Background: an optimization exercise with open tools, aiming at small area and a short achievable clock period. Do not read the settings as production practice.
Where RTL was checked, it was by simulation tests only, not by an equivalence proof against the original.
Not every run is shown, and edits may drop behaviour that the tests do not exercise.
For runs 9 to 12, only the layout was checked, not whether the RTL still works.
Power is estimated from default activity; no workload was simulated.

Figure 1. Gate-type map (run 1).
The bar under the picture is 100 microns long.
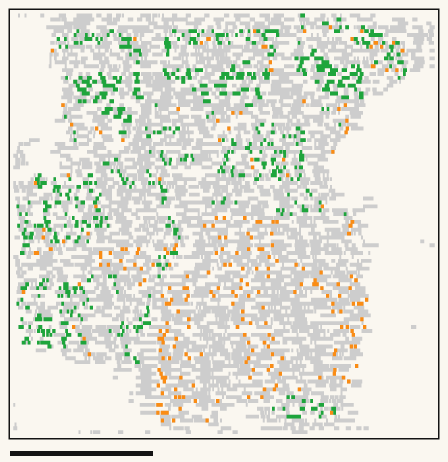
Figure 2. Placed standard cells (run 1).
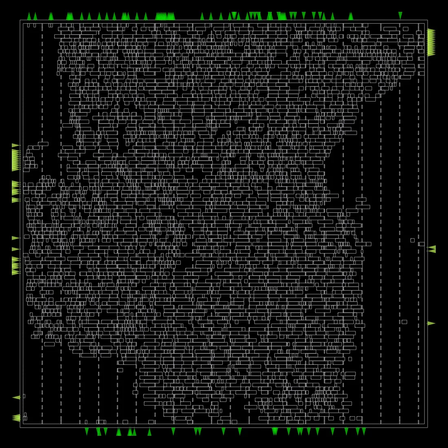
Figure 3. Drive-strength map (run 1).
The bar under the picture is 100 microns long.
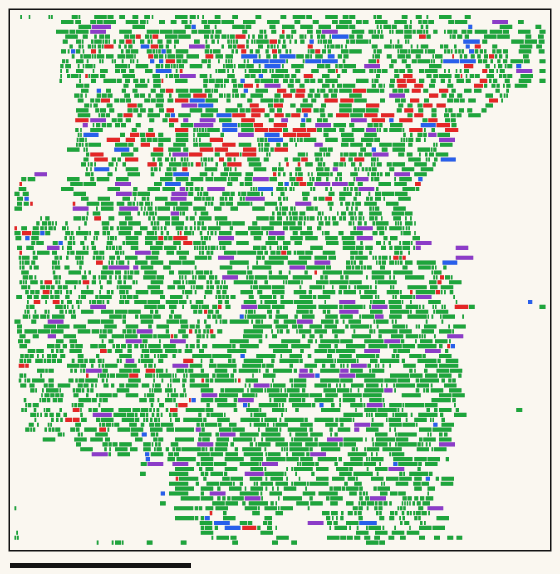
==> flow/design.v, too long to show whole: its modules and the start of the top module <==
// module npu: 800 lines
module npu (
    input               clk,
    input               reset,
    input               cov,
    input  [23:0]       data,
    input  [23:0]       wt,
    output logic [71:0] mmu_out,
    output logic [15:0] conv_out,
    output logic        conv_fin
);
  // ...
==> flow/run.sh <==
#!/bin/bash
# synth_recipe.tcl (not shown) runs the flow's synth.tcl, then flattens the netlist and writes it again
# the make line also repeats each setting of config.mk as NAME=value (left out here)
make -C /OpenROAD-flow-scripts/flow DESIGN_CONFIG=/design/flow/config.mk WORK_HOME=/design/flow/orfs CLKGATE_MAP_FILE= SYNTH_SCRIPT=/design/flow/synth_recipe.tcl finish
==> flow/config.mk <==
export PLATFORM = sky130hd
export DESIGN_NAME = npu
export DESIGN_NICKNAME = npu
export VERILOG_FILES = /design/flow/design.v
export SDC_FILE = /design/flow/constraint.sdc
export NUM_CORES = 4
export LEC_CHECK = 0
export CAP_MARGIN = 20
export CORE_MARGIN = 2
export CORE_UTILIZATION = 40
export PLACE_DENSITY = 0.6
export SETUP_SLACK_MARGIN = 2.8
export SLEW_MARGIN = 20
export TNS_END_PERCENT = 1
==> flow/constraint.sdc <==
create_clock -name core_clock -period 5.5 [get_ports {clk}]
set_input_delay 1.1000 -clock core_clock [delete_from_list [all_inputs] [get_ports {clk}]]
set_output_delay 1.1000 -clock core_clock [all_outputs]
set_load 0.01 [all_outputs]
==> flow_summary.yaml, run 1 <==
routing:
  route.vias.total: 24710
floorplan:
  die_height_microns: 299.0
  rows: 108
  core_area_sq_mm: 0.08648
  start_util_pct: 40.25
critical_path:
  cp_slowest_cell: "dlygate4sd2_1"
  reg2reg_depth: 12
  cp_max_fo: 13
  worstSetupPathType: "in2reg"
  crit_arrival_ns: 3.66
sta:
  slew_headroom_pct: 34.56
  tightest_slew_ns: 0.9816
  finalHoldViolations: 0
  finalSetupTns_ns: 0
cts:
  clockBufferDepth: 3
  htreeDepth: 3
  hold_buffers: 0
  cts_tree: "built"
layout:
  multiInputGateArea_sq_mm: 0.01929
  seq_area_sq_mm: 0.01429
global_routing:
  grt_pass1_wl_microns: 132300
  grt.overflow.total: 0
min_path:
  hold_class: "reg2reg"
place:
  post_dp_cell_area_sq_mm: 0.03695
  io_buffers: 121
  dp_slack_ns: 1.264
logic_synthesis:
  seq_area_frac_synth_pct: 40.77
  ys_types: 84
  synth.area.mux_share_pct: 0.9704
pwr:
  power.leakage_nw: 16.87
  clockPowerShare_pct: 32.9
outcome:
  status: "finished clean"
About Figure 1:
color	family	cells
green	aoi and oai cells	559
orange	and/or cells	242
fin cells: 4,714
most common cell after layout, fill and taps aside: dfxtp_1
fraction of area in multi-input gates: 47.87%

About Figure 2:
fill count: 8,094
post-layout util: 46.61%

About Figure 3:
color	size	cells	share	most used
purple	_6 and larger	111	3.1%	clkbuf_16
green	_0 and _1 cells	3,192	90%	dfxtp_1
red	_2 cells	176	5.0%	dfxtp_2
blue	_3 and _4 cells	74	2.1%	buf_4
PnR worst setup slack: 2.344 ns
area grow syn2layout: 15.79%
post-route cell area: 0.04031 sq mm

[run 1: power by group through the flow]
stage	Sequential [W]	Clock, W	Combinational (W)
floorplan	0.00598	0	0.00260
global placement	0.00626	0	0.00384
detailed placement	0.00626	0	0.00385
CTS	0.00620	0.00513	0.00395
global route	0.00627	0.00532	0.00444
finish	0.00622	0.00502	0.00400
[run 1: critical path: cells and delay by family]
family	cells	cell delay, ns
compound gates	5	1.05
fa+ha+maj	2	0.74
buf+inv	1	0.44
mux	1	0.27
simple gates	1	0.07
[run 1: metrics by stage]
step | std cells | util (%) | power [W] | hold WS (ns)
after global routing | 4714 | 46.61 | 0.01603 | 0.3284
after global placement | 4557 | 42.72 | 0.01010 | 0.3109
after detailed placement | 4557 | 42.72 | 0.01011 | 0.3121
final | 4714 | 46.61 | 0.01523 | 0.3248
after CTS | 4705 | 46.37 | 0.01528 | 0.3248
after floorplan | 3469 | - | 0.008588 | 0.3096
[run 1: placed cells by master (no fill, tap or decap), types with 66 or more instances in the layout]
cell type        count
xnor2_1            217
fa_1               150
a21oi_1            152
dfxtp_1            441
xor2_1              66
inv_1              294
o21ai_0            101
ha_1               244
nand2_1            194
a22o_1              77
clkdlybuf4s50_1     96
nor2_1             217
and2_1             189
a21o_1              74
clkbuf_16           78
edfxtp_1           144
[run 1: synth_stat cells, drive strengths merged (5+ instances only)]
library cell  count  area share (%)
a211oi           20            0.43
a21boi           10            0.23
a21o             74             1.6
a21oi           160             2.3
a221o             5            0.14
a221oi           76             1.9
a222oi           37             1.1
a22o             77             1.9
a22oi            47             1.0
a31oi            19            0.34
and2            195             3.5
and3             23            0.41
buf              41            0.69
clkbuf          169             1.8
dfxtp           493              28
edfxtp          144              12
fa              154             8.9
ha              265             9.5
inv             300             3.2
mux2             14            0.45
mux2i            18            0.52
nand2           194             2.1
nand2b           10            0.18
nand3            32            0.46
nand3b            8            0.17
nand4            12            0.22
nor2            217             2.3
nor2b            31            0.56
nor3             40            0.58
nor3b            10            0.22
o2111ai           5            0.18
o211ai           11            0.24
o21a             16            0.35
o21ai           118             1.7
o21bai           22            0.47
o22ai             8            0.14
o31ai             6            0.13
or2               8            0.14
or3              10            0.18
xnor2           219             5.5
xor2             66             1.7
[run 1: cell type report]
class | instances | share of cell area (%)
multi-input combinational | 2318 | 47.87
sequential | 637 | 35.46
clock buffer | 96 | 5.128
timing repair buffer | 162 | 4.020
tap | 1155 | 3.585
inverter | 304 | 2.840
clock inverter | 36 | 1.059
antenna | 6 | 0.03725
[run 1: layer usage]
| layer | track usage, % | up-vias | share of wire (%) |
|---|---|---|---|
| met5 | 0 | - | 0 |
| met4 | 5.869 | 0 | 2.4 |
| met3 | 2.551 | 133 | 5.0 |
| met2 | 28.96 | 655 | 45 |
| met1 | 26.65 | 11940 | 48 |
| li1 | - | 11980 | - |
[run 1: repair_timing]
item | in CTS | in global routing
cloned | 1 | 2
buffers inserted | 15 | 1
setup endpoints to repair | 253 | 265
gates resized for setup | 155 | 55
pin swaps | 27 | 8
[run 1: kinds of logic after synthesis]
logic type / Yosys count
simple gates: 807
compound gates: 754
flops: 637
buf+inv: 514
fa+ha+maj: 422
xor+xnor: 285
mux: 32
other cells: 1
## Run 2: what changed since run 1
--- a/flow/config.mk
+++ b/flow/config.mk
@@ -9,6 +9,8 @@
 export CORE_MARGIN = 2
 export CORE_UTILIZATION = 40
+export CTS_CLUSTER_DIAMETER = 100
+export CTS_CLUSTER_SIZE = 24
 export PLACE_DENSITY = 0.6
-export SETUP_SLACK_MARGIN = 2.8
+export SETUP_SLACK_MARGIN = 3.0
 export SLEW_MARGIN = 20
-export TNS_END_PERCENT = 1
+export TNS_END_PERCENT = 5
==> run 2 against run 1 <==
  * Worst hold slack gained 0.0036 ns
  * Sequential share of layout area grew 0.050 points
  * Critical path depth grew 2
  * Die area is the same
  * Still clean
  * Clock skew grew 0.014 ns
  * Critical path type is now reg2reg
==> flow_summary.yaml, run 2 <==
global_routing:
  use_met1_pct: 26.80
  grt.overflow.total: 0
  grt_pass1_wl_microns: 133400
  grt_use_met3_pct: 2.486
  grt-busiest-layer: "met2"
layout:
  layout_common_cells: "dfxtp_1, inv_1, ha_1"
  area_growth_pct: 16.09
  fin_area_sq_mm: 0.04041
  fin_util_pct: 46.73
floorplan:
  core_area_sq_mm: 0.08648
  start_util_pct: 40.25
  rows: 108
sta:
  finalSetupTns_ns: 0
  finalHoldViolations: 0
  slew_headroom_pct: 32.91
critical_path:
  worstSetupPathType: "reg2reg"
  cp_slowest_cell: "fa_1"
  reg2reg_depth: 12
  cp_max_fo: 4
  crit_arrival_ns: 3.55
  path_buf_inv: 0
outcome:
  status: "finished clean"
logic_synthesis:
  ys_types: 84
  synth.most_common_cell: "dfxtp_1"
  synth_top_cell_area_share_pct: 28.35
  synth_area_leaders: "dfxtp_1, edfxtp_1, ha_1"
  ys_top_cells_by_count: "dfxtp_1, inv_1, ha_1"
place:
  io_buffers: 121
  post_dp_cell_area_sq_mm: 0.03713
-- run 2: cell counts after synthesis --
No cell type changed its count.
-- run 2: per-layer routing --
layer	wire length (microns)	part of all wire, %
met5	8	0.0094
met4	1689	2.0
met3	4108	4.8
met2	38800	46
met1	40500	48
-- run 2: area by class of cell --
type | count | area, sq um
Antenna cell | 4 | 10.01
Tap cell | 1155 | 1445
Inverter | 304 | 1152
Clock inverter | 11 | 126.4
Clock buffer | 49 | 980.9
Fill cell | 8094 | 46070
Multi-Input combinational cell | 2318 | 20060
Timing Repair Buffer | 234 | 2286
Sequential cell | 637 | 14350
-- run 2: cell families after synthesis --
logic type | share of synthesized area (%)
simple gates | 11.45
other cells | 0.01077
mux | 0.9704
flops | 40.77
fa+ha+maj | 18.47
buf+inv | 5.794
compound gates | 15.36
xor+xnor | 7.170
-- run 2: what timing repair did --
item,in CTS,in global routing
pin swaps,69,93
hold endpoints to repair,0,0
resized for setup,335,133
gates cloned,4,0
buffers inserted,55,35
setup endpoints to repair,443,475
-- run 2: power by group --
| group | switching (W) | internal (W) | leakage [nW] |
|---|---|---|---|
| clock | 0.00164 | 0.00130 | 0.530 |
| combinational | 0.00256 | 0.00190 | 10.8 |
| sequential | 0.000552 | 0.00566 | 5.40 |
| total | 0.00475 | 0.00886 | 16.7 |
-- run 2: per-stage QoR --
step,power (W),hold WS [ns],instances,worst slack [ns]
floorplan,0.008639,0.3096,3469,2.383
global placement,0.01019,0.3114,4554,1.389
detailed placement,0.01020,0.3121,4554,1.358
CTS,0.01342,0.3295,4673,2.342
global route,0.01437,0.3353,4712,2.274
finish,0.01362,0.3284,4712,2.404
Figure 4. Signal routing as the flow saved it (run 2).
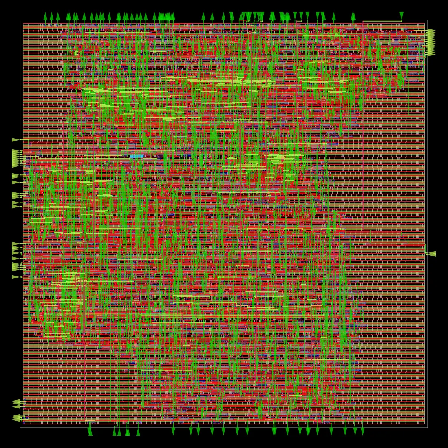
DR vias: 24,810
routed wl met3: 4108 microns
uppermost layer routed: met5
Routed WL: 85,110 microns
WL/cell: 18.06 microns

Figure 5. Routed metal per tile (run 2).
The die is cut into 30 by 30 equal tiles; dark blue is low, red is high, scaled to the fullest tile. Values are wire area over tile area, all layers added.
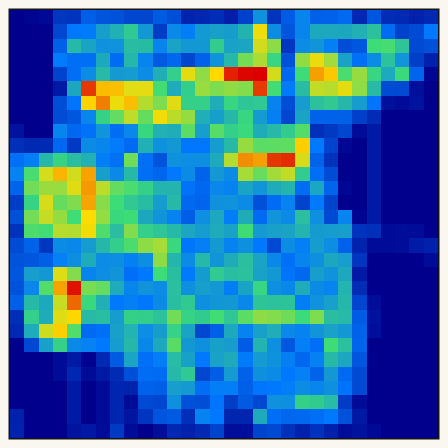
tiles over half the peak	15%
emptiest ninth of the die	right middle
mean over tiles	0.15
nearly empty tiles	18%
fullest tile	0.55
all-layer global routing usage: 18.60%

Figure 6. Gate-type map (run 2).
The bar under the picture is 100 microns long.
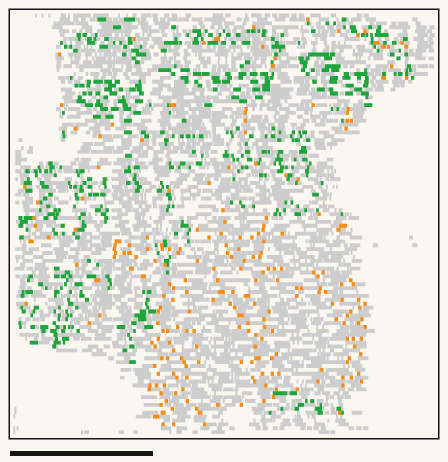
color	family	cells
orange	and/or cells	242
green	aoi and oai cells	559
fin cells: 4,712
fraction of area in multi-input gates: 49.64%

## Run 3: what changed since run 2
--- a/flow/config.mk
+++ b/flow/config.mk
@@ -10,5 +10,5 @@
 export CORE_UTILIZATION = 40
 export CTS_CLUSTER_DIAMETER = 100
-export CTS_CLUSTER_SIZE = 24
+export CTS_CLUSTER_SIZE = 20
 export PLACE_DENSITY = 0.6
 export SETUP_SLACK_MARGIN = 3.0
==> run 3 against run 2 <==
  * Still clean
  * Setup slack improved by 0.014 ns
  * Worst hold slack got worse by 0.0042 ns
  * Clock power rose by about 10%
==> flow_summary.yaml, run 3 <==
outcome:
  status: "finished clean"
sta:
  slew_headroom_pct: 33.16
  finalHoldViolations: 0
  final_max_slew_viol_count: 0
  finalSetupTns_ns: 0
layout:
  fin_util_pct: 47.12
  fill_cells: 8039
  area_growth_pct: 17.06
  layout_common_cells: "dfxtp_1, inv_1, ha_1"
  fin_area_sq_mm: 0.04075
  layout-drive-gt1-share_pct: 14.62
logic_synthesis:
  synth_adder_area_share_pct: 18.47
  synth_area_leaders: "dfxtp_1, edfxtp_1, ha_1"
  synth.area.mux_share_pct: 0.9704
  syn_area_per_cell_sq_um: 10.08
  synthXorXnorAreaFrac_pct: 7.170
  async_flop_share_pct: 0
  synth_top_cell_area_share_pct: 28.35
  synth_top_area_cell: "dfxtp_1"
  yosysWarnings: 1
  synth_top_family_by_area: "adder cells"
  synth_seq_cells: 637
  ys_types: 84
  ys_top_cells_by_count: "dfxtp_1, inv_1, ha_1"
  synth_compound_area_share_pct: 15.36
  synth-simple-area-share_pct: 11.45
  synth.most_common_cell: "dfxtp_1"
floorplan:
  rows: 108
  start_util_pct: 40.25
  core_area_sq_mm: 0.08648
critical_path:
  cp_max_fo: 4
  reg2reg_depth: 12
  crit_arrival_ns: 3.54
  worstSetupPathType: "reg2reg"
place:
  dp_cells: 4554
  post_dp_cell_area_sq_mm: 0.03713
  io_buffers: 121
global_routing:
  grt_use_met3_pct: 2.443
  grt-busiest-layer: "met2"
  use_met1_pct: 26.91
  grt_pass1_wl_microns: 133600
  grt.overflow.total: 0
cts:
  clkTransAtPathRegs_ns: 0.08
  clock_latency_ns: 0.59
pwr:
  power.total_w: 0.01396
routing:
  ant_nets: 0
min_path:
  holdPathStages: 0
run 3: cell counts after synthesis:
Identical to the previous run, type by type.
run 3: repair_timing:
action	4_1_cts	5_1_grt
cloned	3	2
pin swaps	87	85
setup endpoints to repair	444	472
setup buffers	59	36
gates resized for setup	335	140
run 3: final cells by class:
class,instances,area (sq um),area share [%]
diodes,4,10.01,0.02456
clock buffers,62,1179,2.892
clock inverters,9,130.1,0.3193
inverters,304,1152,2.828
multi-input cells,2318,20130,49.39
flip-flops and latches,637,14350,35.21
well taps,1155,1445,3.546
repair buffers,240,2361,5.793
run 3: routing by layer:
metal / routed length, microns / up-vias / share of wire, %
met5: 8 / - / 0.0093
met4: 1545 / 2 / 1.8
met3: 4010 / 89 / 4.7
met2: 39380 / 609 / 46
met1: 40790 / 12140 / 48
li1: - / 12040 / -
run 3: critical path, stage by stage (launching register included):
cell	delay (ns)
dfxtp_4	0.37
a22o_1	0.23
a221oi_2	0.20
xnor2_1	0.12
fa_1	0.58
ha_4	0.21
a21o_1	0.18
a21oi_2	0.20
o21a_1	0.23
a21oi_4	0.06
a221oi_2	0.28
a31oi_1	0.14
xor2_1	0.16
run 3: where the power goes:
part           internal, W  leakage [nW]  switching [W]
clock network      0.00157         0.632        0.00167
logic              0.00192          10.8        0.00258
registers          0.00566          5.40       0.000551
total              0.00916          16.8        0.00480
run 3: logic make-up after synthesis:
| kind of cell | after synthesis |
|---|---|
| AND/OR/NAND/NOR | 807 |
| AO/OA/AOI/OAI | 754 |
| flip-flops | 637 |
| buffers and inverters | 514 |
| adder cells (fa/ha/maj) | 422 |
| XOR/XNOR | 285 |
| multiplexers | 32 |
| other | 1 |
run 3: stage by stage:
step / hold slack, ns / worst slack, ns
finish: 0.3243 / 2.418
detailed placement: 0.3121 / 1.358
global placement: 0.3114 / 1.389
CTS: 0.3248 / 2.357
global route: 0.3289 / 2.256
floorplan: 0.3096 / 2.383
Figure 7. Routed metal per tile (run 3).
The die is cut into 30 by 30 equal tiles; dark blue is low, red is high, scaled to the fullest tile. Values are wire area over tile area, all layers added.
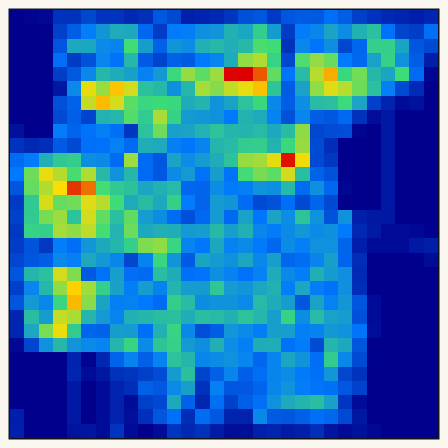
densest ninth of the die	left middle
nearly empty tiles	18%
tiles over half the peak	10%
all-layer global routing usage: 18.63%
Routed WL: 85,730 microns
DR vias: 24,880
WL/cell: 18.13 microns

Figure 8. Gate-type map (run 3).
The bar under the picture is 100 microns long.
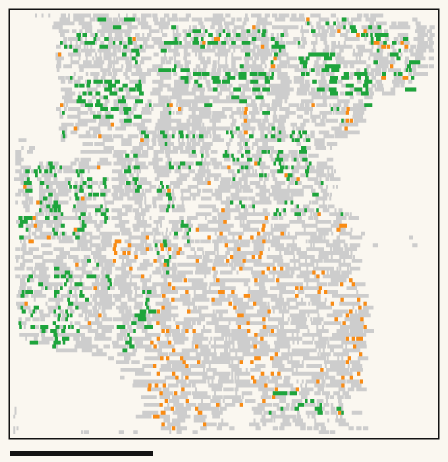
color	family	cells
green	aoi and oai cells	559
orange	and/or cells	242
fin cells: 4,729
fraction of area in multi-input gates: 49.39%

Figure 9. Signal routing as the flow saved it (run 3).
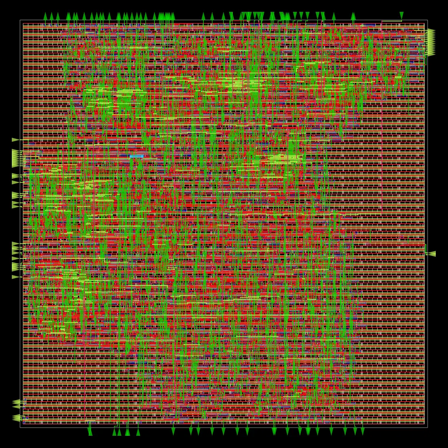
metal2 WL: 39,380 microns
met1 WL: 40,790 microns
routed wl met3: 4010 microns

## Run 4: what changed since run 3
==> flow/flow/run.sh (new file) <==
#!/bin/bash
# Own flow: the standard layout (standard.sh, all steps, standard synthesis),
# with one change: the port buffers that global placement inserts on every input
# and output are buf_2 cells instead of the resizer's default pick (a 0.5 ns delay
# buffer). The whole make output goes to standard.log in this folder; ORFS keeps
# each step's own log under orfs/logs/.
set -euo pipefail
export BUFFER_PORTS_ARGS="-buffer_cell sky130_fd_sc_hd__buf_2"
bash standard.sh > standard.log 2>&1
==> flow/standard.sh (new file) <==
#!/bin/bash
# synth_recipe.tcl (not shown) runs the flow's synth.tcl, then flattens the netlist and writes it again
# the make line also repeats each setting of config.mk as NAME=value (left out here)
make -C /OpenROAD-flow-scripts/flow DESIGN_CONFIG=/design/flow/config.mk WORK_HOME=/design/flow/orfs CLKGATE_MAP_FILE= SYNTH_SCRIPT=/design/flow/synth_recipe.tcl "${@:-finish}"
removed: flow/run.sh
==> run 4 against run 3 <==
  * Register-to-register slack about the same
  * Flip-flop and latch count unchanged
  * Sequential share of layout area increased by 1.2 points
  * Global-route usage decreased by 0.51 points
  * Critical path depth unchanged
  * Die area unchanged
  * Synthesized area unchanged
  * Count of clock-buffer cells in the layout decreased by 6
  * Core utilization decreased by 1.6 points
  * Worst hold slack improved by 0.0053 ns
  * Critical path type unchanged
  * Largest power group unchanged
==> flow_summary.yaml, run 4 <==
cts:
  clockRootBuffer: "clkbuf_16"
  clkTransAtPathRegs_ns: 0.09
  clock_latency_ns: 0.59
pwr:
  clockPowerShare_pct: 23.1
  p_sw_w: 0.004614
  pwr_density_cell_mw_per_mm2: 341.8
  p_sw_share_pct: 34.32
  pwr-share-seq_pct: 46.1
  internal_power_w: 0.008828
  pwr-share-comb_pct: 30.8
  vdd_drop_max_mv: 0.2249
  power.leakage_nw: 16.55
sta:
  fin_hold_ws_ns: 0.3296
  grt_setup_unrepaired: "yes"
  finalHoldViolations: 0
  slew_headroom_pct: 36.05
  skew_ns: 0.02352
  final_max_slew_viol_count: 0
  finalSetupTns_ns: 0
  fin_crit_ns: 3.082
logic_synthesis:
  ys_types: 84
  synth.most_common_cell: "dfxtp_1"
  synth_area_leaders: "dfxtp_1, edfxtp_1, ha_1"
  syn_area_per_cell_sq_um: 10.08
  async_flop_share_pct: 0
  synth_seq_cells: 637
  ys_top_cells_by_count: "dfxtp_1, inv_1, ha_1"
  synth_top_cell_area_share_pct: 28.35
  synth_top_area_cell: "dfxtp_1"
  yosysWarnings: 1
flow_run:
  cap_violations: 0
layout:
  multiInputGateArea_sq_mm: 0.01974
  final_common_cell: "dfxtp_1"
  layout_common_cells: "dfxtp_1, inv_1, ha_1"
  layout-drive-gt1-share_pct: 14.82
  seq_area_sq_mm: 0.01434
  fill_cells: 8221
place:
  io_buffers: 121
critical_path:
  cp-start-kind: "flip-flop"
  reg2reg_depth: 12
  crit_arrival_ns: 3.56
  cp_max_fo: 9
  worstSetupPathType: "reg2reg"
floorplan:
  core_area_sq_mm: 0.08648
  rows: 108
  start_util_pct: 40.25
outcome:
  status: "finished clean"
routing:
  ant_nets: 0
  vias_per_cell: 5.210
global_routing:
  antenna_found_initial: 12
  grt.overflow.total: 0
  grt_pass1_wl_microns: 129900
min_path:
  holdPathStages: 0
run 4: area by class of cell:
class | count | share of cell area (%)
inverter | 304 | 2.911
antenna | 5 | 0.03182
clock buffer | 56 | 2.778
timing repair buffer | 206 | 3.652
clock inverter | 8 | 0.3086
multi-input combinational | 2318 | 50.19
sequential | 637 | 36.45
tap | 1155 | 3.675
run 4: logic make-up (layout without fill, tap and decap cells):
logic type	after synthesis	count (layout)	synth area share (%)
fa+ha+maj	422	422	18.47
compound gates	754	754	15.36
buf+inv	514	574	5.794
simple gates	807	807	11.45
flops	637	637	40.77
mux	32	32	0.9704
other cells	1	23	0.01077
xor+xnor	285	285	7.170
run 4: per-layer routing:
layer	global-route usage [%]	share of wire [%]	wire length, microns	up-vias
li1	-	-	-	11970
met3	2.334	4.9	4080	108
met1	25.97	47	38990	11740
met5	0	0.041	34	-
met4	4.714	2.3	1876	6
met2	28.89	46	37880	608
run 4: per-stage QoR:
| stage | utilization [%] | std cells | instance area, sq um | power [W] | setup slack, ns |
|---|---|---|---|---|---|
| 6_report | 45.47 | 4689 | 39330 | 0.01344 | 2.418 |
| 5_1_grt | 45.47 | 4688 | 39320 | 0.01419 | 2.271 |
| 4_1_cts | 44.71 | 4654 | 38670 | 0.01345 | 2.446 |
| 3_5_place_dp | 42.18 | 4547 | 36480 | 0.01004 | 1.571 |
| 3_3_place_gp | 42.18 | 4547 | 36480 | 0.01002 | 1.552 |
| 2_1_floorplan | - | 3469 | 35310 | 0.008639 | 2.383 |
run 4: critical path, cell delays in order (launching register included):
cell	delay, ns
dfxtp_4	0.38
buf_6	0.12
a22o_1	0.21
a221oi_2	0.25
xnor2_1	0.15
fa_1	0.47
ha_4	0.31
a21oi_2	0.23
a21bo_4	0.16
o211ai_1	0.09
buf_4	0.16
a311o_1	0.32
xnor2_1	0.12
run 4: repair_timing:
action                     in CTS  in global routing
pin swaps                      58                 50
gates cloned                    0                  3
hold endpoints to repair        0                  0
setup endpoints to repair     248                315
setup buffers                  43                 27
gates resized for setup       175                101
run 4: power groups by stage:
| stage | Sequential (W) | Clock [W] | Combinational, W |
|---|---|---|---|
| 4_1_cts | 0.00618 | 0.00320 | 0.00407 |
| 3_3_place_gp | 0.00626 | 0 | 0.00375 |
| 2_1_floorplan | 0.00598 | 0 | 0.00266 |
| 6_report | 0.00620 | 0.00310 | 0.00414 |
| 5_1_grt | 0.00626 | 0.00337 | 0.00457 |
| 3_5_place_dp | 0.00627 | 0 | 0.00377 |
Figure 10. Routed metal per tile (run 4).
The die is cut into 30 by 30 equal tiles; dark blue is low, red is high, scaled to the fullest tile. Values are wire area over tile area, all layers added.
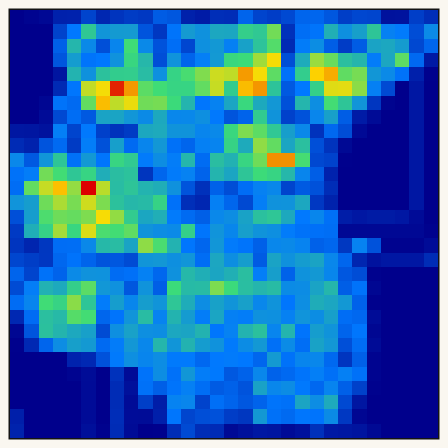
emptiest ninth of the die	right middle
fullest tile	0.62
nearly empty tiles	19%
DR vias: 24,430
WL/cell: 17.67 microns
Routed WL: 82,860 microns
all-layer global routing usage: 18.12%

Figure 11. Drive-strength map (run 4).
The bar under the picture is 100 microns long.
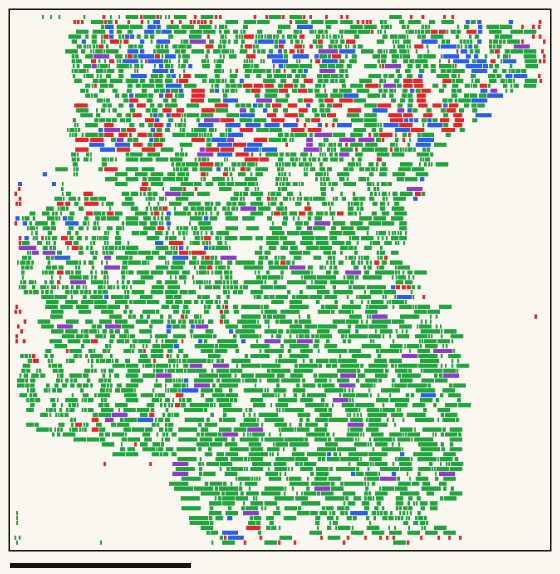
color	size	cells	share	most used
green	_0 and _1 cells	3,006	85%	dfxtp_1
blue	_3 and _4 cells	155	4.4%	buf_4
red	_2 cells	302	8.6%	buf_2
purple	_6 and larger	66	1.9%	clkbuf_16
area grow syn2layout: 12.97%
bufs w/o clock: 206
post-route cell area: 0.03933 sq mm

Figure 12. Gate-type map (run 4).
The bar under the picture is 100 microns long.
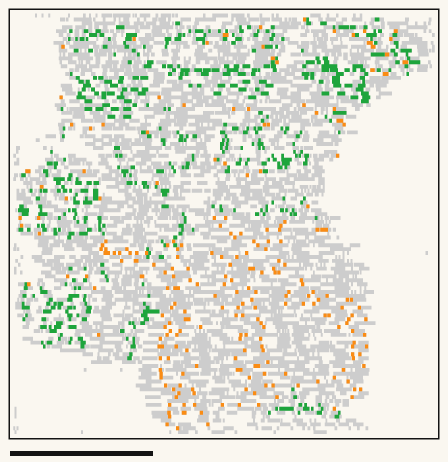
color	family	cells
orange	and/or cells	242
green	aoi and oai cells	559
fraction of area in multi-input gates: 50.19%
fin cells: 4,689

## Run 5: what changed since run 4
--- a/flow/config.mk
+++ b/flow/config.mk
@@ -9,6 +9,6 @@
 export CORE_MARGIN = 2
 export CORE_UTILIZATION = 40
-export CTS_CLUSTER_DIAMETER = 100
-export CTS_CLUSTER_SIZE = 20
+export CTS_CLUSTER_DIAMETER = 120
+export CTS_CLUSTER_SIZE = 30
 export PLACE_DENSITY = 0.6
 export SETUP_SLACK_MARGIN = 3.0
==> run 5 against run 4 <==
  * Register-to-register slack lost 0.04 ns
  * Worst hold slack improved by 0.0073 ns
  * Still clean
  * Total power down 4.8%
  * Maximum frequency down 1.2%
  * Sequential power is essentially flat
  * Highest routed layer unchanged
  * Via count is 0.50% lower
  * Cell count is 0.43% lower
  * Largest power group unchanged
  * Count of clock-buffer cells in the layout shrank 19
  * Critical endpoint is now m0[16]
  * Clock skew shrank 0.0034 ns
  * First-iteration DRC count up 3.6%
  * Non-clock buffer count rose by 3
  * Setup slack worse by 0.037 ns
==> flow_summary.yaml, run 5 <==
logic_synthesis:
  synth_area_leaders: "dfxtp_1, edfxtp_1, ha_1"
  synth_top_cell_area_share_pct: 28.35
  ys_top_cells_by_count: "dfxtp_1, inv_1, ha_1"
  syn_area_per_cell_sq_um: 10.08
  yosysWarnings: 1
  synth.most_common_cell: "dfxtp_1"
  synth_top_area_cell: "dfxtp_1"
  ys_types: 84
  synth_seq_cells: 637
  async_flop_share_pct: 0
critical_path:
  cpMostUsedCell: "ha_1"
  critical_path.cell_chain: "o21ai_0, xnor2_1, ha_1, ha_1, nand2_1, nor2_1, a311oi_2, buf_4, a21oi_4, a221oi_2, a31oi_1, xor2_1"
  cp-start-kind: "flip-flop"
  worstSetupPathType: "reg2reg"
  crit_arrival_ns: 3.64
  reg2reg_depth: 12
  cp_max_fo: 10
  cp_slowest_stage_delay_ns: 0.60
routing:
  vias_per_cell: 5.206
  ant_nets: 0
global_routing:
  antenna_found_initial: 9
  grt.overflow.total: 0
  grt_pass1_wl_microns: 129700
sta:
  slew_headroom_pct: 39.20
  fin_crit_ns: 3.118
  grt_setup_unrepaired: "yes"
  finalSetupTns_ns: 0
  setup_slack_ns: 2.382
  skew_ns: 0.02014
  fin_hold_ws_ns: 0.3369
  final_max_slew_viol_count: 0
layout:
  fin_area_sq_mm: 0.03887
  multiInputGateArea_sq_mm: 0.01976
  seq_area_sq_mm: 0.01434
  layout-drive-gt1-share_pct: 14.55
  layout_common_cells: "dfxtp_1, inv_1, ha_1"
cts:
  clock_latency_ns: 0.62
  clkTransAtPathRegs_ns: 0.12
  clockRootBuffer: "clkbuf_16"
min_path:
  holdPathStages: 0
floorplan:
  core_area_sq_mm: 0.08648
  start_util_pct: 40.25
pwr:
  vdd_drop_max_mv: 0.2447
  pwr_density_cell_mw_per_mm2: 329.1
place:
  post_dp_cell_area_sq_mm: 0.03648
  io_buffers: 121
  dp_slack_ns: 1.571
outcome:
  status: "finished clean"
flow_run:
  cap_violations: 0
[run 5: logic make-up (layout without fill, tap and decap cells)]
kind of cell	count (synthesis)	count (layout)	share of synthesized area [%]
AND/OR/NAND/NOR	807	807	11.45
multiplexers	32	32	0.9704
other	1	21	0.01077
flip-flops	637	637	40.77
buffers and inverters	514	556	5.794
AO/OA/AOI/OAI	754	754	15.36
adder cells (fa/ha/maj)	422	422	18.47
XOR/XNOR	285	285	7.170
[run 5: timing repair]
action                                  in CTS  in global routing
cloned                                       0                  1
endpoints found under the setup margin     249                315
pin swaps                                   52                 66
buffers inserted                            46                 29
gates resized for setup                    180                 90
[run 5: area by class of cell]
class / count / area share (%)
multi-input combinational: 2318 / 50.82
antenna: 3 / 0.01931
clock inverter: 6 / 0.2317
timing repair buffer: 209 / 3.634
clock buffer: 37 / 1.725
inverter: 304 / 2.951
tap: 1155 / 3.718
sequential: 637 / 36.90
[run 5: where the power goes]
group	internal [W]	total, W	switching (W)	leakage [nW]
clock	0.000964	0.00244	0.00148	0.364
combinational	0.00167	0.00415	0.00247	10.6
sequential	0.00567	0.00621	0.000540	5.40
total	0.00830	0.0128	0.00449	16.3
[run 5: routing by layer]
layer | global-route usage (%) | up-vias | part of all wire, %
met5 | 0 | - | 0.041
met4 | 3.714 | 6 | 1.8
met3 | 1.841 | 90 | 4.2
met2 | 29.11 | 521 | 46
met1 | 26.10 | 11760 | 48
li1 | - | 11930 | -
[run 5: per-stage QoR]
stage | instances | power [W]
6_report | 4669 | 0.01279
3_3_place_gp | 4547 | 0.01002
2_1_floorplan | 3469 | 0.008639
5_1_grt | 4669 | 0.01351
4_1_cts | 4636 | 0.01277
3_5_place_dp | 4547 | 0.01004
[run 5: worst max-delay path, delay by kind of cell, from the launching register on]
kind	cells	cell delay (ns)
XOR/XNOR	2	0.34
adder cells (fa/ha/maj)	2	0.65
buffers and inverters	1	0.18
AND/OR/NAND/NOR	2	0.19
flip-flops	1	0.60
AO/OA/AOI/OAI	5	1.07
Figure 13. Placed standard cells (run 5).
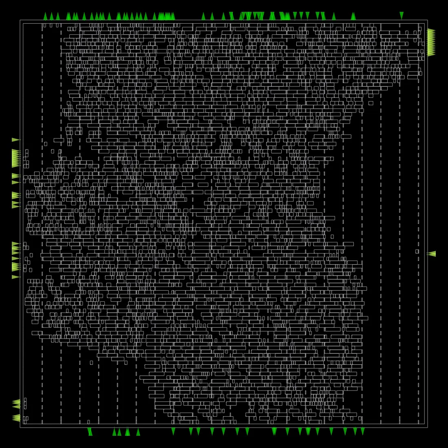
fill count: 8,290
Std-Cell Rows: 108
register share of the cell area: 36.90%
tap cells: 1,155
post-layout util: 44.95%

Figure 14. Routed metal per tile (run 5).
The die is cut into 30 by 30 equal tiles; dark blue is low, red is high, scaled to the fullest tile. Values are wire area over tile area, all layers added.
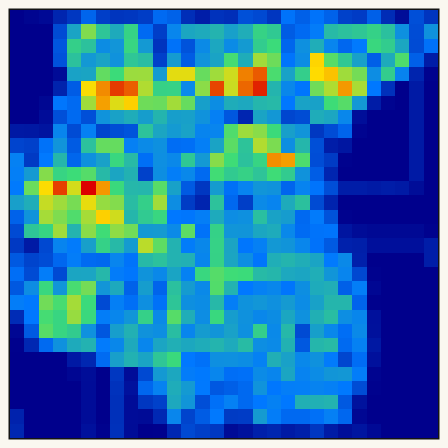
tiles over half the peak	11%
mean over tiles	0.15
nearly empty tiles	19%
WL/cell: 17.76 microns
all-layer global routing usage: 17.99%

Figure 15. Signal routing as the flow saved it (run 5).
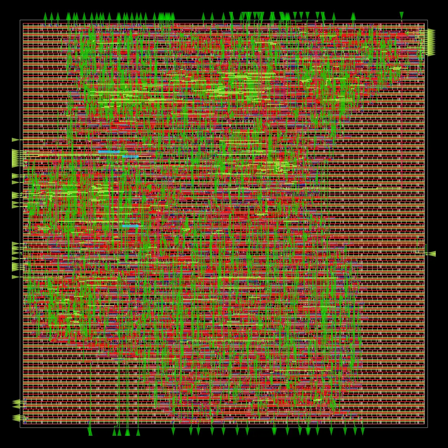
metal2 WL: 38,280 microns
Routed WL: 82,920 microns
met1 WL: 39,640 microns

## Run 6: what changed since run 5
--- a/flow/config.mk
+++ b/flow/config.mk
@@ -9,8 +9,8 @@
 export CORE_MARGIN = 2
 export CORE_UTILIZATION = 40
-export CTS_CLUSTER_DIAMETER = 120
-export CTS_CLUSTER_SIZE = 30
+export CTS_CLUSTER_DIAMETER = 100
+export CTS_CLUSTER_SIZE = 20
 export PLACE_DENSITY = 0.6
-export SETUP_SLACK_MARGIN = 3.0
+export SETUP_SLACK_MARGIN = 3.3
 export SLEW_MARGIN = 20
-export TNS_END_PERCENT = 5
+export TNS_END_PERCENT = 3
==> run 6 against run 5 <==
  * Non-clock buffer count increased by 5
  * Sequential share of layout area down 0.61 points
  * Register-to-register slack about the same
  * Critical endpoint unchanged
  * Clock skew rose by 0.0012 ns
  * Largest power group unchanged
  * Maximum frequency hardly changed
==> flow_summary.yaml, run 6 <==
outcome:
  status: "finished clean"
pwr:
  pwr-share-seq_pct: 46.5
  p_sw_share_pct: 34.75
  p_sw_w: 0.004631
sta:
  grt_setup_unrepaired: "yes"
  finalSetupTns_ns: 0
  fin_hold_ws_ns: 0.3262
logic_synthesis:
  ys_top_cells_by_count: "dfxtp_1, inv_1, ha_1"
  yosysWarnings: 1
  ys_types: 84
  syn_area_per_cell_sq_um: 10.08
  synth_top_cell_area_share_pct: 28.35
  async_flop_share_pct: 0
critical_path:
  critical_path.cell_chain: "a22o_1, a221oi_2, xnor2_1, fa_1, ha_4, a21o_1, a21oi_2, nor2b_4, a21oi_4, a221oi_2, a31oi_1, xor2_1"
  reg2reg_depth: 12
  crit_arrival_ns: 3.60
  cp_max_fo: 4
  cp-start-kind: "flip-flop"
  cp_slowest_stage_delay_ns: 0.60
cts:
  clockRootBuffer: "clkbuf_16"
routing:
  wl_per_cell_microns: 18.12
  routed_wl_microns: 85110
  vias_per_cell: 5.260
global_routing:
  grt.total_usage_pct: 18.62
  antenna_found_initial: 13
  grt.overflow.total: 0
floorplan:
  rows: 108
  core_area_sq_mm: 0.08648
layout:
  layout_common_cells: "dfxtp_1, inv_1, ha_1"
  layout-drive-gt1-share_pct: 14.79
  fill_cells: 8140
min_path:
  holdPathStages: 0
flow_run:
  cap_violations: 0
-- run 6: cell counts after synthesis --
No cell type changed its count.
-- run 6: timing repair --
action	CTS	global route
setup endpoints to repair	436	389
cloned	4	2
buffers inserted	62	16
gates resized for setup	186	90
pin swaps	62	33
-- run 6: per-layer routing --
metal / part of all wire (%) / up-vias / GRT usage [%]
li1: - / 11980 / -
met1: 47 / 11940 / 27.00
met5: 0.028 / - / 0
met4: 2.6 / 4 / 5.345
met3: 5.1 / 120 / 2.138
met2: 45 / 667 / 29.30
-- run 6: cell families (layout without fill, tap and decap cells) --
| family | Yosys count | in the layout | synth area share, % |
|---|---|---|---|
| buf+inv | 514 | 582 | 5.794 |
| mux | 32 | 32 | 0.9704 |
| simple gates | 807 | 807 | 11.45 |
| other cells | 1 | 22 | 0.01077 |
| flops | 637 | 637 | 40.77 |
| xor+xnor | 285 | 285 | 7.170 |
| compound gates | 754 | 754 | 15.36 |
| fa+ha+maj | 422 | 422 | 18.47 |
-- run 6: metrics by stage --
stage,utilization [%],std cells,total power (W),area [sq um],setup WS (ns)
2_1_floorplan,-,3469,0.008639,35310,2.383
3_3_place_gp,42.16,4544,0.01001,36460,1.559
3_5_place_dp,42.16,4544,0.01003,36460,1.507
4_1_cts,45.02,4674,0.01328,38940,2.439
5_1_grt,45.66,4696,0.01406,39490,2.263
6_report,45.66,4696,0.01333,39490,2.383
-- run 6: power by group through the flow --
| stage | clock network [W] | logic (W) | registers (W) |
|---|---|---|---|
| final | 0.00299 | 0.00414 | 0.00620 |
| after global routing | 0.00324 | 0.00456 | 0.00625 |
| after CTS | 0.00308 | 0.00403 | 0.00617 |
| after detailed placement | 0 | 0.00376 | 0.00627 |
| after global placement | 0 | 0.00374 | 0.00627 |
| after floorplan | 0 | 0.00266 | 0.00598 |
-- run 6: final cells by class --
cell class / instances / area [sq um] / share of cell area [%]
tap: 1155 / 1445 / 3.660
clock buffer: 57 / 1065 / 2.696
timing repair buffer: 214 / 1670 / 4.230
antenna: 4 / 10.01 / 0.02535
inverter: 304 / 1145 / 2.899
sequential: 637 / 14330 / 36.29
clock inverter: 7 / 77.57 / 0.1965
multi-input combinational: 2318 / 19750 / 50.01
-- run 6: critical path: cells and delay by family, from the launching register on --
| kind | cells | cell delay (ns) |
|---|---|---|
| AO/OA/AOI/OAI | 7 | 1.34 |
| adder cells (fa/ha/maj) | 2 | 0.81 |
| flip-flops | 1 | 0.37 |
| XOR/XNOR | 2 | 0.28 |
| AND/OR/NAND/NOR | 1 | 0.20 |
Figure 16. Clock wires, drivers and flops (run 6).
The bar under the picture is 100 microns long.
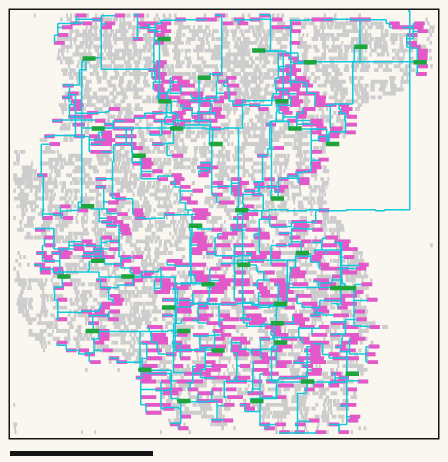
[cyan] clock wires | length: 7,580 microns
[green] clock drivers | count: 39
[magenta] flip-flops | count: 637
routed clock nets	40
Clk. pwr: 0.00299 W
Clock Power Share: 22.4%

Figure 17. Gate-type map (run 6).
The bar under the picture is 100 microns long.
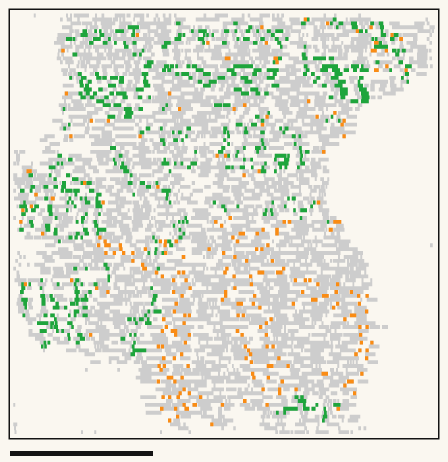
color	family	cells
green	aoi and oai cells	559
orange	and/or cells	242
fin cells: 4,696
fraction of area in multi-input gates: 50.01%

Figure 18. Drive-strength map (run 6).
The bar under the picture is 100 microns long.
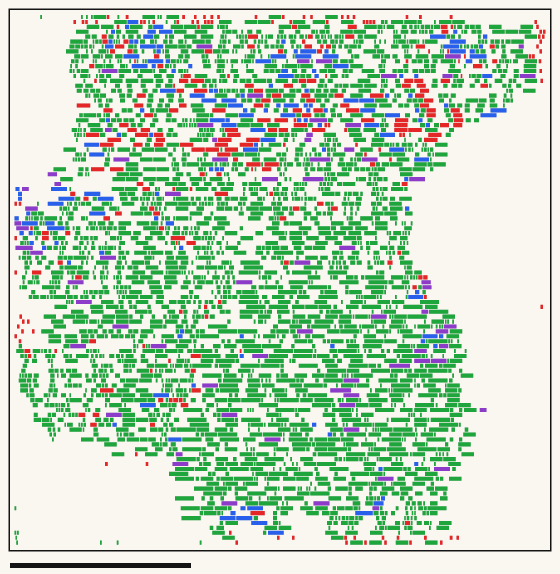
color	size	cells	share	most used
purple	_6 and larger	73	2.1%	clkbuf_16
red	_2 cells	290	8.2%	buf_2
blue	_3 and _4 cells	160	4.5%	buf_4
green	_0 and _1 cells	3,014	85%	dfxtp_1
PnR worst setup slack: 2.383 ns
post-route cell area: 0.03949 sq mm

## Run 7: what changed since run 6
--- a/flow/config.mk
+++ b/flow/config.mk
@@ -8,9 +8,9 @@
 export CAP_MARGIN = 20
 export CORE_MARGIN = 2
-export CORE_UTILIZATION = 40
+export CORE_UTILIZATION = 50
 export CTS_CLUSTER_DIAMETER = 100
 export CTS_CLUSTER_SIZE = 20
-export PLACE_DENSITY = 0.6
-export SETUP_SLACK_MARGIN = 3.3
+export PLACE_DENSITY = 0.7
+export SETUP_SLACK_MARGIN = 3.0
 export SLEW_MARGIN = 20
-export TNS_END_PERCENT = 3
+export TNS_END_PERCENT = 5
==> run 7 against run 6 <==
  * Via count barely moved
  * Critical path depth did not move
  * Highest routed layer is now met4
  * Clock skew is 0.0015 ns higher
  * Sequential power hardly changed
  * Cell count down 5.2%
  * Die area decreased by 20%
  * Core utilization increased by 11 points
==> flow_summary.yaml, run 7 <==
place:
  post_dp_cell_area_sq_mm: 0.03617
  io_buffers: 121
global_routing:
  grt-busiest-layer: "met2"
  antenna_found_initial: 7
  grt.overflow.total: 0
sta:
  setup_slack_ns: 2.357
  grt_setup_unrepaired: "yes"
critical_path:
  reg2reg_depth: 12
  cp-start-kind: "flip-flop"
  cp_max_fo: 4
logic_synthesis:
  async_flop_share_pct: 0
  ys_top_cells_by_count: "dfxtp_1, inv_1, ha_1"
  synth_top_cell_area_share_pct: 28.35
  yosysWarnings: 1
flow_run:
  cap_violations: 0
layout:
  layout-drive-gt1-share_pct: 14.28
  fin_util_pct: 56.56
  fin_area_sq_mm: 0.03886
  layout.cells.non_filler: 4453
  fill_cells: 5993
  seq_area_sq_mm: 0.01432
  multiInputGateArea_sq_mm: 0.01973
cts:
  clockRootBuffer: "clkbuf_16"
routing:
  vias_per_cell: 5.542
outcome:
  status: "finished clean"
floorplan:
  core_area_sq_mm: 0.06871
[run 7: critical path, stage by stage (launching register included)]
cell,delay (ns)
dfxtp_4,0.37
a22o_1,0.26
a221oi_4,0.26
xnor2_2,0.17
fa_1,0.49
ha_4,0.24
a21o_1,0.19
a21oi_4,0.18
nor2b_4,0.20
a21oi_4,0.07
a221oi_2,0.30
a31oi_1,0.14
xor2_1,0.18
[run 7: cell type report]
| cell class | count | share of cell area, % |
|---|---|---|
| repair buffers | 198 | 3.706 |
| multi-input cells | 2318 | 50.77 |
| flip-flops and latches | 637 | 36.85 |
| well taps | 931 | 2.998 |
| clock inverters | 3 | 0.09659 |
| inverters | 304 | 2.946 |
| clock buffers | 56 | 2.592 |
| diodes | 6 | 0.03864 |
[run 7: kinds of logic after synthesis]
kind of cell	after synthesis	share of synthesized area [%]
compound gates	754	15.36
xor+xnor	285	7.170
fa+ha+maj	422	18.47
buf+inv	514	5.794
flops	637	40.77
mux	32	0.9704
other cells	1	0.01077
simple gates	807	11.45
[run 7: power by group]
part           switching [W]  total, W  internal [W]
sequential          0.000513   0.00617       0.00566
combinational        0.00251   0.00422       0.00171
clock                0.00153   0.00281       0.00128
[run 7: timing repair]
item / CTS / global route
gates resized for setup: 185 / 70
cloned: 2 / 1
setup buffers: 48 / 18
setup endpoints to repair: 258 / 263
pin swaps: 66 / 48
[run 7: metal layers]
layer  vias up  share of wire, %
met5         -                 0
met4         0               3.2
met3       138               4.8
met2       679                47
met1     11910                45
li1      11950                 -
[run 7: per-stage QoR]
| stage | power, W | hold slack (ns) |
|---|---|---|
| finish | 0.01321 | 0.3213 |
| global route | 0.01392 | 0.3283 |
| CTS | 0.01311 | 0.3218 |
| detailed placement | 0.009996 | 0.3121 |
| global placement | 0.009956 | 0.3102 |
| floorplan | 0.008639 | 0.3096 |
Figure 19. Signal routing as the flow saved it (run 7).
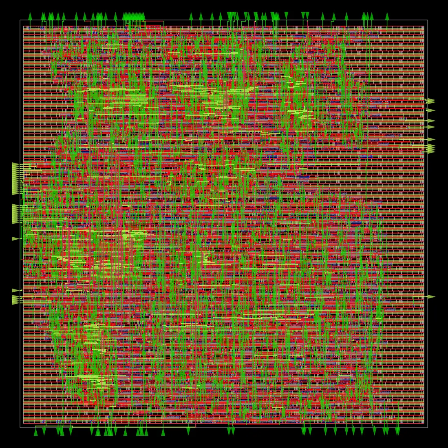
WL/cell: 17.95 microns
uppermost layer routed: met4

Figure 20. Routed metal per tile (run 7).
The die is cut into 27 by 27 equal tiles; dark blue is low, red is high, scaled to the fullest tile. Values are wire area over tile area, all layers added.
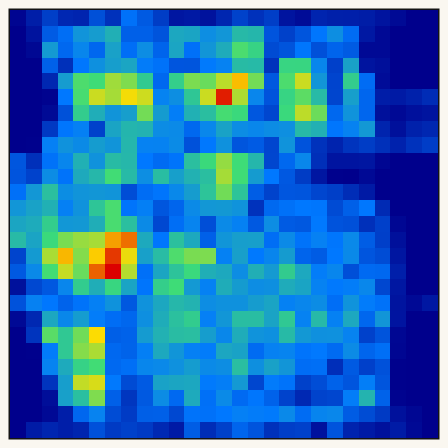
densest ninth of the die	left middle
mean over tiles	0.18
tiles over half the peak	8.6%
fullest tile	0.71
emptiest ninth of the die	right middle
all-layer global routing usage: 22.02%
Routed WL: 79,940 microns

Figure 21. Clock wires, drivers and flops (run 7).
The bar under the picture is 100 microns long.
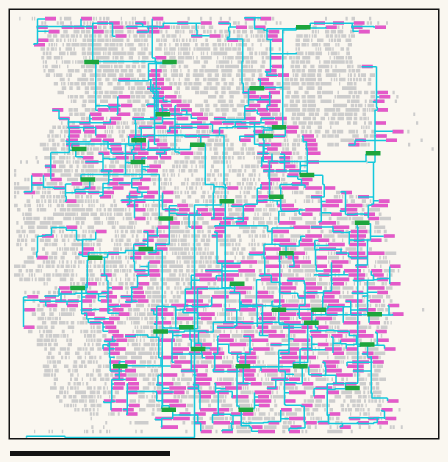
[green] clock drivers | count: 37
[cyan] clock wires | length: 7,030 microns
[magenta] flip-flops | count: 637
routed clock nets	38
Clk. pwr: 0.00281 W
latest clock arrival within the worst-skew pair: 0.59 ns
Clock Power Share: 21.3%
Clock Skews: 0.02285 ns

## Run 8: what changed since run 7
==> flow/flow/run.sh (replaced) <==
#!/bin/bash
# Own flow: the standard layout (standard.sh, all steps, standard synthesis),
# with one change: the port buffers that global placement inserts on every input
# and output are buf_1 cells instead of the resizer's default pick (a 0.5 ns delay
# buffer). The whole make output goes to standard.log in this folder; ORFS keeps
# each step's own log under orfs/logs/.
set -euo pipefail
export BUFFER_PORTS_ARGS="-buffer_cell sky130_fd_sc_hd__buf_1"
bash standard.sh > standard.log 2>&1
--- a/flow/config.mk
+++ b/flow/config.mk
@@ -8,8 +8,8 @@
 export CAP_MARGIN = 20
 export CORE_MARGIN = 2
-export CORE_UTILIZATION = 50
+export CORE_UTILIZATION = 40
 export CTS_CLUSTER_DIAMETER = 100
-export CTS_CLUSTER_SIZE = 20
-export PLACE_DENSITY = 0.7
+export CTS_CLUSTER_SIZE = 24
+export PLACE_DENSITY = 0.6
 export SETUP_SLACK_MARGIN = 3.0
 export SLEW_MARGIN = 20
==> run 8 against run 7 <==
  * Still clean on timing, DRC and antenna
  * Flip-flop and latch count is the same
  * Synthesized area is the same
  * Die area rose by 25%
  * Register-to-register slack better by 0.05 ns
  * Core utilization decreased by 11 points
  * Critical endpoint is now m2[17]
==> flow_summary.yaml, run 8 <==
outcome:
  status: "finished clean"
sta:
  finalCritPeriodShare_pct: 56.31
  grt_setup_unrepaired: "yes"
  slew_headroom_pct: 39.28
  finalHoldViolations: 0
  fin_crit_ns: 3.097
  skew_ns: 0.03741
logic_synthesis:
  synth_top_cell_area_share_pct: 28.35
  synth_top_family_by_area: "adder cells"
  yosysWarnings: 1
  synth_compound_area_share_pct: 15.36
  ys_top_cells_by_count: "dfxtp_1, inv_1, ha_1"
  async_flop_share_pct: 0
  synth_seq_cells: 637
  synthXorXnorAreaFrac_pct: 7.170
  synth-simple-area-share_pct: 11.45
  synth.area.mux_share_pct: 0.9704
  synth_adder_area_share_pct: 18.47
layout:
  final_common_cell: "dfxtp_1"
  fill_cells: 8199
  nNetsFinal: 3994
  fin_util_pct: 45.50
  layout-drive-gt1-share_pct: 12.34
critical_path:
  reg2reg_depth: 12
  crit_arrival_ns: 3.61
  cp.depth: 12
  cp_slowest_cell: "fa_1"
  worstSetupPathType: "reg2reg"
  path_buf_inv: 2
  worst_path_dominant_cell_family: "compound AO/OA/AOI/OAI gates"
  cp-start-kind: "flip-flop"
  cp_slowest_stage_delay_ns: 0.48
  critical_path.cell_chain: "buf_6, a22o_1, a221oi_2, xnor2_1, fa_1, ha_4, buf_4, a21o_1, o2111ai_4, a21boi_2, or3_1, o2111ai_1"
  cp_max_fo: 7
routing:
  routed_wl_microns: 84780
  vias_per_cell: 5.242
  wl_per_cell_microns: 18.01
  drc: 0
floorplan:
  die_w_microns: 299.0
  die_height_microns: 299.0
  rows: 108
  dieArea_sq_mm: 0.08941
  core_area_sq_mm: 0.08648
place:
  post_dp_cell_area_sq_mm: 0.03641
  io_buffers: 121
global_routing:
  grt_pass1_wl_microns: 133700
  grt_max_degree: 72
  antenna_found_initial: 9
  grt.overflow.total: 0
min_path:
  hold_class: "reg2reg"
cts:
  clock_latency_ns: 0.60
  htreeDepth: 2
  clockRootBuffer: "clkbuf_16"
flow_run:
  cap_violations: 0
pwr:
  vdd_drop_max_mv: 0.2109
==> run 8: cell types whose count changed in the layout (fill, tap and decap cells not counted), sizes merged <==
| cell | delta |
|---|---|
| buf | +27 |
| bufbuf | +1 |
| bufinv | +3 |
| clkbuf | -3 |
| clkinv | +2 |
| clkinvlp | +1 |
| diode | -2 |
| inv | +1 |
==> run 8: cell families after synthesis <==
logic type / count (synthesis)
fa+ha+maj: 422
flops: 637
buf+inv: 514
other cells: 1
compound gates: 754
xor+xnor: 285
simple gates: 807
mux: 32
==> run 8: repair_timing <==
| action | CTS | global route |
|---|---|---|
| setup endpoints to repair | 315 | 272 |
| resized for setup | 203 | 83 |
| cloned | 3 | 0 |
| pin swaps | 68 | 65 |
| setup buffers | 61 | 22 |
| hold buffers | 0 | 0 |
==> run 8: layout make-up <==
class	instances	area (sq um)	area share, %
clock inverter	10	183.9	0.4674
inverter	304	1145	2.909
antenna	4	10.01	0.02544
tap	1155	1445	3.673
multi-input combinational	2318	19820	50.36
clock buffer	50	920.9	2.340
timing repair buffer	229	1481	3.765
sequential	637	14350	36.46
==> run 8: through the flow <==
step	total power, W	cells	hold WS, ns
2_1_floorplan	0.008639	3469	0.3096
3_3_place_gp	0.009989	4557	0.3100
3_5_place_dp	0.01002	4557	0.3135
4_1_cts	0.01322	4681	0.3344
5_1_grt	0.01406	4707	0.3413
6_report	0.01334	4707	0.3340
==> run 8: power by group <==
| group | switching, W | internal (W) |
|---|---|---|
| Combinational | 0.00252 | 0.00165 |
| Sequential | 0.000540 | 0.00566 |
| Clock | 0.00162 | 0.00135 |
| Total | 0.00467 | 0.00866 |
==> run 8: per-layer routing <==
layer  up-vias  part of all wire (%)  global-route usage, %
li1      12000                     -                      -
met1     11900                    47                  26.68
met2       653                    46                  30.11
met3       122                   5.0                  2.153
met4         4                   2.3                  4.798
met5         -                 0.024                      0
Figure 22. Signal routing as the flow saved it (run 8).
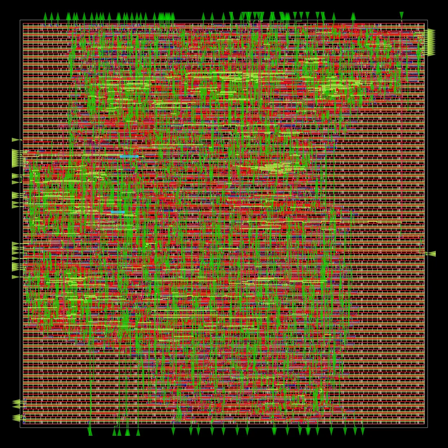
met1 WL: 39,630 microns
all-layer global routing usage: 18.68%

Figure 23. Gate-type map (run 8).
The bar under the picture is 100 microns long.
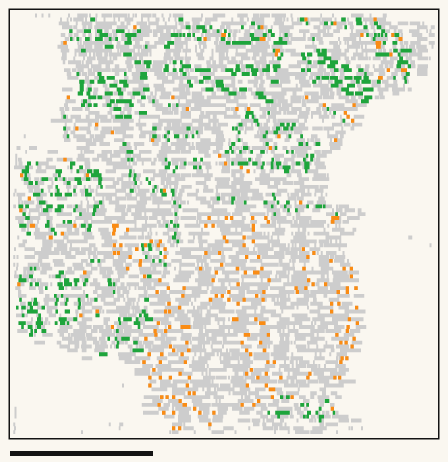
color	family	cells
orange	and/or cells	242
green	aoi and oai cells	559
fin cells: 4,707
fraction of area in multi-input gates: 50.36%

Figure 24. Drive-strength map (run 8).
The bar under the picture is 100 microns long.
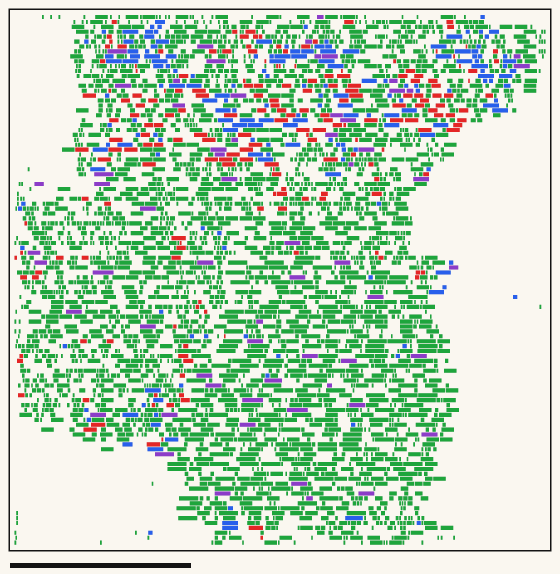
color	size	cells	share	most used
purple	_6 and larger	62	1.7%	clkbuf_16
blue	_3 and _4 cells	179	5.0%	buf_4
red	_2 cells	197	5.6%	a221oi_2
green	_0 and _1 cells	3,110	88%	dfxtp_1
post-route cell area: 0.03935 sq mm
PnR worst setup slack: 2.403 ns
area grow syn2layout: 13.04%

--- run 9: outline of the changes from run 8 ---
flow/design.v: 800 -> 764 lines; modules unchanged: 0
  npu: edited, 800 -> 764 lines
==> flow/run.sh (new file) <==
#!/bin/bash
# synth_recipe.tcl (not shown) runs the flow's synth.tcl, then flattens the netlist and writes it again
# the make line also repeats each setting of config.mk as NAME=value (left out here)
make -C /OpenROAD-flow-scripts/flow DESIGN_CONFIG=/design/flow/config.mk WORK_HOME=/design/flow/orfs CLKGATE_MAP_FILE= SYNTH_SCRIPT=/design/flow/synth_recipe.tcl finish
--- a/flow/config.mk
+++ b/flow/config.mk
@@ -9,6 +9,4 @@
 export CORE_MARGIN = 2
 export CORE_UTILIZATION = 40
-export CTS_CLUSTER_DIAMETER = 100
-export CTS_CLUSTER_SIZE = 24
 export PLACE_DENSITY = 0.6
 export SETUP_SLACK_MARGIN = 3.0
removed: flow/flow/run.sh
removed: flow/standard.sh
==> run 9 against run 8 <==
  * Still clean
  * Total power rose by 15%
  * Cell count down 1.0%
  * Routed wire length shrank 1.5%
  * Synthesized area decreased by 1.7%
  * First-iteration DRC count shrank 8.3%
  * Register-to-register slack got worse by 0.11 ns
  * Via count down 2.6%
  * Sequential share of layout area fell by 1.9 points
==> flow_summary.yaml, run 9 <==
global_routing:
  grt_max_degree: 71
  grt.overflow.total: 0
  grt_pass1_wl_microns: 129600
  antenna_found_initial: 7
critical_path:
  cp.depth: 13
  cp-start-kind: "flip-flop"
  cp_slowest_cell: "fa_1"
  cp_max_fo: 6
  crit_arrival_ns: 3.71
  worstSetupPathType: "reg2reg"
  reg2reg_depth: 13
  cp_slowest_stage_delay_ns: 0.52
  worst_path_dominant_cell_family: "compound AO/OA/AOI/OAI gates"
layout:
  nNetsFinal: 3919
  final_common_cell: "dfxtp_1"
  fin_util_pct: 48.87
logic_synthesis:
  async_flop_share_pct: 0
  yosysWarnings: 1
  ys_top_cells_by_count: "dfxtp_1, ha_1, inv_1, xnor2_1, nor2_1"
  synth_top_cell_area_share_pct: 28.85
sta:
  finalHoldViolations: 0
  slew_headroom_pct: 28.48
  grt_setup_unrepaired: "yes"
  fin_crit_ns: 3.211
cts:
  hold_buffers: 0
  htreeDepth: 3
  clockRootBuffer: "clkbuf_16"
floorplan:
  dieArea_sq_mm: 0.08787
  die_w_microns: 296.4
  core_area_sq_mm: 0.08501
pwr:
  vdd_drop_max_mv: 0.2363
routing:
  routed_wl_microns: 83480
  vias_per_cell: 5.156
  wl_per_cell_microns: 17.91
outcome:
  status: "finished clean"
place:
  io_buffers: 121
[run 9: cell types whose count changed after synthesis, moves of 11 or more]
cell     change
nor3_1      -20
fa_1        +27
a21o_1      -11
ha_1        -30
nand2_1     -24
xnor2_1     +14
inv_1       -64
[run 9: cell type report]
cell class	count	area [sq um]
Tap cell	1144	1431
Timing Repair Buffer	283	2656
Antenna cell	3	7.507
Inverter	240	905.9
Fill cell	7619	43470
Sequential cell	637	14350
Multi-Input combinational cell	2217	19490
Clock inverter	38	603.1
Clock buffer	98	2106
[run 9: stage by stage]
step	hold WS [ns]	total power [W]	instances	cell area (sq um)	setup WS [ns]
6_report	0.3240	0.01531	4660	41540	2.289
3_5_place_dp	0.3121	0.009615	4378	36540	1.346
3_3_place_gp	0.3104	0.009607	4378	36540	1.371
5_1_grt	0.3300	0.01605	4659	41540	2.183
2_1_floorplan	0.3096	0.008226	3300	34700	2.270
4_1_cts	0.3172	0.01524	4609	40700	2.302
[run 9: power breakdown]
| group | switching [W] | internal [W] | total (W) | leakage (nW) |
|---|---|---|---|---|
| clock network | 0.00207 | 0.00326 | 0.00533 | 1.29 |
| registers | 0.000557 | 0.00561 | 0.00617 | 5.40 |
| logic | 0.00222 | 0.00160 | 0.00382 | 10.6 |
[run 9: kinds of logic (layout without fill, tap and decap cells)]
group                      after synthesis  in the layout  share of synthesized area [%]
DFF                                    637            637                          41.49
xor gates and xnor gates               301            301                          7.707
AOI/OAI and AO/OA                      693            693                          14.25
muxes                                   37             37                          1.145
adders and majority gates              416            416                          19.19
buffers and inverters                  446            659                          5.220
and+or+nand+nor                        752            752                          10.98
other                                    1             21                        0.01096
[run 9: metal layers]
layer	vias up	part of all wire (%)	GRT usage [%]
li1	11590	-	-
met1	11620	47	27.08
met2	680	45	29.16
met3	130	5.7	3.385
met4	6	1.9	4.508
met5	-	0.038	0
[run 9: timing repair]
action                     CTS  global route
pin swaps                   86            84
setup endpoints to repair  468           443
resized for setup          281           139
cloned                       5             0
setup buffers               90            48
Figure 25. Gate-type map (run 9).
The bar under the picture is 100 microns long.
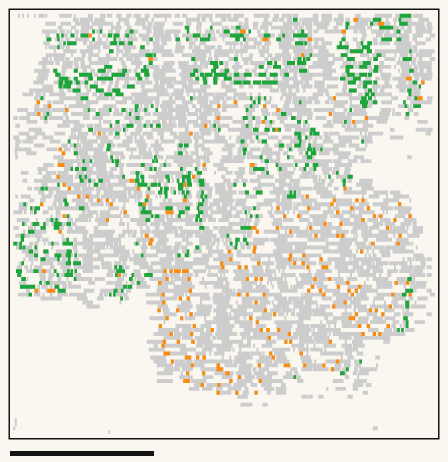
color	family	cells
green	aoi and oai cells	522
orange	and/or cells	230
fin cells: 4,660
fraction of area in multi-input gates: 46.90%

Figure 26. Clock wires, drivers and flops (run 9).
The bar under the picture is 100 microns long.
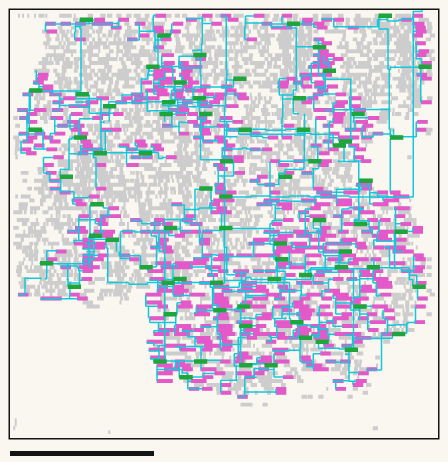
[magenta] flip-flops | count: 637
[green] clock drivers | count: 73
[cyan] clock wires | length: 8,300 microns
routed clock nets	74
latest clock arrival within the worst-skew pair: 0.63 ns
Clk. pwr: 0.00533 W
Clock Skews: 0.04092 ns
Clock Power Share: 34.8%

Figure 27. Drive-strength map (run 9).
The bar under the picture is 100 microns long.
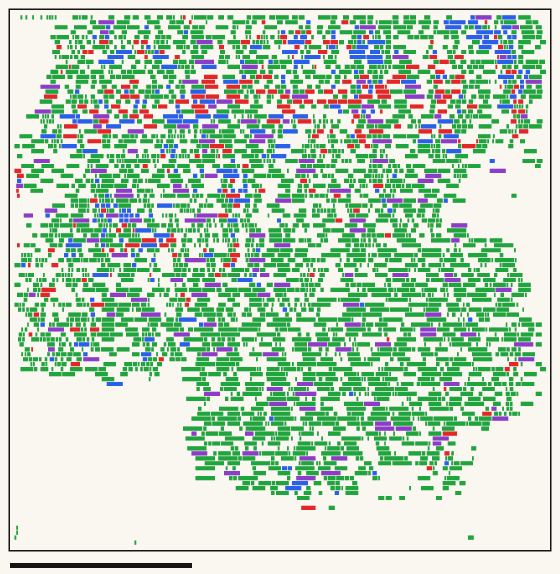
color	size	cells	share	most used
green	_0 and _1 cells	2,913	83%	dfxtp_1
red	_2 cells	222	6.3%	a221oi_2
purple	_6 and larger	137	3.9%	clkbuf_16
blue	_3 and _4 cells	241	6.9%	buf_4
post-route cell area: 0.04154 sq mm
area grow syn2layout: 21.45%
bufs w/o clock: 283
PnR worst setup slack: 2.289 ns

## Run 10: what changed since run 9
==> flow/flow/run.sh (new file) <==
#!/bin/bash
# Own flow: the standard layout (standard.sh, all steps, standard synthesis),
# with one change: the port buffers that global placement inserts on every input
# and output are buf_2 cells instead of the resizer's default pick (a 0.5 ns delay
# buffer). The whole make output goes to standard.log in this folder; ORFS keeps
# each step's own log under orfs/logs/.
set -euo pipefail
export BUFFER_PORTS_ARGS="-buffer_cell sky130_fd_sc_hd__buf_2"
bash standard.sh > standard.log 2>&1
==> flow/standard.sh (new file) <==
#!/bin/bash
# synth_recipe.tcl (not shown) runs the flow's synth.tcl, then flattens the netlist and writes it again
# the make line also repeats each setting of config.mk as NAME=value (left out here)
make -C /OpenROAD-flow-scripts/flow DESIGN_CONFIG=/design/flow/config.mk WORK_HOME=/design/flow/orfs CLKGATE_MAP_FILE= SYNTH_SCRIPT=/design/flow/synth_recipe.tcl "${@:-finish}"
--- a/flow/config.mk
+++ b/flow/config.mk
@@ -9,4 +9,6 @@
 export CORE_MARGIN = 2
 export CORE_UTILIZATION = 40
+export CTS_CLUSTER_DIAMETER = 100
+export CTS_CLUSTER_SIZE = 20
 export PLACE_DENSITY = 0.6
 export SETUP_SLACK_MARGIN = 3.0
removed: flow/run.sh
==> run 10 against run 9 <==
  * Core utilization shrank 3.4 points
  * Routed wire length decreased by 3.7%
  * Flip-flop and latch count is the same
  * Sequential power about the same
  * Clock power decreased by 43%
  * Total power is 17% lower
  * Synthesized cell count did not move
  * Final area is 6.9% lower
  * Die area unchanged
  * Maximum frequency grew 1.6%
  * Register-to-register slack gained 0.05 ns
  * Via count is 2.5% lower
  * Largest cell class unchanged
  * Largest power group unchanged
  * Highest routed layer unchanged
==> flow_summary.yaml, run 10 <==
cts:
  htreeDepth: 2
  clockRootBuffer: "clkbuf_16"
floorplan:
  die_w_microns: 296.4
  core_area_sq_mm: 0.08501
  dieArea_sq_mm: 0.08787
pwr:
  p_sw_share_pct: 34.04
  pwr-share-comb_pct: 27.9
  power.leakage_nw: 16.22
  vdd_drop_max_mv: 0.2119
  pwr-share-seq_pct: 48.4
  internal_power_w: 0.008376
  pwr_density_cell_mw_per_mm2: 328.2
  p_sw_w: 0.004322
critical_path:
  worstSetupPathType: "reg2reg"
  worstSetupEndpointType: "flip-flop"
  cp_max_fo: 6
  crit_arrival_ns: 3.63
  cp-start-kind: "flip-flop"
  reg2reg_depth: 13
logic_synthesis:
  yosysWarnings: 1
  ys_top_cells_by_count: "dfxtp_1, ha_1, inv_1, xnor2_1, nor2_1"
  seq_area_frac_synth_pct: 41.49
  async_flop_share_pct: 0
  synth_top_cell_area_share_pct: 28.85
layout:
  layout_common_cells: "dfxtp_1, xnor2_1, inv_1"
  nNetsFinal: 3820
  final_common_cell: "dfxtp_1"
routing:
  vias_per_cell: 5.177
  ant_nets: 0
  drc: 0
  wl_per_cell_microns: 17.75
  routed_wl_microns: 80360
global_routing:
  grt_pass1_wl_microns: 126200
  grt_max_degree: 71
  first_global_vias: 22230
  grt.overflow.total: 0
  antenna_found_initial: 11
  grt.total_usage_pct: 18.19
sta:
  slew_headroom_pct: 33.65
  fin_hold_ws_ns: 0.3232
  fin_crit_ns: 3.161
  tightest_slew_ns: 0.9952
  grt_setup_unrepaired: "yes"
  fmax_mhz: 316.3
  finalHoldViolations: 0
outcome:
  status: "finished clean"
place:
  io_buffers: 121
-- run 10: cell counts after synthesis --
Identical to the previous run, type by type.
-- run 10: layer usage --
metal,GRT usage (%),wire [microns],vias up
li1,-,-,11370
met1,26.70,38180,11340
met2,27.86,35850,612
met3,2.966,4829,105
met4,4.508,1462,6
met5,0,35,-
-- run 10: what timing repair did --
item,in CTS,in global routing
hold buffers,0,0
endpoints found under the setup margin,253,264
gates cloned,2,3
buffers inserted,55,28
pin swaps,53,66
resized for setup,145,94
-- run 10: cell families (layout without fill, tap and decap cells) --
logic type	Yosys count	in the layout	synth area share (%)
xor+xnor	301	301	7.707
other cells	1	25	0.01096
buf+inv	446	522	5.220
simple gates	752	752	10.98
mux	37	37	1.145
compound gates	693	693	14.25
fa+ha+maj	416	416	19.19
flops	637	637	41.49
-- run 10: layout make-up --
class                      instances  area, sq um
clock buffer                      56         1061
multi-input combinational       2217        19260
sequential                       637        14360
timing repair buffer             217         1565
inverter                         240        902.1
antenna                            7        17.52
tap                             1144         1431
clock inverter                     9        100.1
fill                            7978        46320
-- run 10: stage by stage --
| stage | cells | instance area (sq um) | utilization, % | setup WS [ns] | total power (W) |
|---|---|---|---|---|---|
| after floorplan | 3300 | 34700 | - | 2.270 | 0.008226 |
| after global placement | 4367 | 35860 | 42.18 | 1.579 | 0.009474 |
| after detailed placement | 4367 | 35860 | 42.18 | 1.535 | 0.009505 |
| after CTS | 4489 | 38020 | 44.72 | 2.279 | 0.01269 |
| after global routing | 4525 | 38690 | 45.51 | 2.142 | 0.01342 |
| final | 4527 | 38690 | 45.51 | 2.339 | 0.01270 |
-- run 10: worst max-delay path: stages (launching register included) --
cell and delay (ns):
dfxtp_4 0.37, buf_6 0.13, a22o_1 0.21, a221oi_2 0.24, xnor2_1 0.15, fa_2 0.55, inv_2 0.04, ha_4 0.17
a21o_1 0.16, a21oi_2 0.12, nor2b_1 0.05, a311o_1 0.36, and4b_1 0.19, or3_1 0.29
-- run 10: power by group through the flow --
stage	Sequential, W	Clock, W	Combinational [W]
global route	0.00619	0.00329	0.00394
global placement	0.00620	0	0.00327
finish	0.00614	0.00302	0.00354
floorplan	0.00590	0	0.00232
CTS	0.00611	0.00312	0.00346
detailed placement	0.00621	0	0.00330
Figure 28. Gate-type map (run 10).
The bar under the picture is 100 microns long.
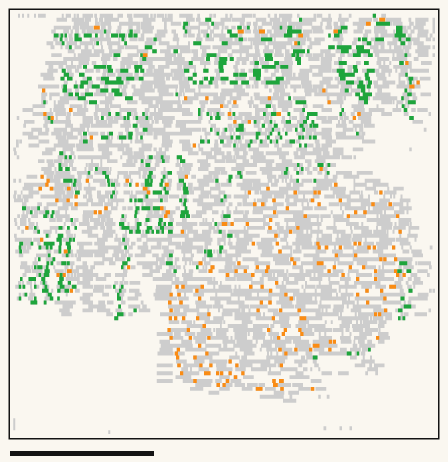
color	family	cells
green	aoi and oai cells	522
orange	and/or cells	230
fraction of area in multi-input gates: 49.78%
fin cells: 4,527

Figure 29. Clock wires, drivers and flops (run 10).
The bar under the picture is 100 microns long.
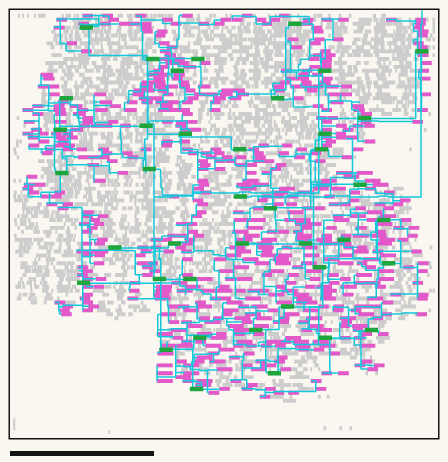
[cyan] clock wires | length: 7,670 microns
[green] clock drivers | count: 40
[magenta] flip-flops | count: 637
routed clock nets	41
Clock Power Share: 23.8%
Clock Skews: 0.03429 ns
latest clock arrival within the worst-skew pair: 0.60 ns

Figure 30. Drive-strength map (run 10).
The bar under the picture is 100 microns long.
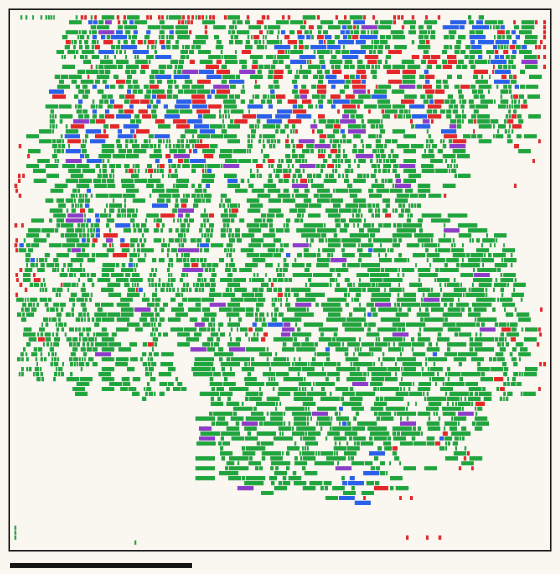
color	size	cells	share	most used
blue	_3 and _4 cells	167	4.9%	buf_4
red	_2 cells	286	8.5%	buf_2
green	_0 and _1 cells	2,859	85%	dfxtp_1
purple	_6 and larger	64	1.9%	clkbuf_16
PnR worst setup slack: 2.339 ns
post-route cell area: 0.03869 sq mm
area grow syn2layout: 13.12%
bufs w/o clock: 217

--- run 11: outline of the changes from run 10 ---
flow/design.v: 764 -> 749 lines; modules unchanged: 0
  npu: edited, 764 -> 749 lines
==> run 11 against run 10 <==
  * Maximum frequency is 8.8% lower
  * Synthesized cell count rose by 1.4%
  * Die area barely moved
  * Synthesized area barely moved
  * Final area grew 1.8%
  * Sequential power increased by 0.8%
  * Still clean
  * Sequential share of layout area down 1.0 points
==> flow_summary.yaml, run 11 <==
layout:
  fin_util_pct: 46.41
  fill_cells: 7999
  final_common_cell: "dfxtp_1"
  area_growth_pct: 15.18
  layout_common_cells: "dfxtp_1, inv_1, xnor2_1"
  nNetsFinal: 3895
sta:
  fin_crit_ns: 3.467
  slew_headroom_pct: 39.90
  tightest_slew_ns: 0.8950
  finalHoldViolations: 0
  final_max_slew_viol_count: 0
  grt_setup_unrepaired: "yes"
  fmax_mhz: 288.4
  finalSetupTns_ns: 0
critical_path:
  worstSetupEndpointType: "flip-flop"
  crit_arrival_ns: 3.99
  critical_path.cell_chain: "buf_12, ha_4, fa_2, a21oi_2, o21bai_2, a21o_1, a311o_1, mux2_4, a221oi_4, o32ai_2, a211o_1, fa_2"
  cp_slowest_stage_delay_ns: 0.53
  cp-start-kind: "input pin"
  worstSetupPathType: "in2reg"
  cp_slowest_cell: "fa_2"
  reg2reg_depth: 12
  cpMostUsedCell: "fa_2"
  cp_max_fo: 3
  crit_required_ns: 6.02
routing:
  drc: 0
  vias_per_cell: 5.232
  drtIter0Drc: 1606
  ant_nets: 0
  drtPass1Iterations: 6
  routed_wl_microns: 82210
place:
  hpwl_microns: 58140
  io_buffers: 121
cts:
  clockRootBuffer: "clkbuf_16"
  htreeDepth: 2
  cts_tree: "built"
  hold_buffers: 0
global_routing:
  grt_max_degree: 72
  grt.overflow.total: 0
  first_global_vias: 22910
  grt_pass1_wl_microns: 126900
  antenna_found_initial: 18
pwr:
  pwr_density_cell_mw_per_mm2: 330.1
  vdd_drop_max_mv: 0.1874
  power.leakage_nw: 16.23
logic_synthesis:
  ys_top_cells_by_count: "dfxtp_1, inv_1, ha_1"
  yosysWarnings: 1
  async_flop_share_pct: 0
  synth_top_cell_area_share_pct: 28.51
  seq_area_frac_synth_pct: 41.15
floorplan:
  dieArea_sq_mm: 0.08785
  core_area_sq_mm: 0.08488
  die_w_microns: 296.4
  num_io_pins: 140
outcome:
  status: "finished clean"
min_path:
  holdPathStages: 0
  hold_class: "reg2reg"
## run 11: cell types whose count changed after synthesis, moves of 15 or more
cell and delta:
nand2_1 +17, fa_1 -15, o21ai_0 +18, a21o_1 -16, nand3_1 -19, ha_1 +16, inv_1 +19, xor2_1 -16
## run 11: timing repair
action / in CTS / in global routing
setup buffers: 55 / 46
pin swaps: 54 / 69
gates cloned: 0 / 7
hold endpoints to repair: 0 / 0
endpoints found under the setup margin: 276 / 326
resized for setup: 193 / 176
## run 11: final cells by class
| class | count | area [sq um] | area share [%] |
|---|---|---|---|
| Multi-Input combinational cell | 2252 | 19690 | 49.99 |
| Tap cell | 1144 | 1431 | 3.634 |
| Inverter | 262 | 987.2 | 2.506 |
| Clock buffer | 56 | 1050 | 2.665 |
| Clock inverter | 7 | 92.59 | 0.2351 |
| Timing Repair Buffer | 241 | 1921 | 4.876 |
| Antenna cell | 4 | 10.01 | 0.02541 |
| Sequential cell | 631 | 14210 | 36.07 |
## run 11: power by group
part	leakage [nW]	switching [W]	internal [W]	total (W)
sequential	5.35	0.000523	0.00566	0.00619
clock	0.551	0.00159	0.00140	0.00298
combinational	10.3	0.00231	0.00153	0.00383
## run 11: logic make-up after synthesis
logic type | share of synthesized area [%]
compound gates | 15.01
mux | 1.054
flops | 41.15
other cells | 0.01097
buf+inv | 5.312
xor+xnor | 7.530
simple gates | 10.91
fa+ha+maj | 19.02
## run 11: critical path: cells and delay by family
| kind | cells | cell delay (ns) |
|---|---|---|
| AOI/OAI and AO/OA | 7 | 1.45 |
| adders and majority gates | 3 | 1.05 |
| buffers and inverters | 1 | 0.11 |
| muxes | 1 | 0.28 |
## run 11: routing by layer
metal	share of wire, %	vias to the layer above	track usage [%]
met3	6.1	136	3.400
met4	2.5	16	5.112
li1	-	11630	-
met2	45	614	28.66
met1	46	11660	25.55
met5	0.12	-	0
## run 11: per-stage QoR
step	hold slack (ns)	instances	total power, W	area [sq um]	setup WS [ns]
after floorplan	0.3096	3346	0.008454	34540	1.633
after CTS	0.3284	4540	0.01299	38110	1.858
after detailed placement	0.3121	4422	0.009782	35790	1.162
after global placement	0.3118	4422	0.009756	35790	1.165
final	0.3280	4597	0.01300	39390	2.033
after global routing	0.3339	4596	0.01375	39390	1.964
Figure 31. Clock wires, drivers and flops (run 11).
The bar under the picture is 100 microns long.
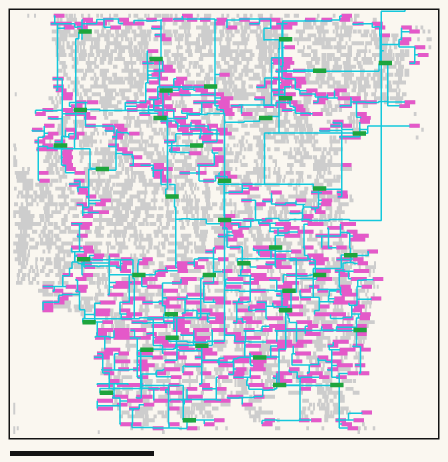
[cyan] clock wires | length: 7,560 microns
[green] clock drivers | count: 39
[magenta] flip-flops | count: 631
routed clock nets	40
Clk. pwr: 0.00298 W
Clock Skews: 0.01986 ns
latest clock arrival within the worst-skew pair: 0.59 ns
Clock Power Share: 22.9%

Figure 32. Routed metal per tile (run 11).
The die is cut into 30 by 30 equal tiles; dark blue is low, red is high, scaled to the fullest tile. Values are wire area over tile area, all layers added.
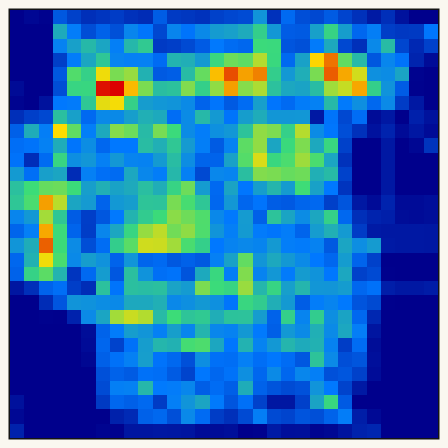
nearly empty tiles	17%
mean over tiles	0.15
tiles over half the peak	10%
fullest tile	0.60
DR vias: 24,050
all-layer global routing usage: 18.21%
WL/cell: 17.88 microns

Figure 33. Gate-type map (run 11).
The bar under the picture is 100 microns long.
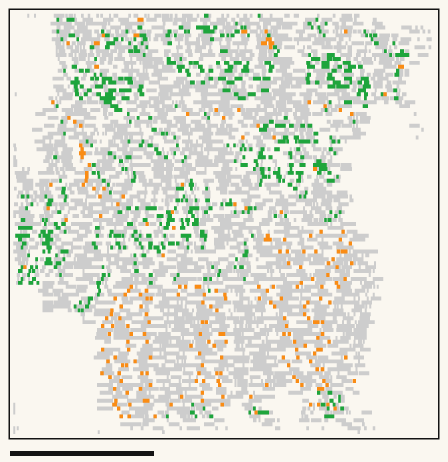
color	family	cells
green	aoi and oai cells	554
orange	and/or cells	227
fraction of area in multi-input gates: 49.99%
fin cells: 4,597

==> run 12: too many edits to list; what changed since run 11 <==
flow/design.v: 749 -> 830 lines; modules unchanged: 0
  npu: edited, 749 -> 830 lines
==> flow/run.sh (new file) <==
#!/bin/bash
# synth_recipe.tcl (not shown) runs the flow's synth.tcl, then flattens the netlist and writes it again
# the make line also repeats each setting of config.mk as NAME=value (left out here)
make -C /OpenROAD-flow-scripts/flow DESIGN_CONFIG=/design/flow/config.mk WORK_HOME=/design/flow/orfs CLKGATE_MAP_FILE= SYNTH_SCRIPT=/design/flow/synth_recipe.tcl finish
--- a/flow/config.mk
+++ b/flow/config.mk
@@ -9,6 +9,4 @@
 export CORE_MARGIN = 2
 export CORE_UTILIZATION = 40
-export CTS_CLUSTER_DIAMETER = 100
-export CTS_CLUSTER_SIZE = 20
 export PLACE_DENSITY = 0.6
 export SETUP_SLACK_MARGIN = 3.0
removed: flow/flow/run.sh
removed: flow/standard.sh
==> run 12 against run 11 <==
  * Global-route usage grew 0.59 points
  * Maximum frequency is 8.3% higher
  * Register-to-register slack better by 0.13 ns
==> flow_summary.yaml, run 12 <==
logic_synthesis:
  async_flop_share_pct: 0
  seq_area_frac_synth_pct: 41.06
  ys_top_cells_by_count: "dfxtp_1, inv_1, ha_1"
sta:
  finalHoldViolations: 0
  tightest_slew_ns: 1.025
  slew_headroom_pct: 31.65
  fin_crit_ns: 3.202
critical_path:
  cp_slowest_stage_delay_ns: 0.59
  cp-start-kind: "flip-flop"
  crit_arrival_ns: 3.76
  worstSetupEndpointType: "flip-flop"
  reg2reg_depth: 14
  worst_path_dominant_cell_family: "compound AO/OA/AOI/OAI gates"
  critical_path.cell_chain: "nand2_1, o21ai_0, a211oi_2, nand3_1, fa_2, ha_4, a211o_1, a31oi_4, o31a_1, o21bai_2, o31ai_2, nand2b_1, a21oi_2, xnor2_1"
  cp.depth: 14
pwr:
  vdd_drop_max_mv: 0.2451
  power.leakage_nw: 18.35
global_routing:
  grt.overflow.total: 0
  grt_pass1_wl_microns: 136600
  grt_use_met3_pct: 3.294
  antenna_found_initial: 9
  grt-busiest-layer: "met2"
cts:
  hold_buffers: 0
  htreeDepth: 3
  clock_latency_ns: 0.64
layout:
  layout_common_cells: "dfxtp_1, inv_1, nand2_1"
  nNetsFinal: 4195
  fill_cells: 8014
routing:
  routed_wl_microns: 86710
  route.vias.total: 25410
  drtIter0Drc: 1736
  vias_per_cell: 5.135
  ant_nets: 0
min_path:
  hold_class: "reg2reg"
  holdPathStages: 0
place:
  io_buffers: 121
  hpwl_microns: 60360
outcome:
  status: "finished clean"
floorplan:
  die_w_microns: 302.9
  num_io_pins: 140
run 12: cell count changes after synthesis, sizes merged, moves of 21 or more:
cell | before | now
dfxtp | 487 | 517
a221oi | 72 | 23
inv | 257 | 315
mux2i | 18 | 198
xnor2 | 242 | 164
a21oi | 160 | 139
nor3 | 25 | 51
nand2 | 187 | 225
a22o | 68 | 32
run 12: final cells by class:
cell class	count	area (sq um)	share of cell area, %
Clock buffer	111	2166	4.987
Timing Repair Buffer	314	2953	6.799
Clock inverter	26	254.0	0.5848
Antenna cell	3	7.507	0.01729
Sequential cell	661	14920	34.36
Tap cell	1165	1458	3.356
Multi-Input combinational cell	2352	20470	47.14
Inverter	317	1194	2.748
run 12: cell families (layout without fill, tap and decap cells):
kind of cell,Yosys count,after routing,synth area share [%]
compound gates,614,614,11.75
xor+xnor,214,214,5.245
fa+ha+maj,423,423,18.11
buf+inv,534,768,5.833
flops,661,661,41.06
mux,211,211,5.955
other cells,1,24,0.01049
simple gates,869,869,12.04
run 12: through the flow:
stage                     setup WS, ns  power, W  cell area [sq um]  hold slack [ns]  instances
after floorplan                  2.311  0.009284              36520           0.3096       3547
after global placement           1.257   0.01089              38210           0.3105       4637
after detailed placement         1.235   0.01090              38210           0.3121       4637
after CTS                        2.385   0.01640              42670           0.3245       4903
after global routing             2.152   0.01747              43430           0.3295       4949
final                            2.298   0.01660              43430           0.3238       4949
run 12: where the power goes:
part / internal (W) / total (W) / switching (W)
Sequential: 0.00590 / 0.00651 / 0.000615
Clock: 0.00289 / 0.00491 / 0.00202
Combinational: 0.00244 / 0.00518 / 0.00274
Total: 0.0112 / 0.0166 / 0.00537
run 12: metal layers:
layer | share of wire, % | vias to the layer above
li1 | - | 12400
met1 | 47 | 12250
met2 | 45 | 615
met3 | 5.4 | 142
met4 | 2.3 | 6
met5 | 0.039 | -
run 12: worst register-to-register path: stages (launching register included):
cell      delay [ns]
dfxtp_4         0.39
nand2_1         0.07
o21ai_0         0.10
a211oi_2        0.18
nand3_1         0.13
fa_2            0.59
ha_4            0.23
a211o_1         0.34
a31oi_4         0.17
o31a_1          0.22
o21bai_2        0.09
o31ai_2         0.27
nand2b_1        0.11
a21oi_2         0.14
xnor2_1         0.12
run 12: repair_timing:
item | 4_1_cts | 5_1_grt
gates resized for setup | 379 | 82
buffers inserted | 124 | 43
gates cloned | 5 | 0
pin swaps | 109 | 75
setup endpoints to repair | 438 | 484
Figure 34. Clock wires, drivers and flops (run 12).
The bar under the picture is 100 microns long.
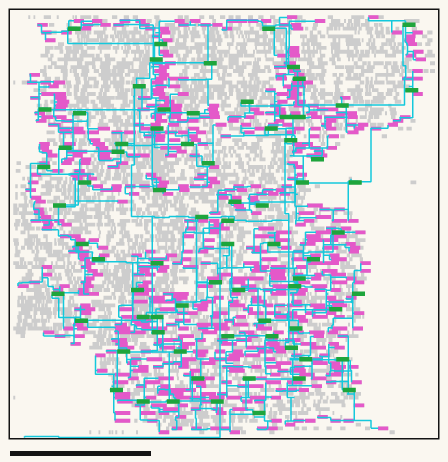
[cyan] clock wires | length: 8,720 microns
[green] clock drivers | count: 75
[magenta] flip-flops | count: 661
routed clock nets	76
Clock Skews: 0.03284 ns
Clk. pwr: 0.00491 W
Clock Power Share: 29.6%

Figure 35. Drive-strength map (run 12).
The bar under the picture is 100 microns long.
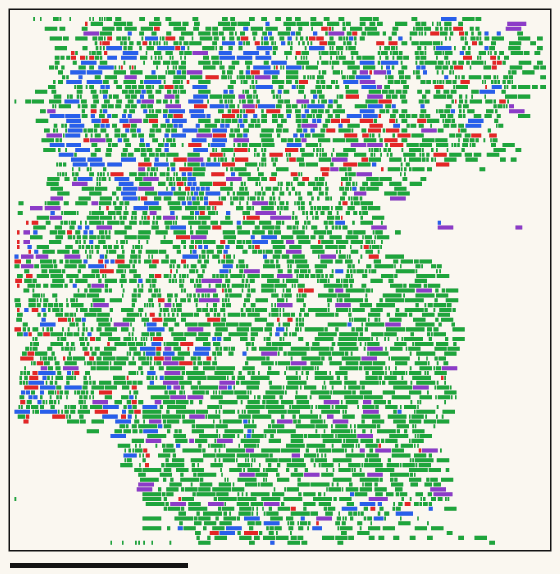
color	size	cells	share	most used
green	_0 and _1 cells	3,139	83%	dfxtp_1
purple	_6 and larger	131	3.5%	clkbuf_16
blue	_3 and _4 cells	305	8.1%	buf_4
red	_2 cells	206	5.4%	dfxtp_2
PnR worst setup slack: 2.298 ns
post-route cell area: 0.04343 sq mm
bufs w/o clock: 314
area grow syn2layout: 21.53%

Figure 36. Placed standard cells (run 12).
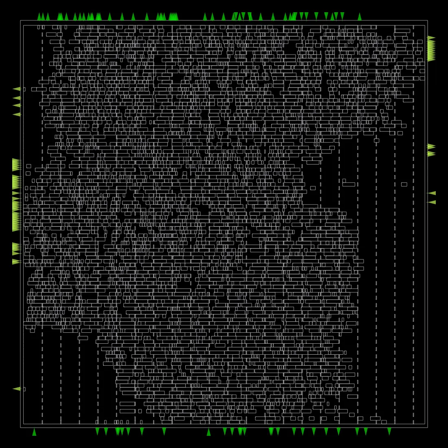
Std-Cell Rows: 109
fin cells: 4,949
post-layout util: 49.07%
core area: 0.08851 sq mm


==> layout pictures side by side <==
Placed standard cells.
image #1
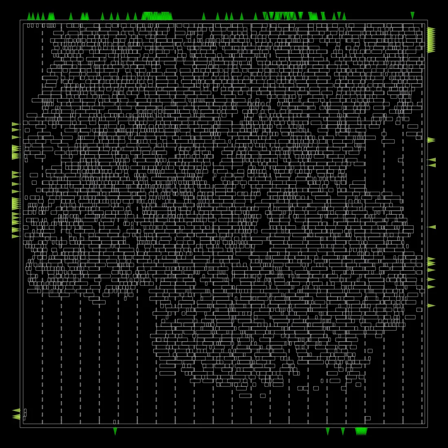
image #2
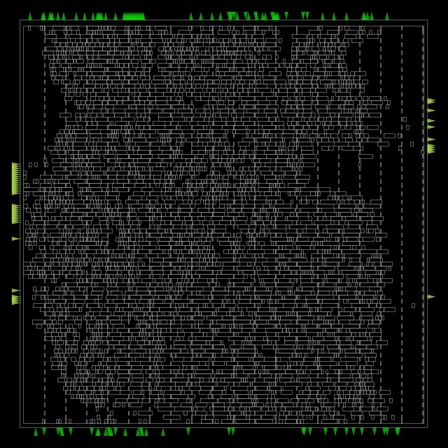
image #3
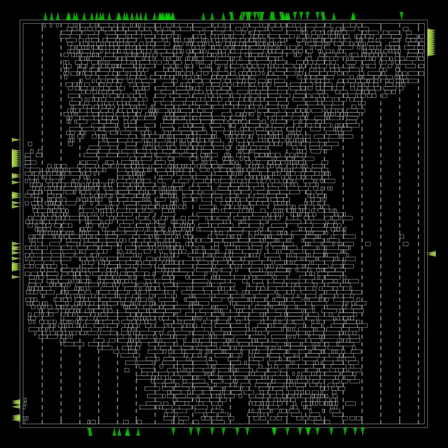
- image #2 = run 7
- image #3 = run 2
- image #1 = run 9
The one with the highest utilization is image #2.

port drivers added, routing unchanged:
In the flow no input, the clock included, has a driving cell. The finished layouts below were timed again as built, in two steps. Step 1 sets driving cells, clkbuf_16 on the clock port and buf_2 on the other inputs (assumed; they add their load-dependent delay and slew). Step 2, shift: input delay + t, output delay - t, t = (earliest + latest rising clock arrival at the registers) / 2. This alone moves slack from input paths to output paths. a / b / c = ideal / step 1 / step 2; a / b = the first two.
run	t, ns	slack for setup (ns)	worst setup path at the end
run 1	0.674	2.344 / 2.370 / 1.696	input to register
run 2	0.645	2.404 / 2.404 / 1.951	input to register
run 3	0.641	2.418 / 2.418 / 1.953	input to register
run 4	0.638	2.418 / 2.418 / 1.952	input to register
run 5	0.673	2.382 / 2.382 / 1.883	input to register
run 6	0.638	2.383 / 2.383 / 1.923	input to register
run 7	0.642	2.357 / 2.357 / 1.795	input to register
run 8	0.645	2.403 / 2.403 / 1.802	input to register
run 9	0.682	2.289 / 2.289 / 1.797	input to register
run 10	0.642	2.339 / 2.339 / 1.829	input to register
run 11	0.639	2.033 / 2.021 / 1.382	input to register
run 12	0.679	2.298 / 2.298 / 1.933	input to register
After both steps every run listed still meets setup and hold. The setup slack of run 11, which loses most, moves by -0.012 ns with the drivers and by -0.651 ns with both steps.
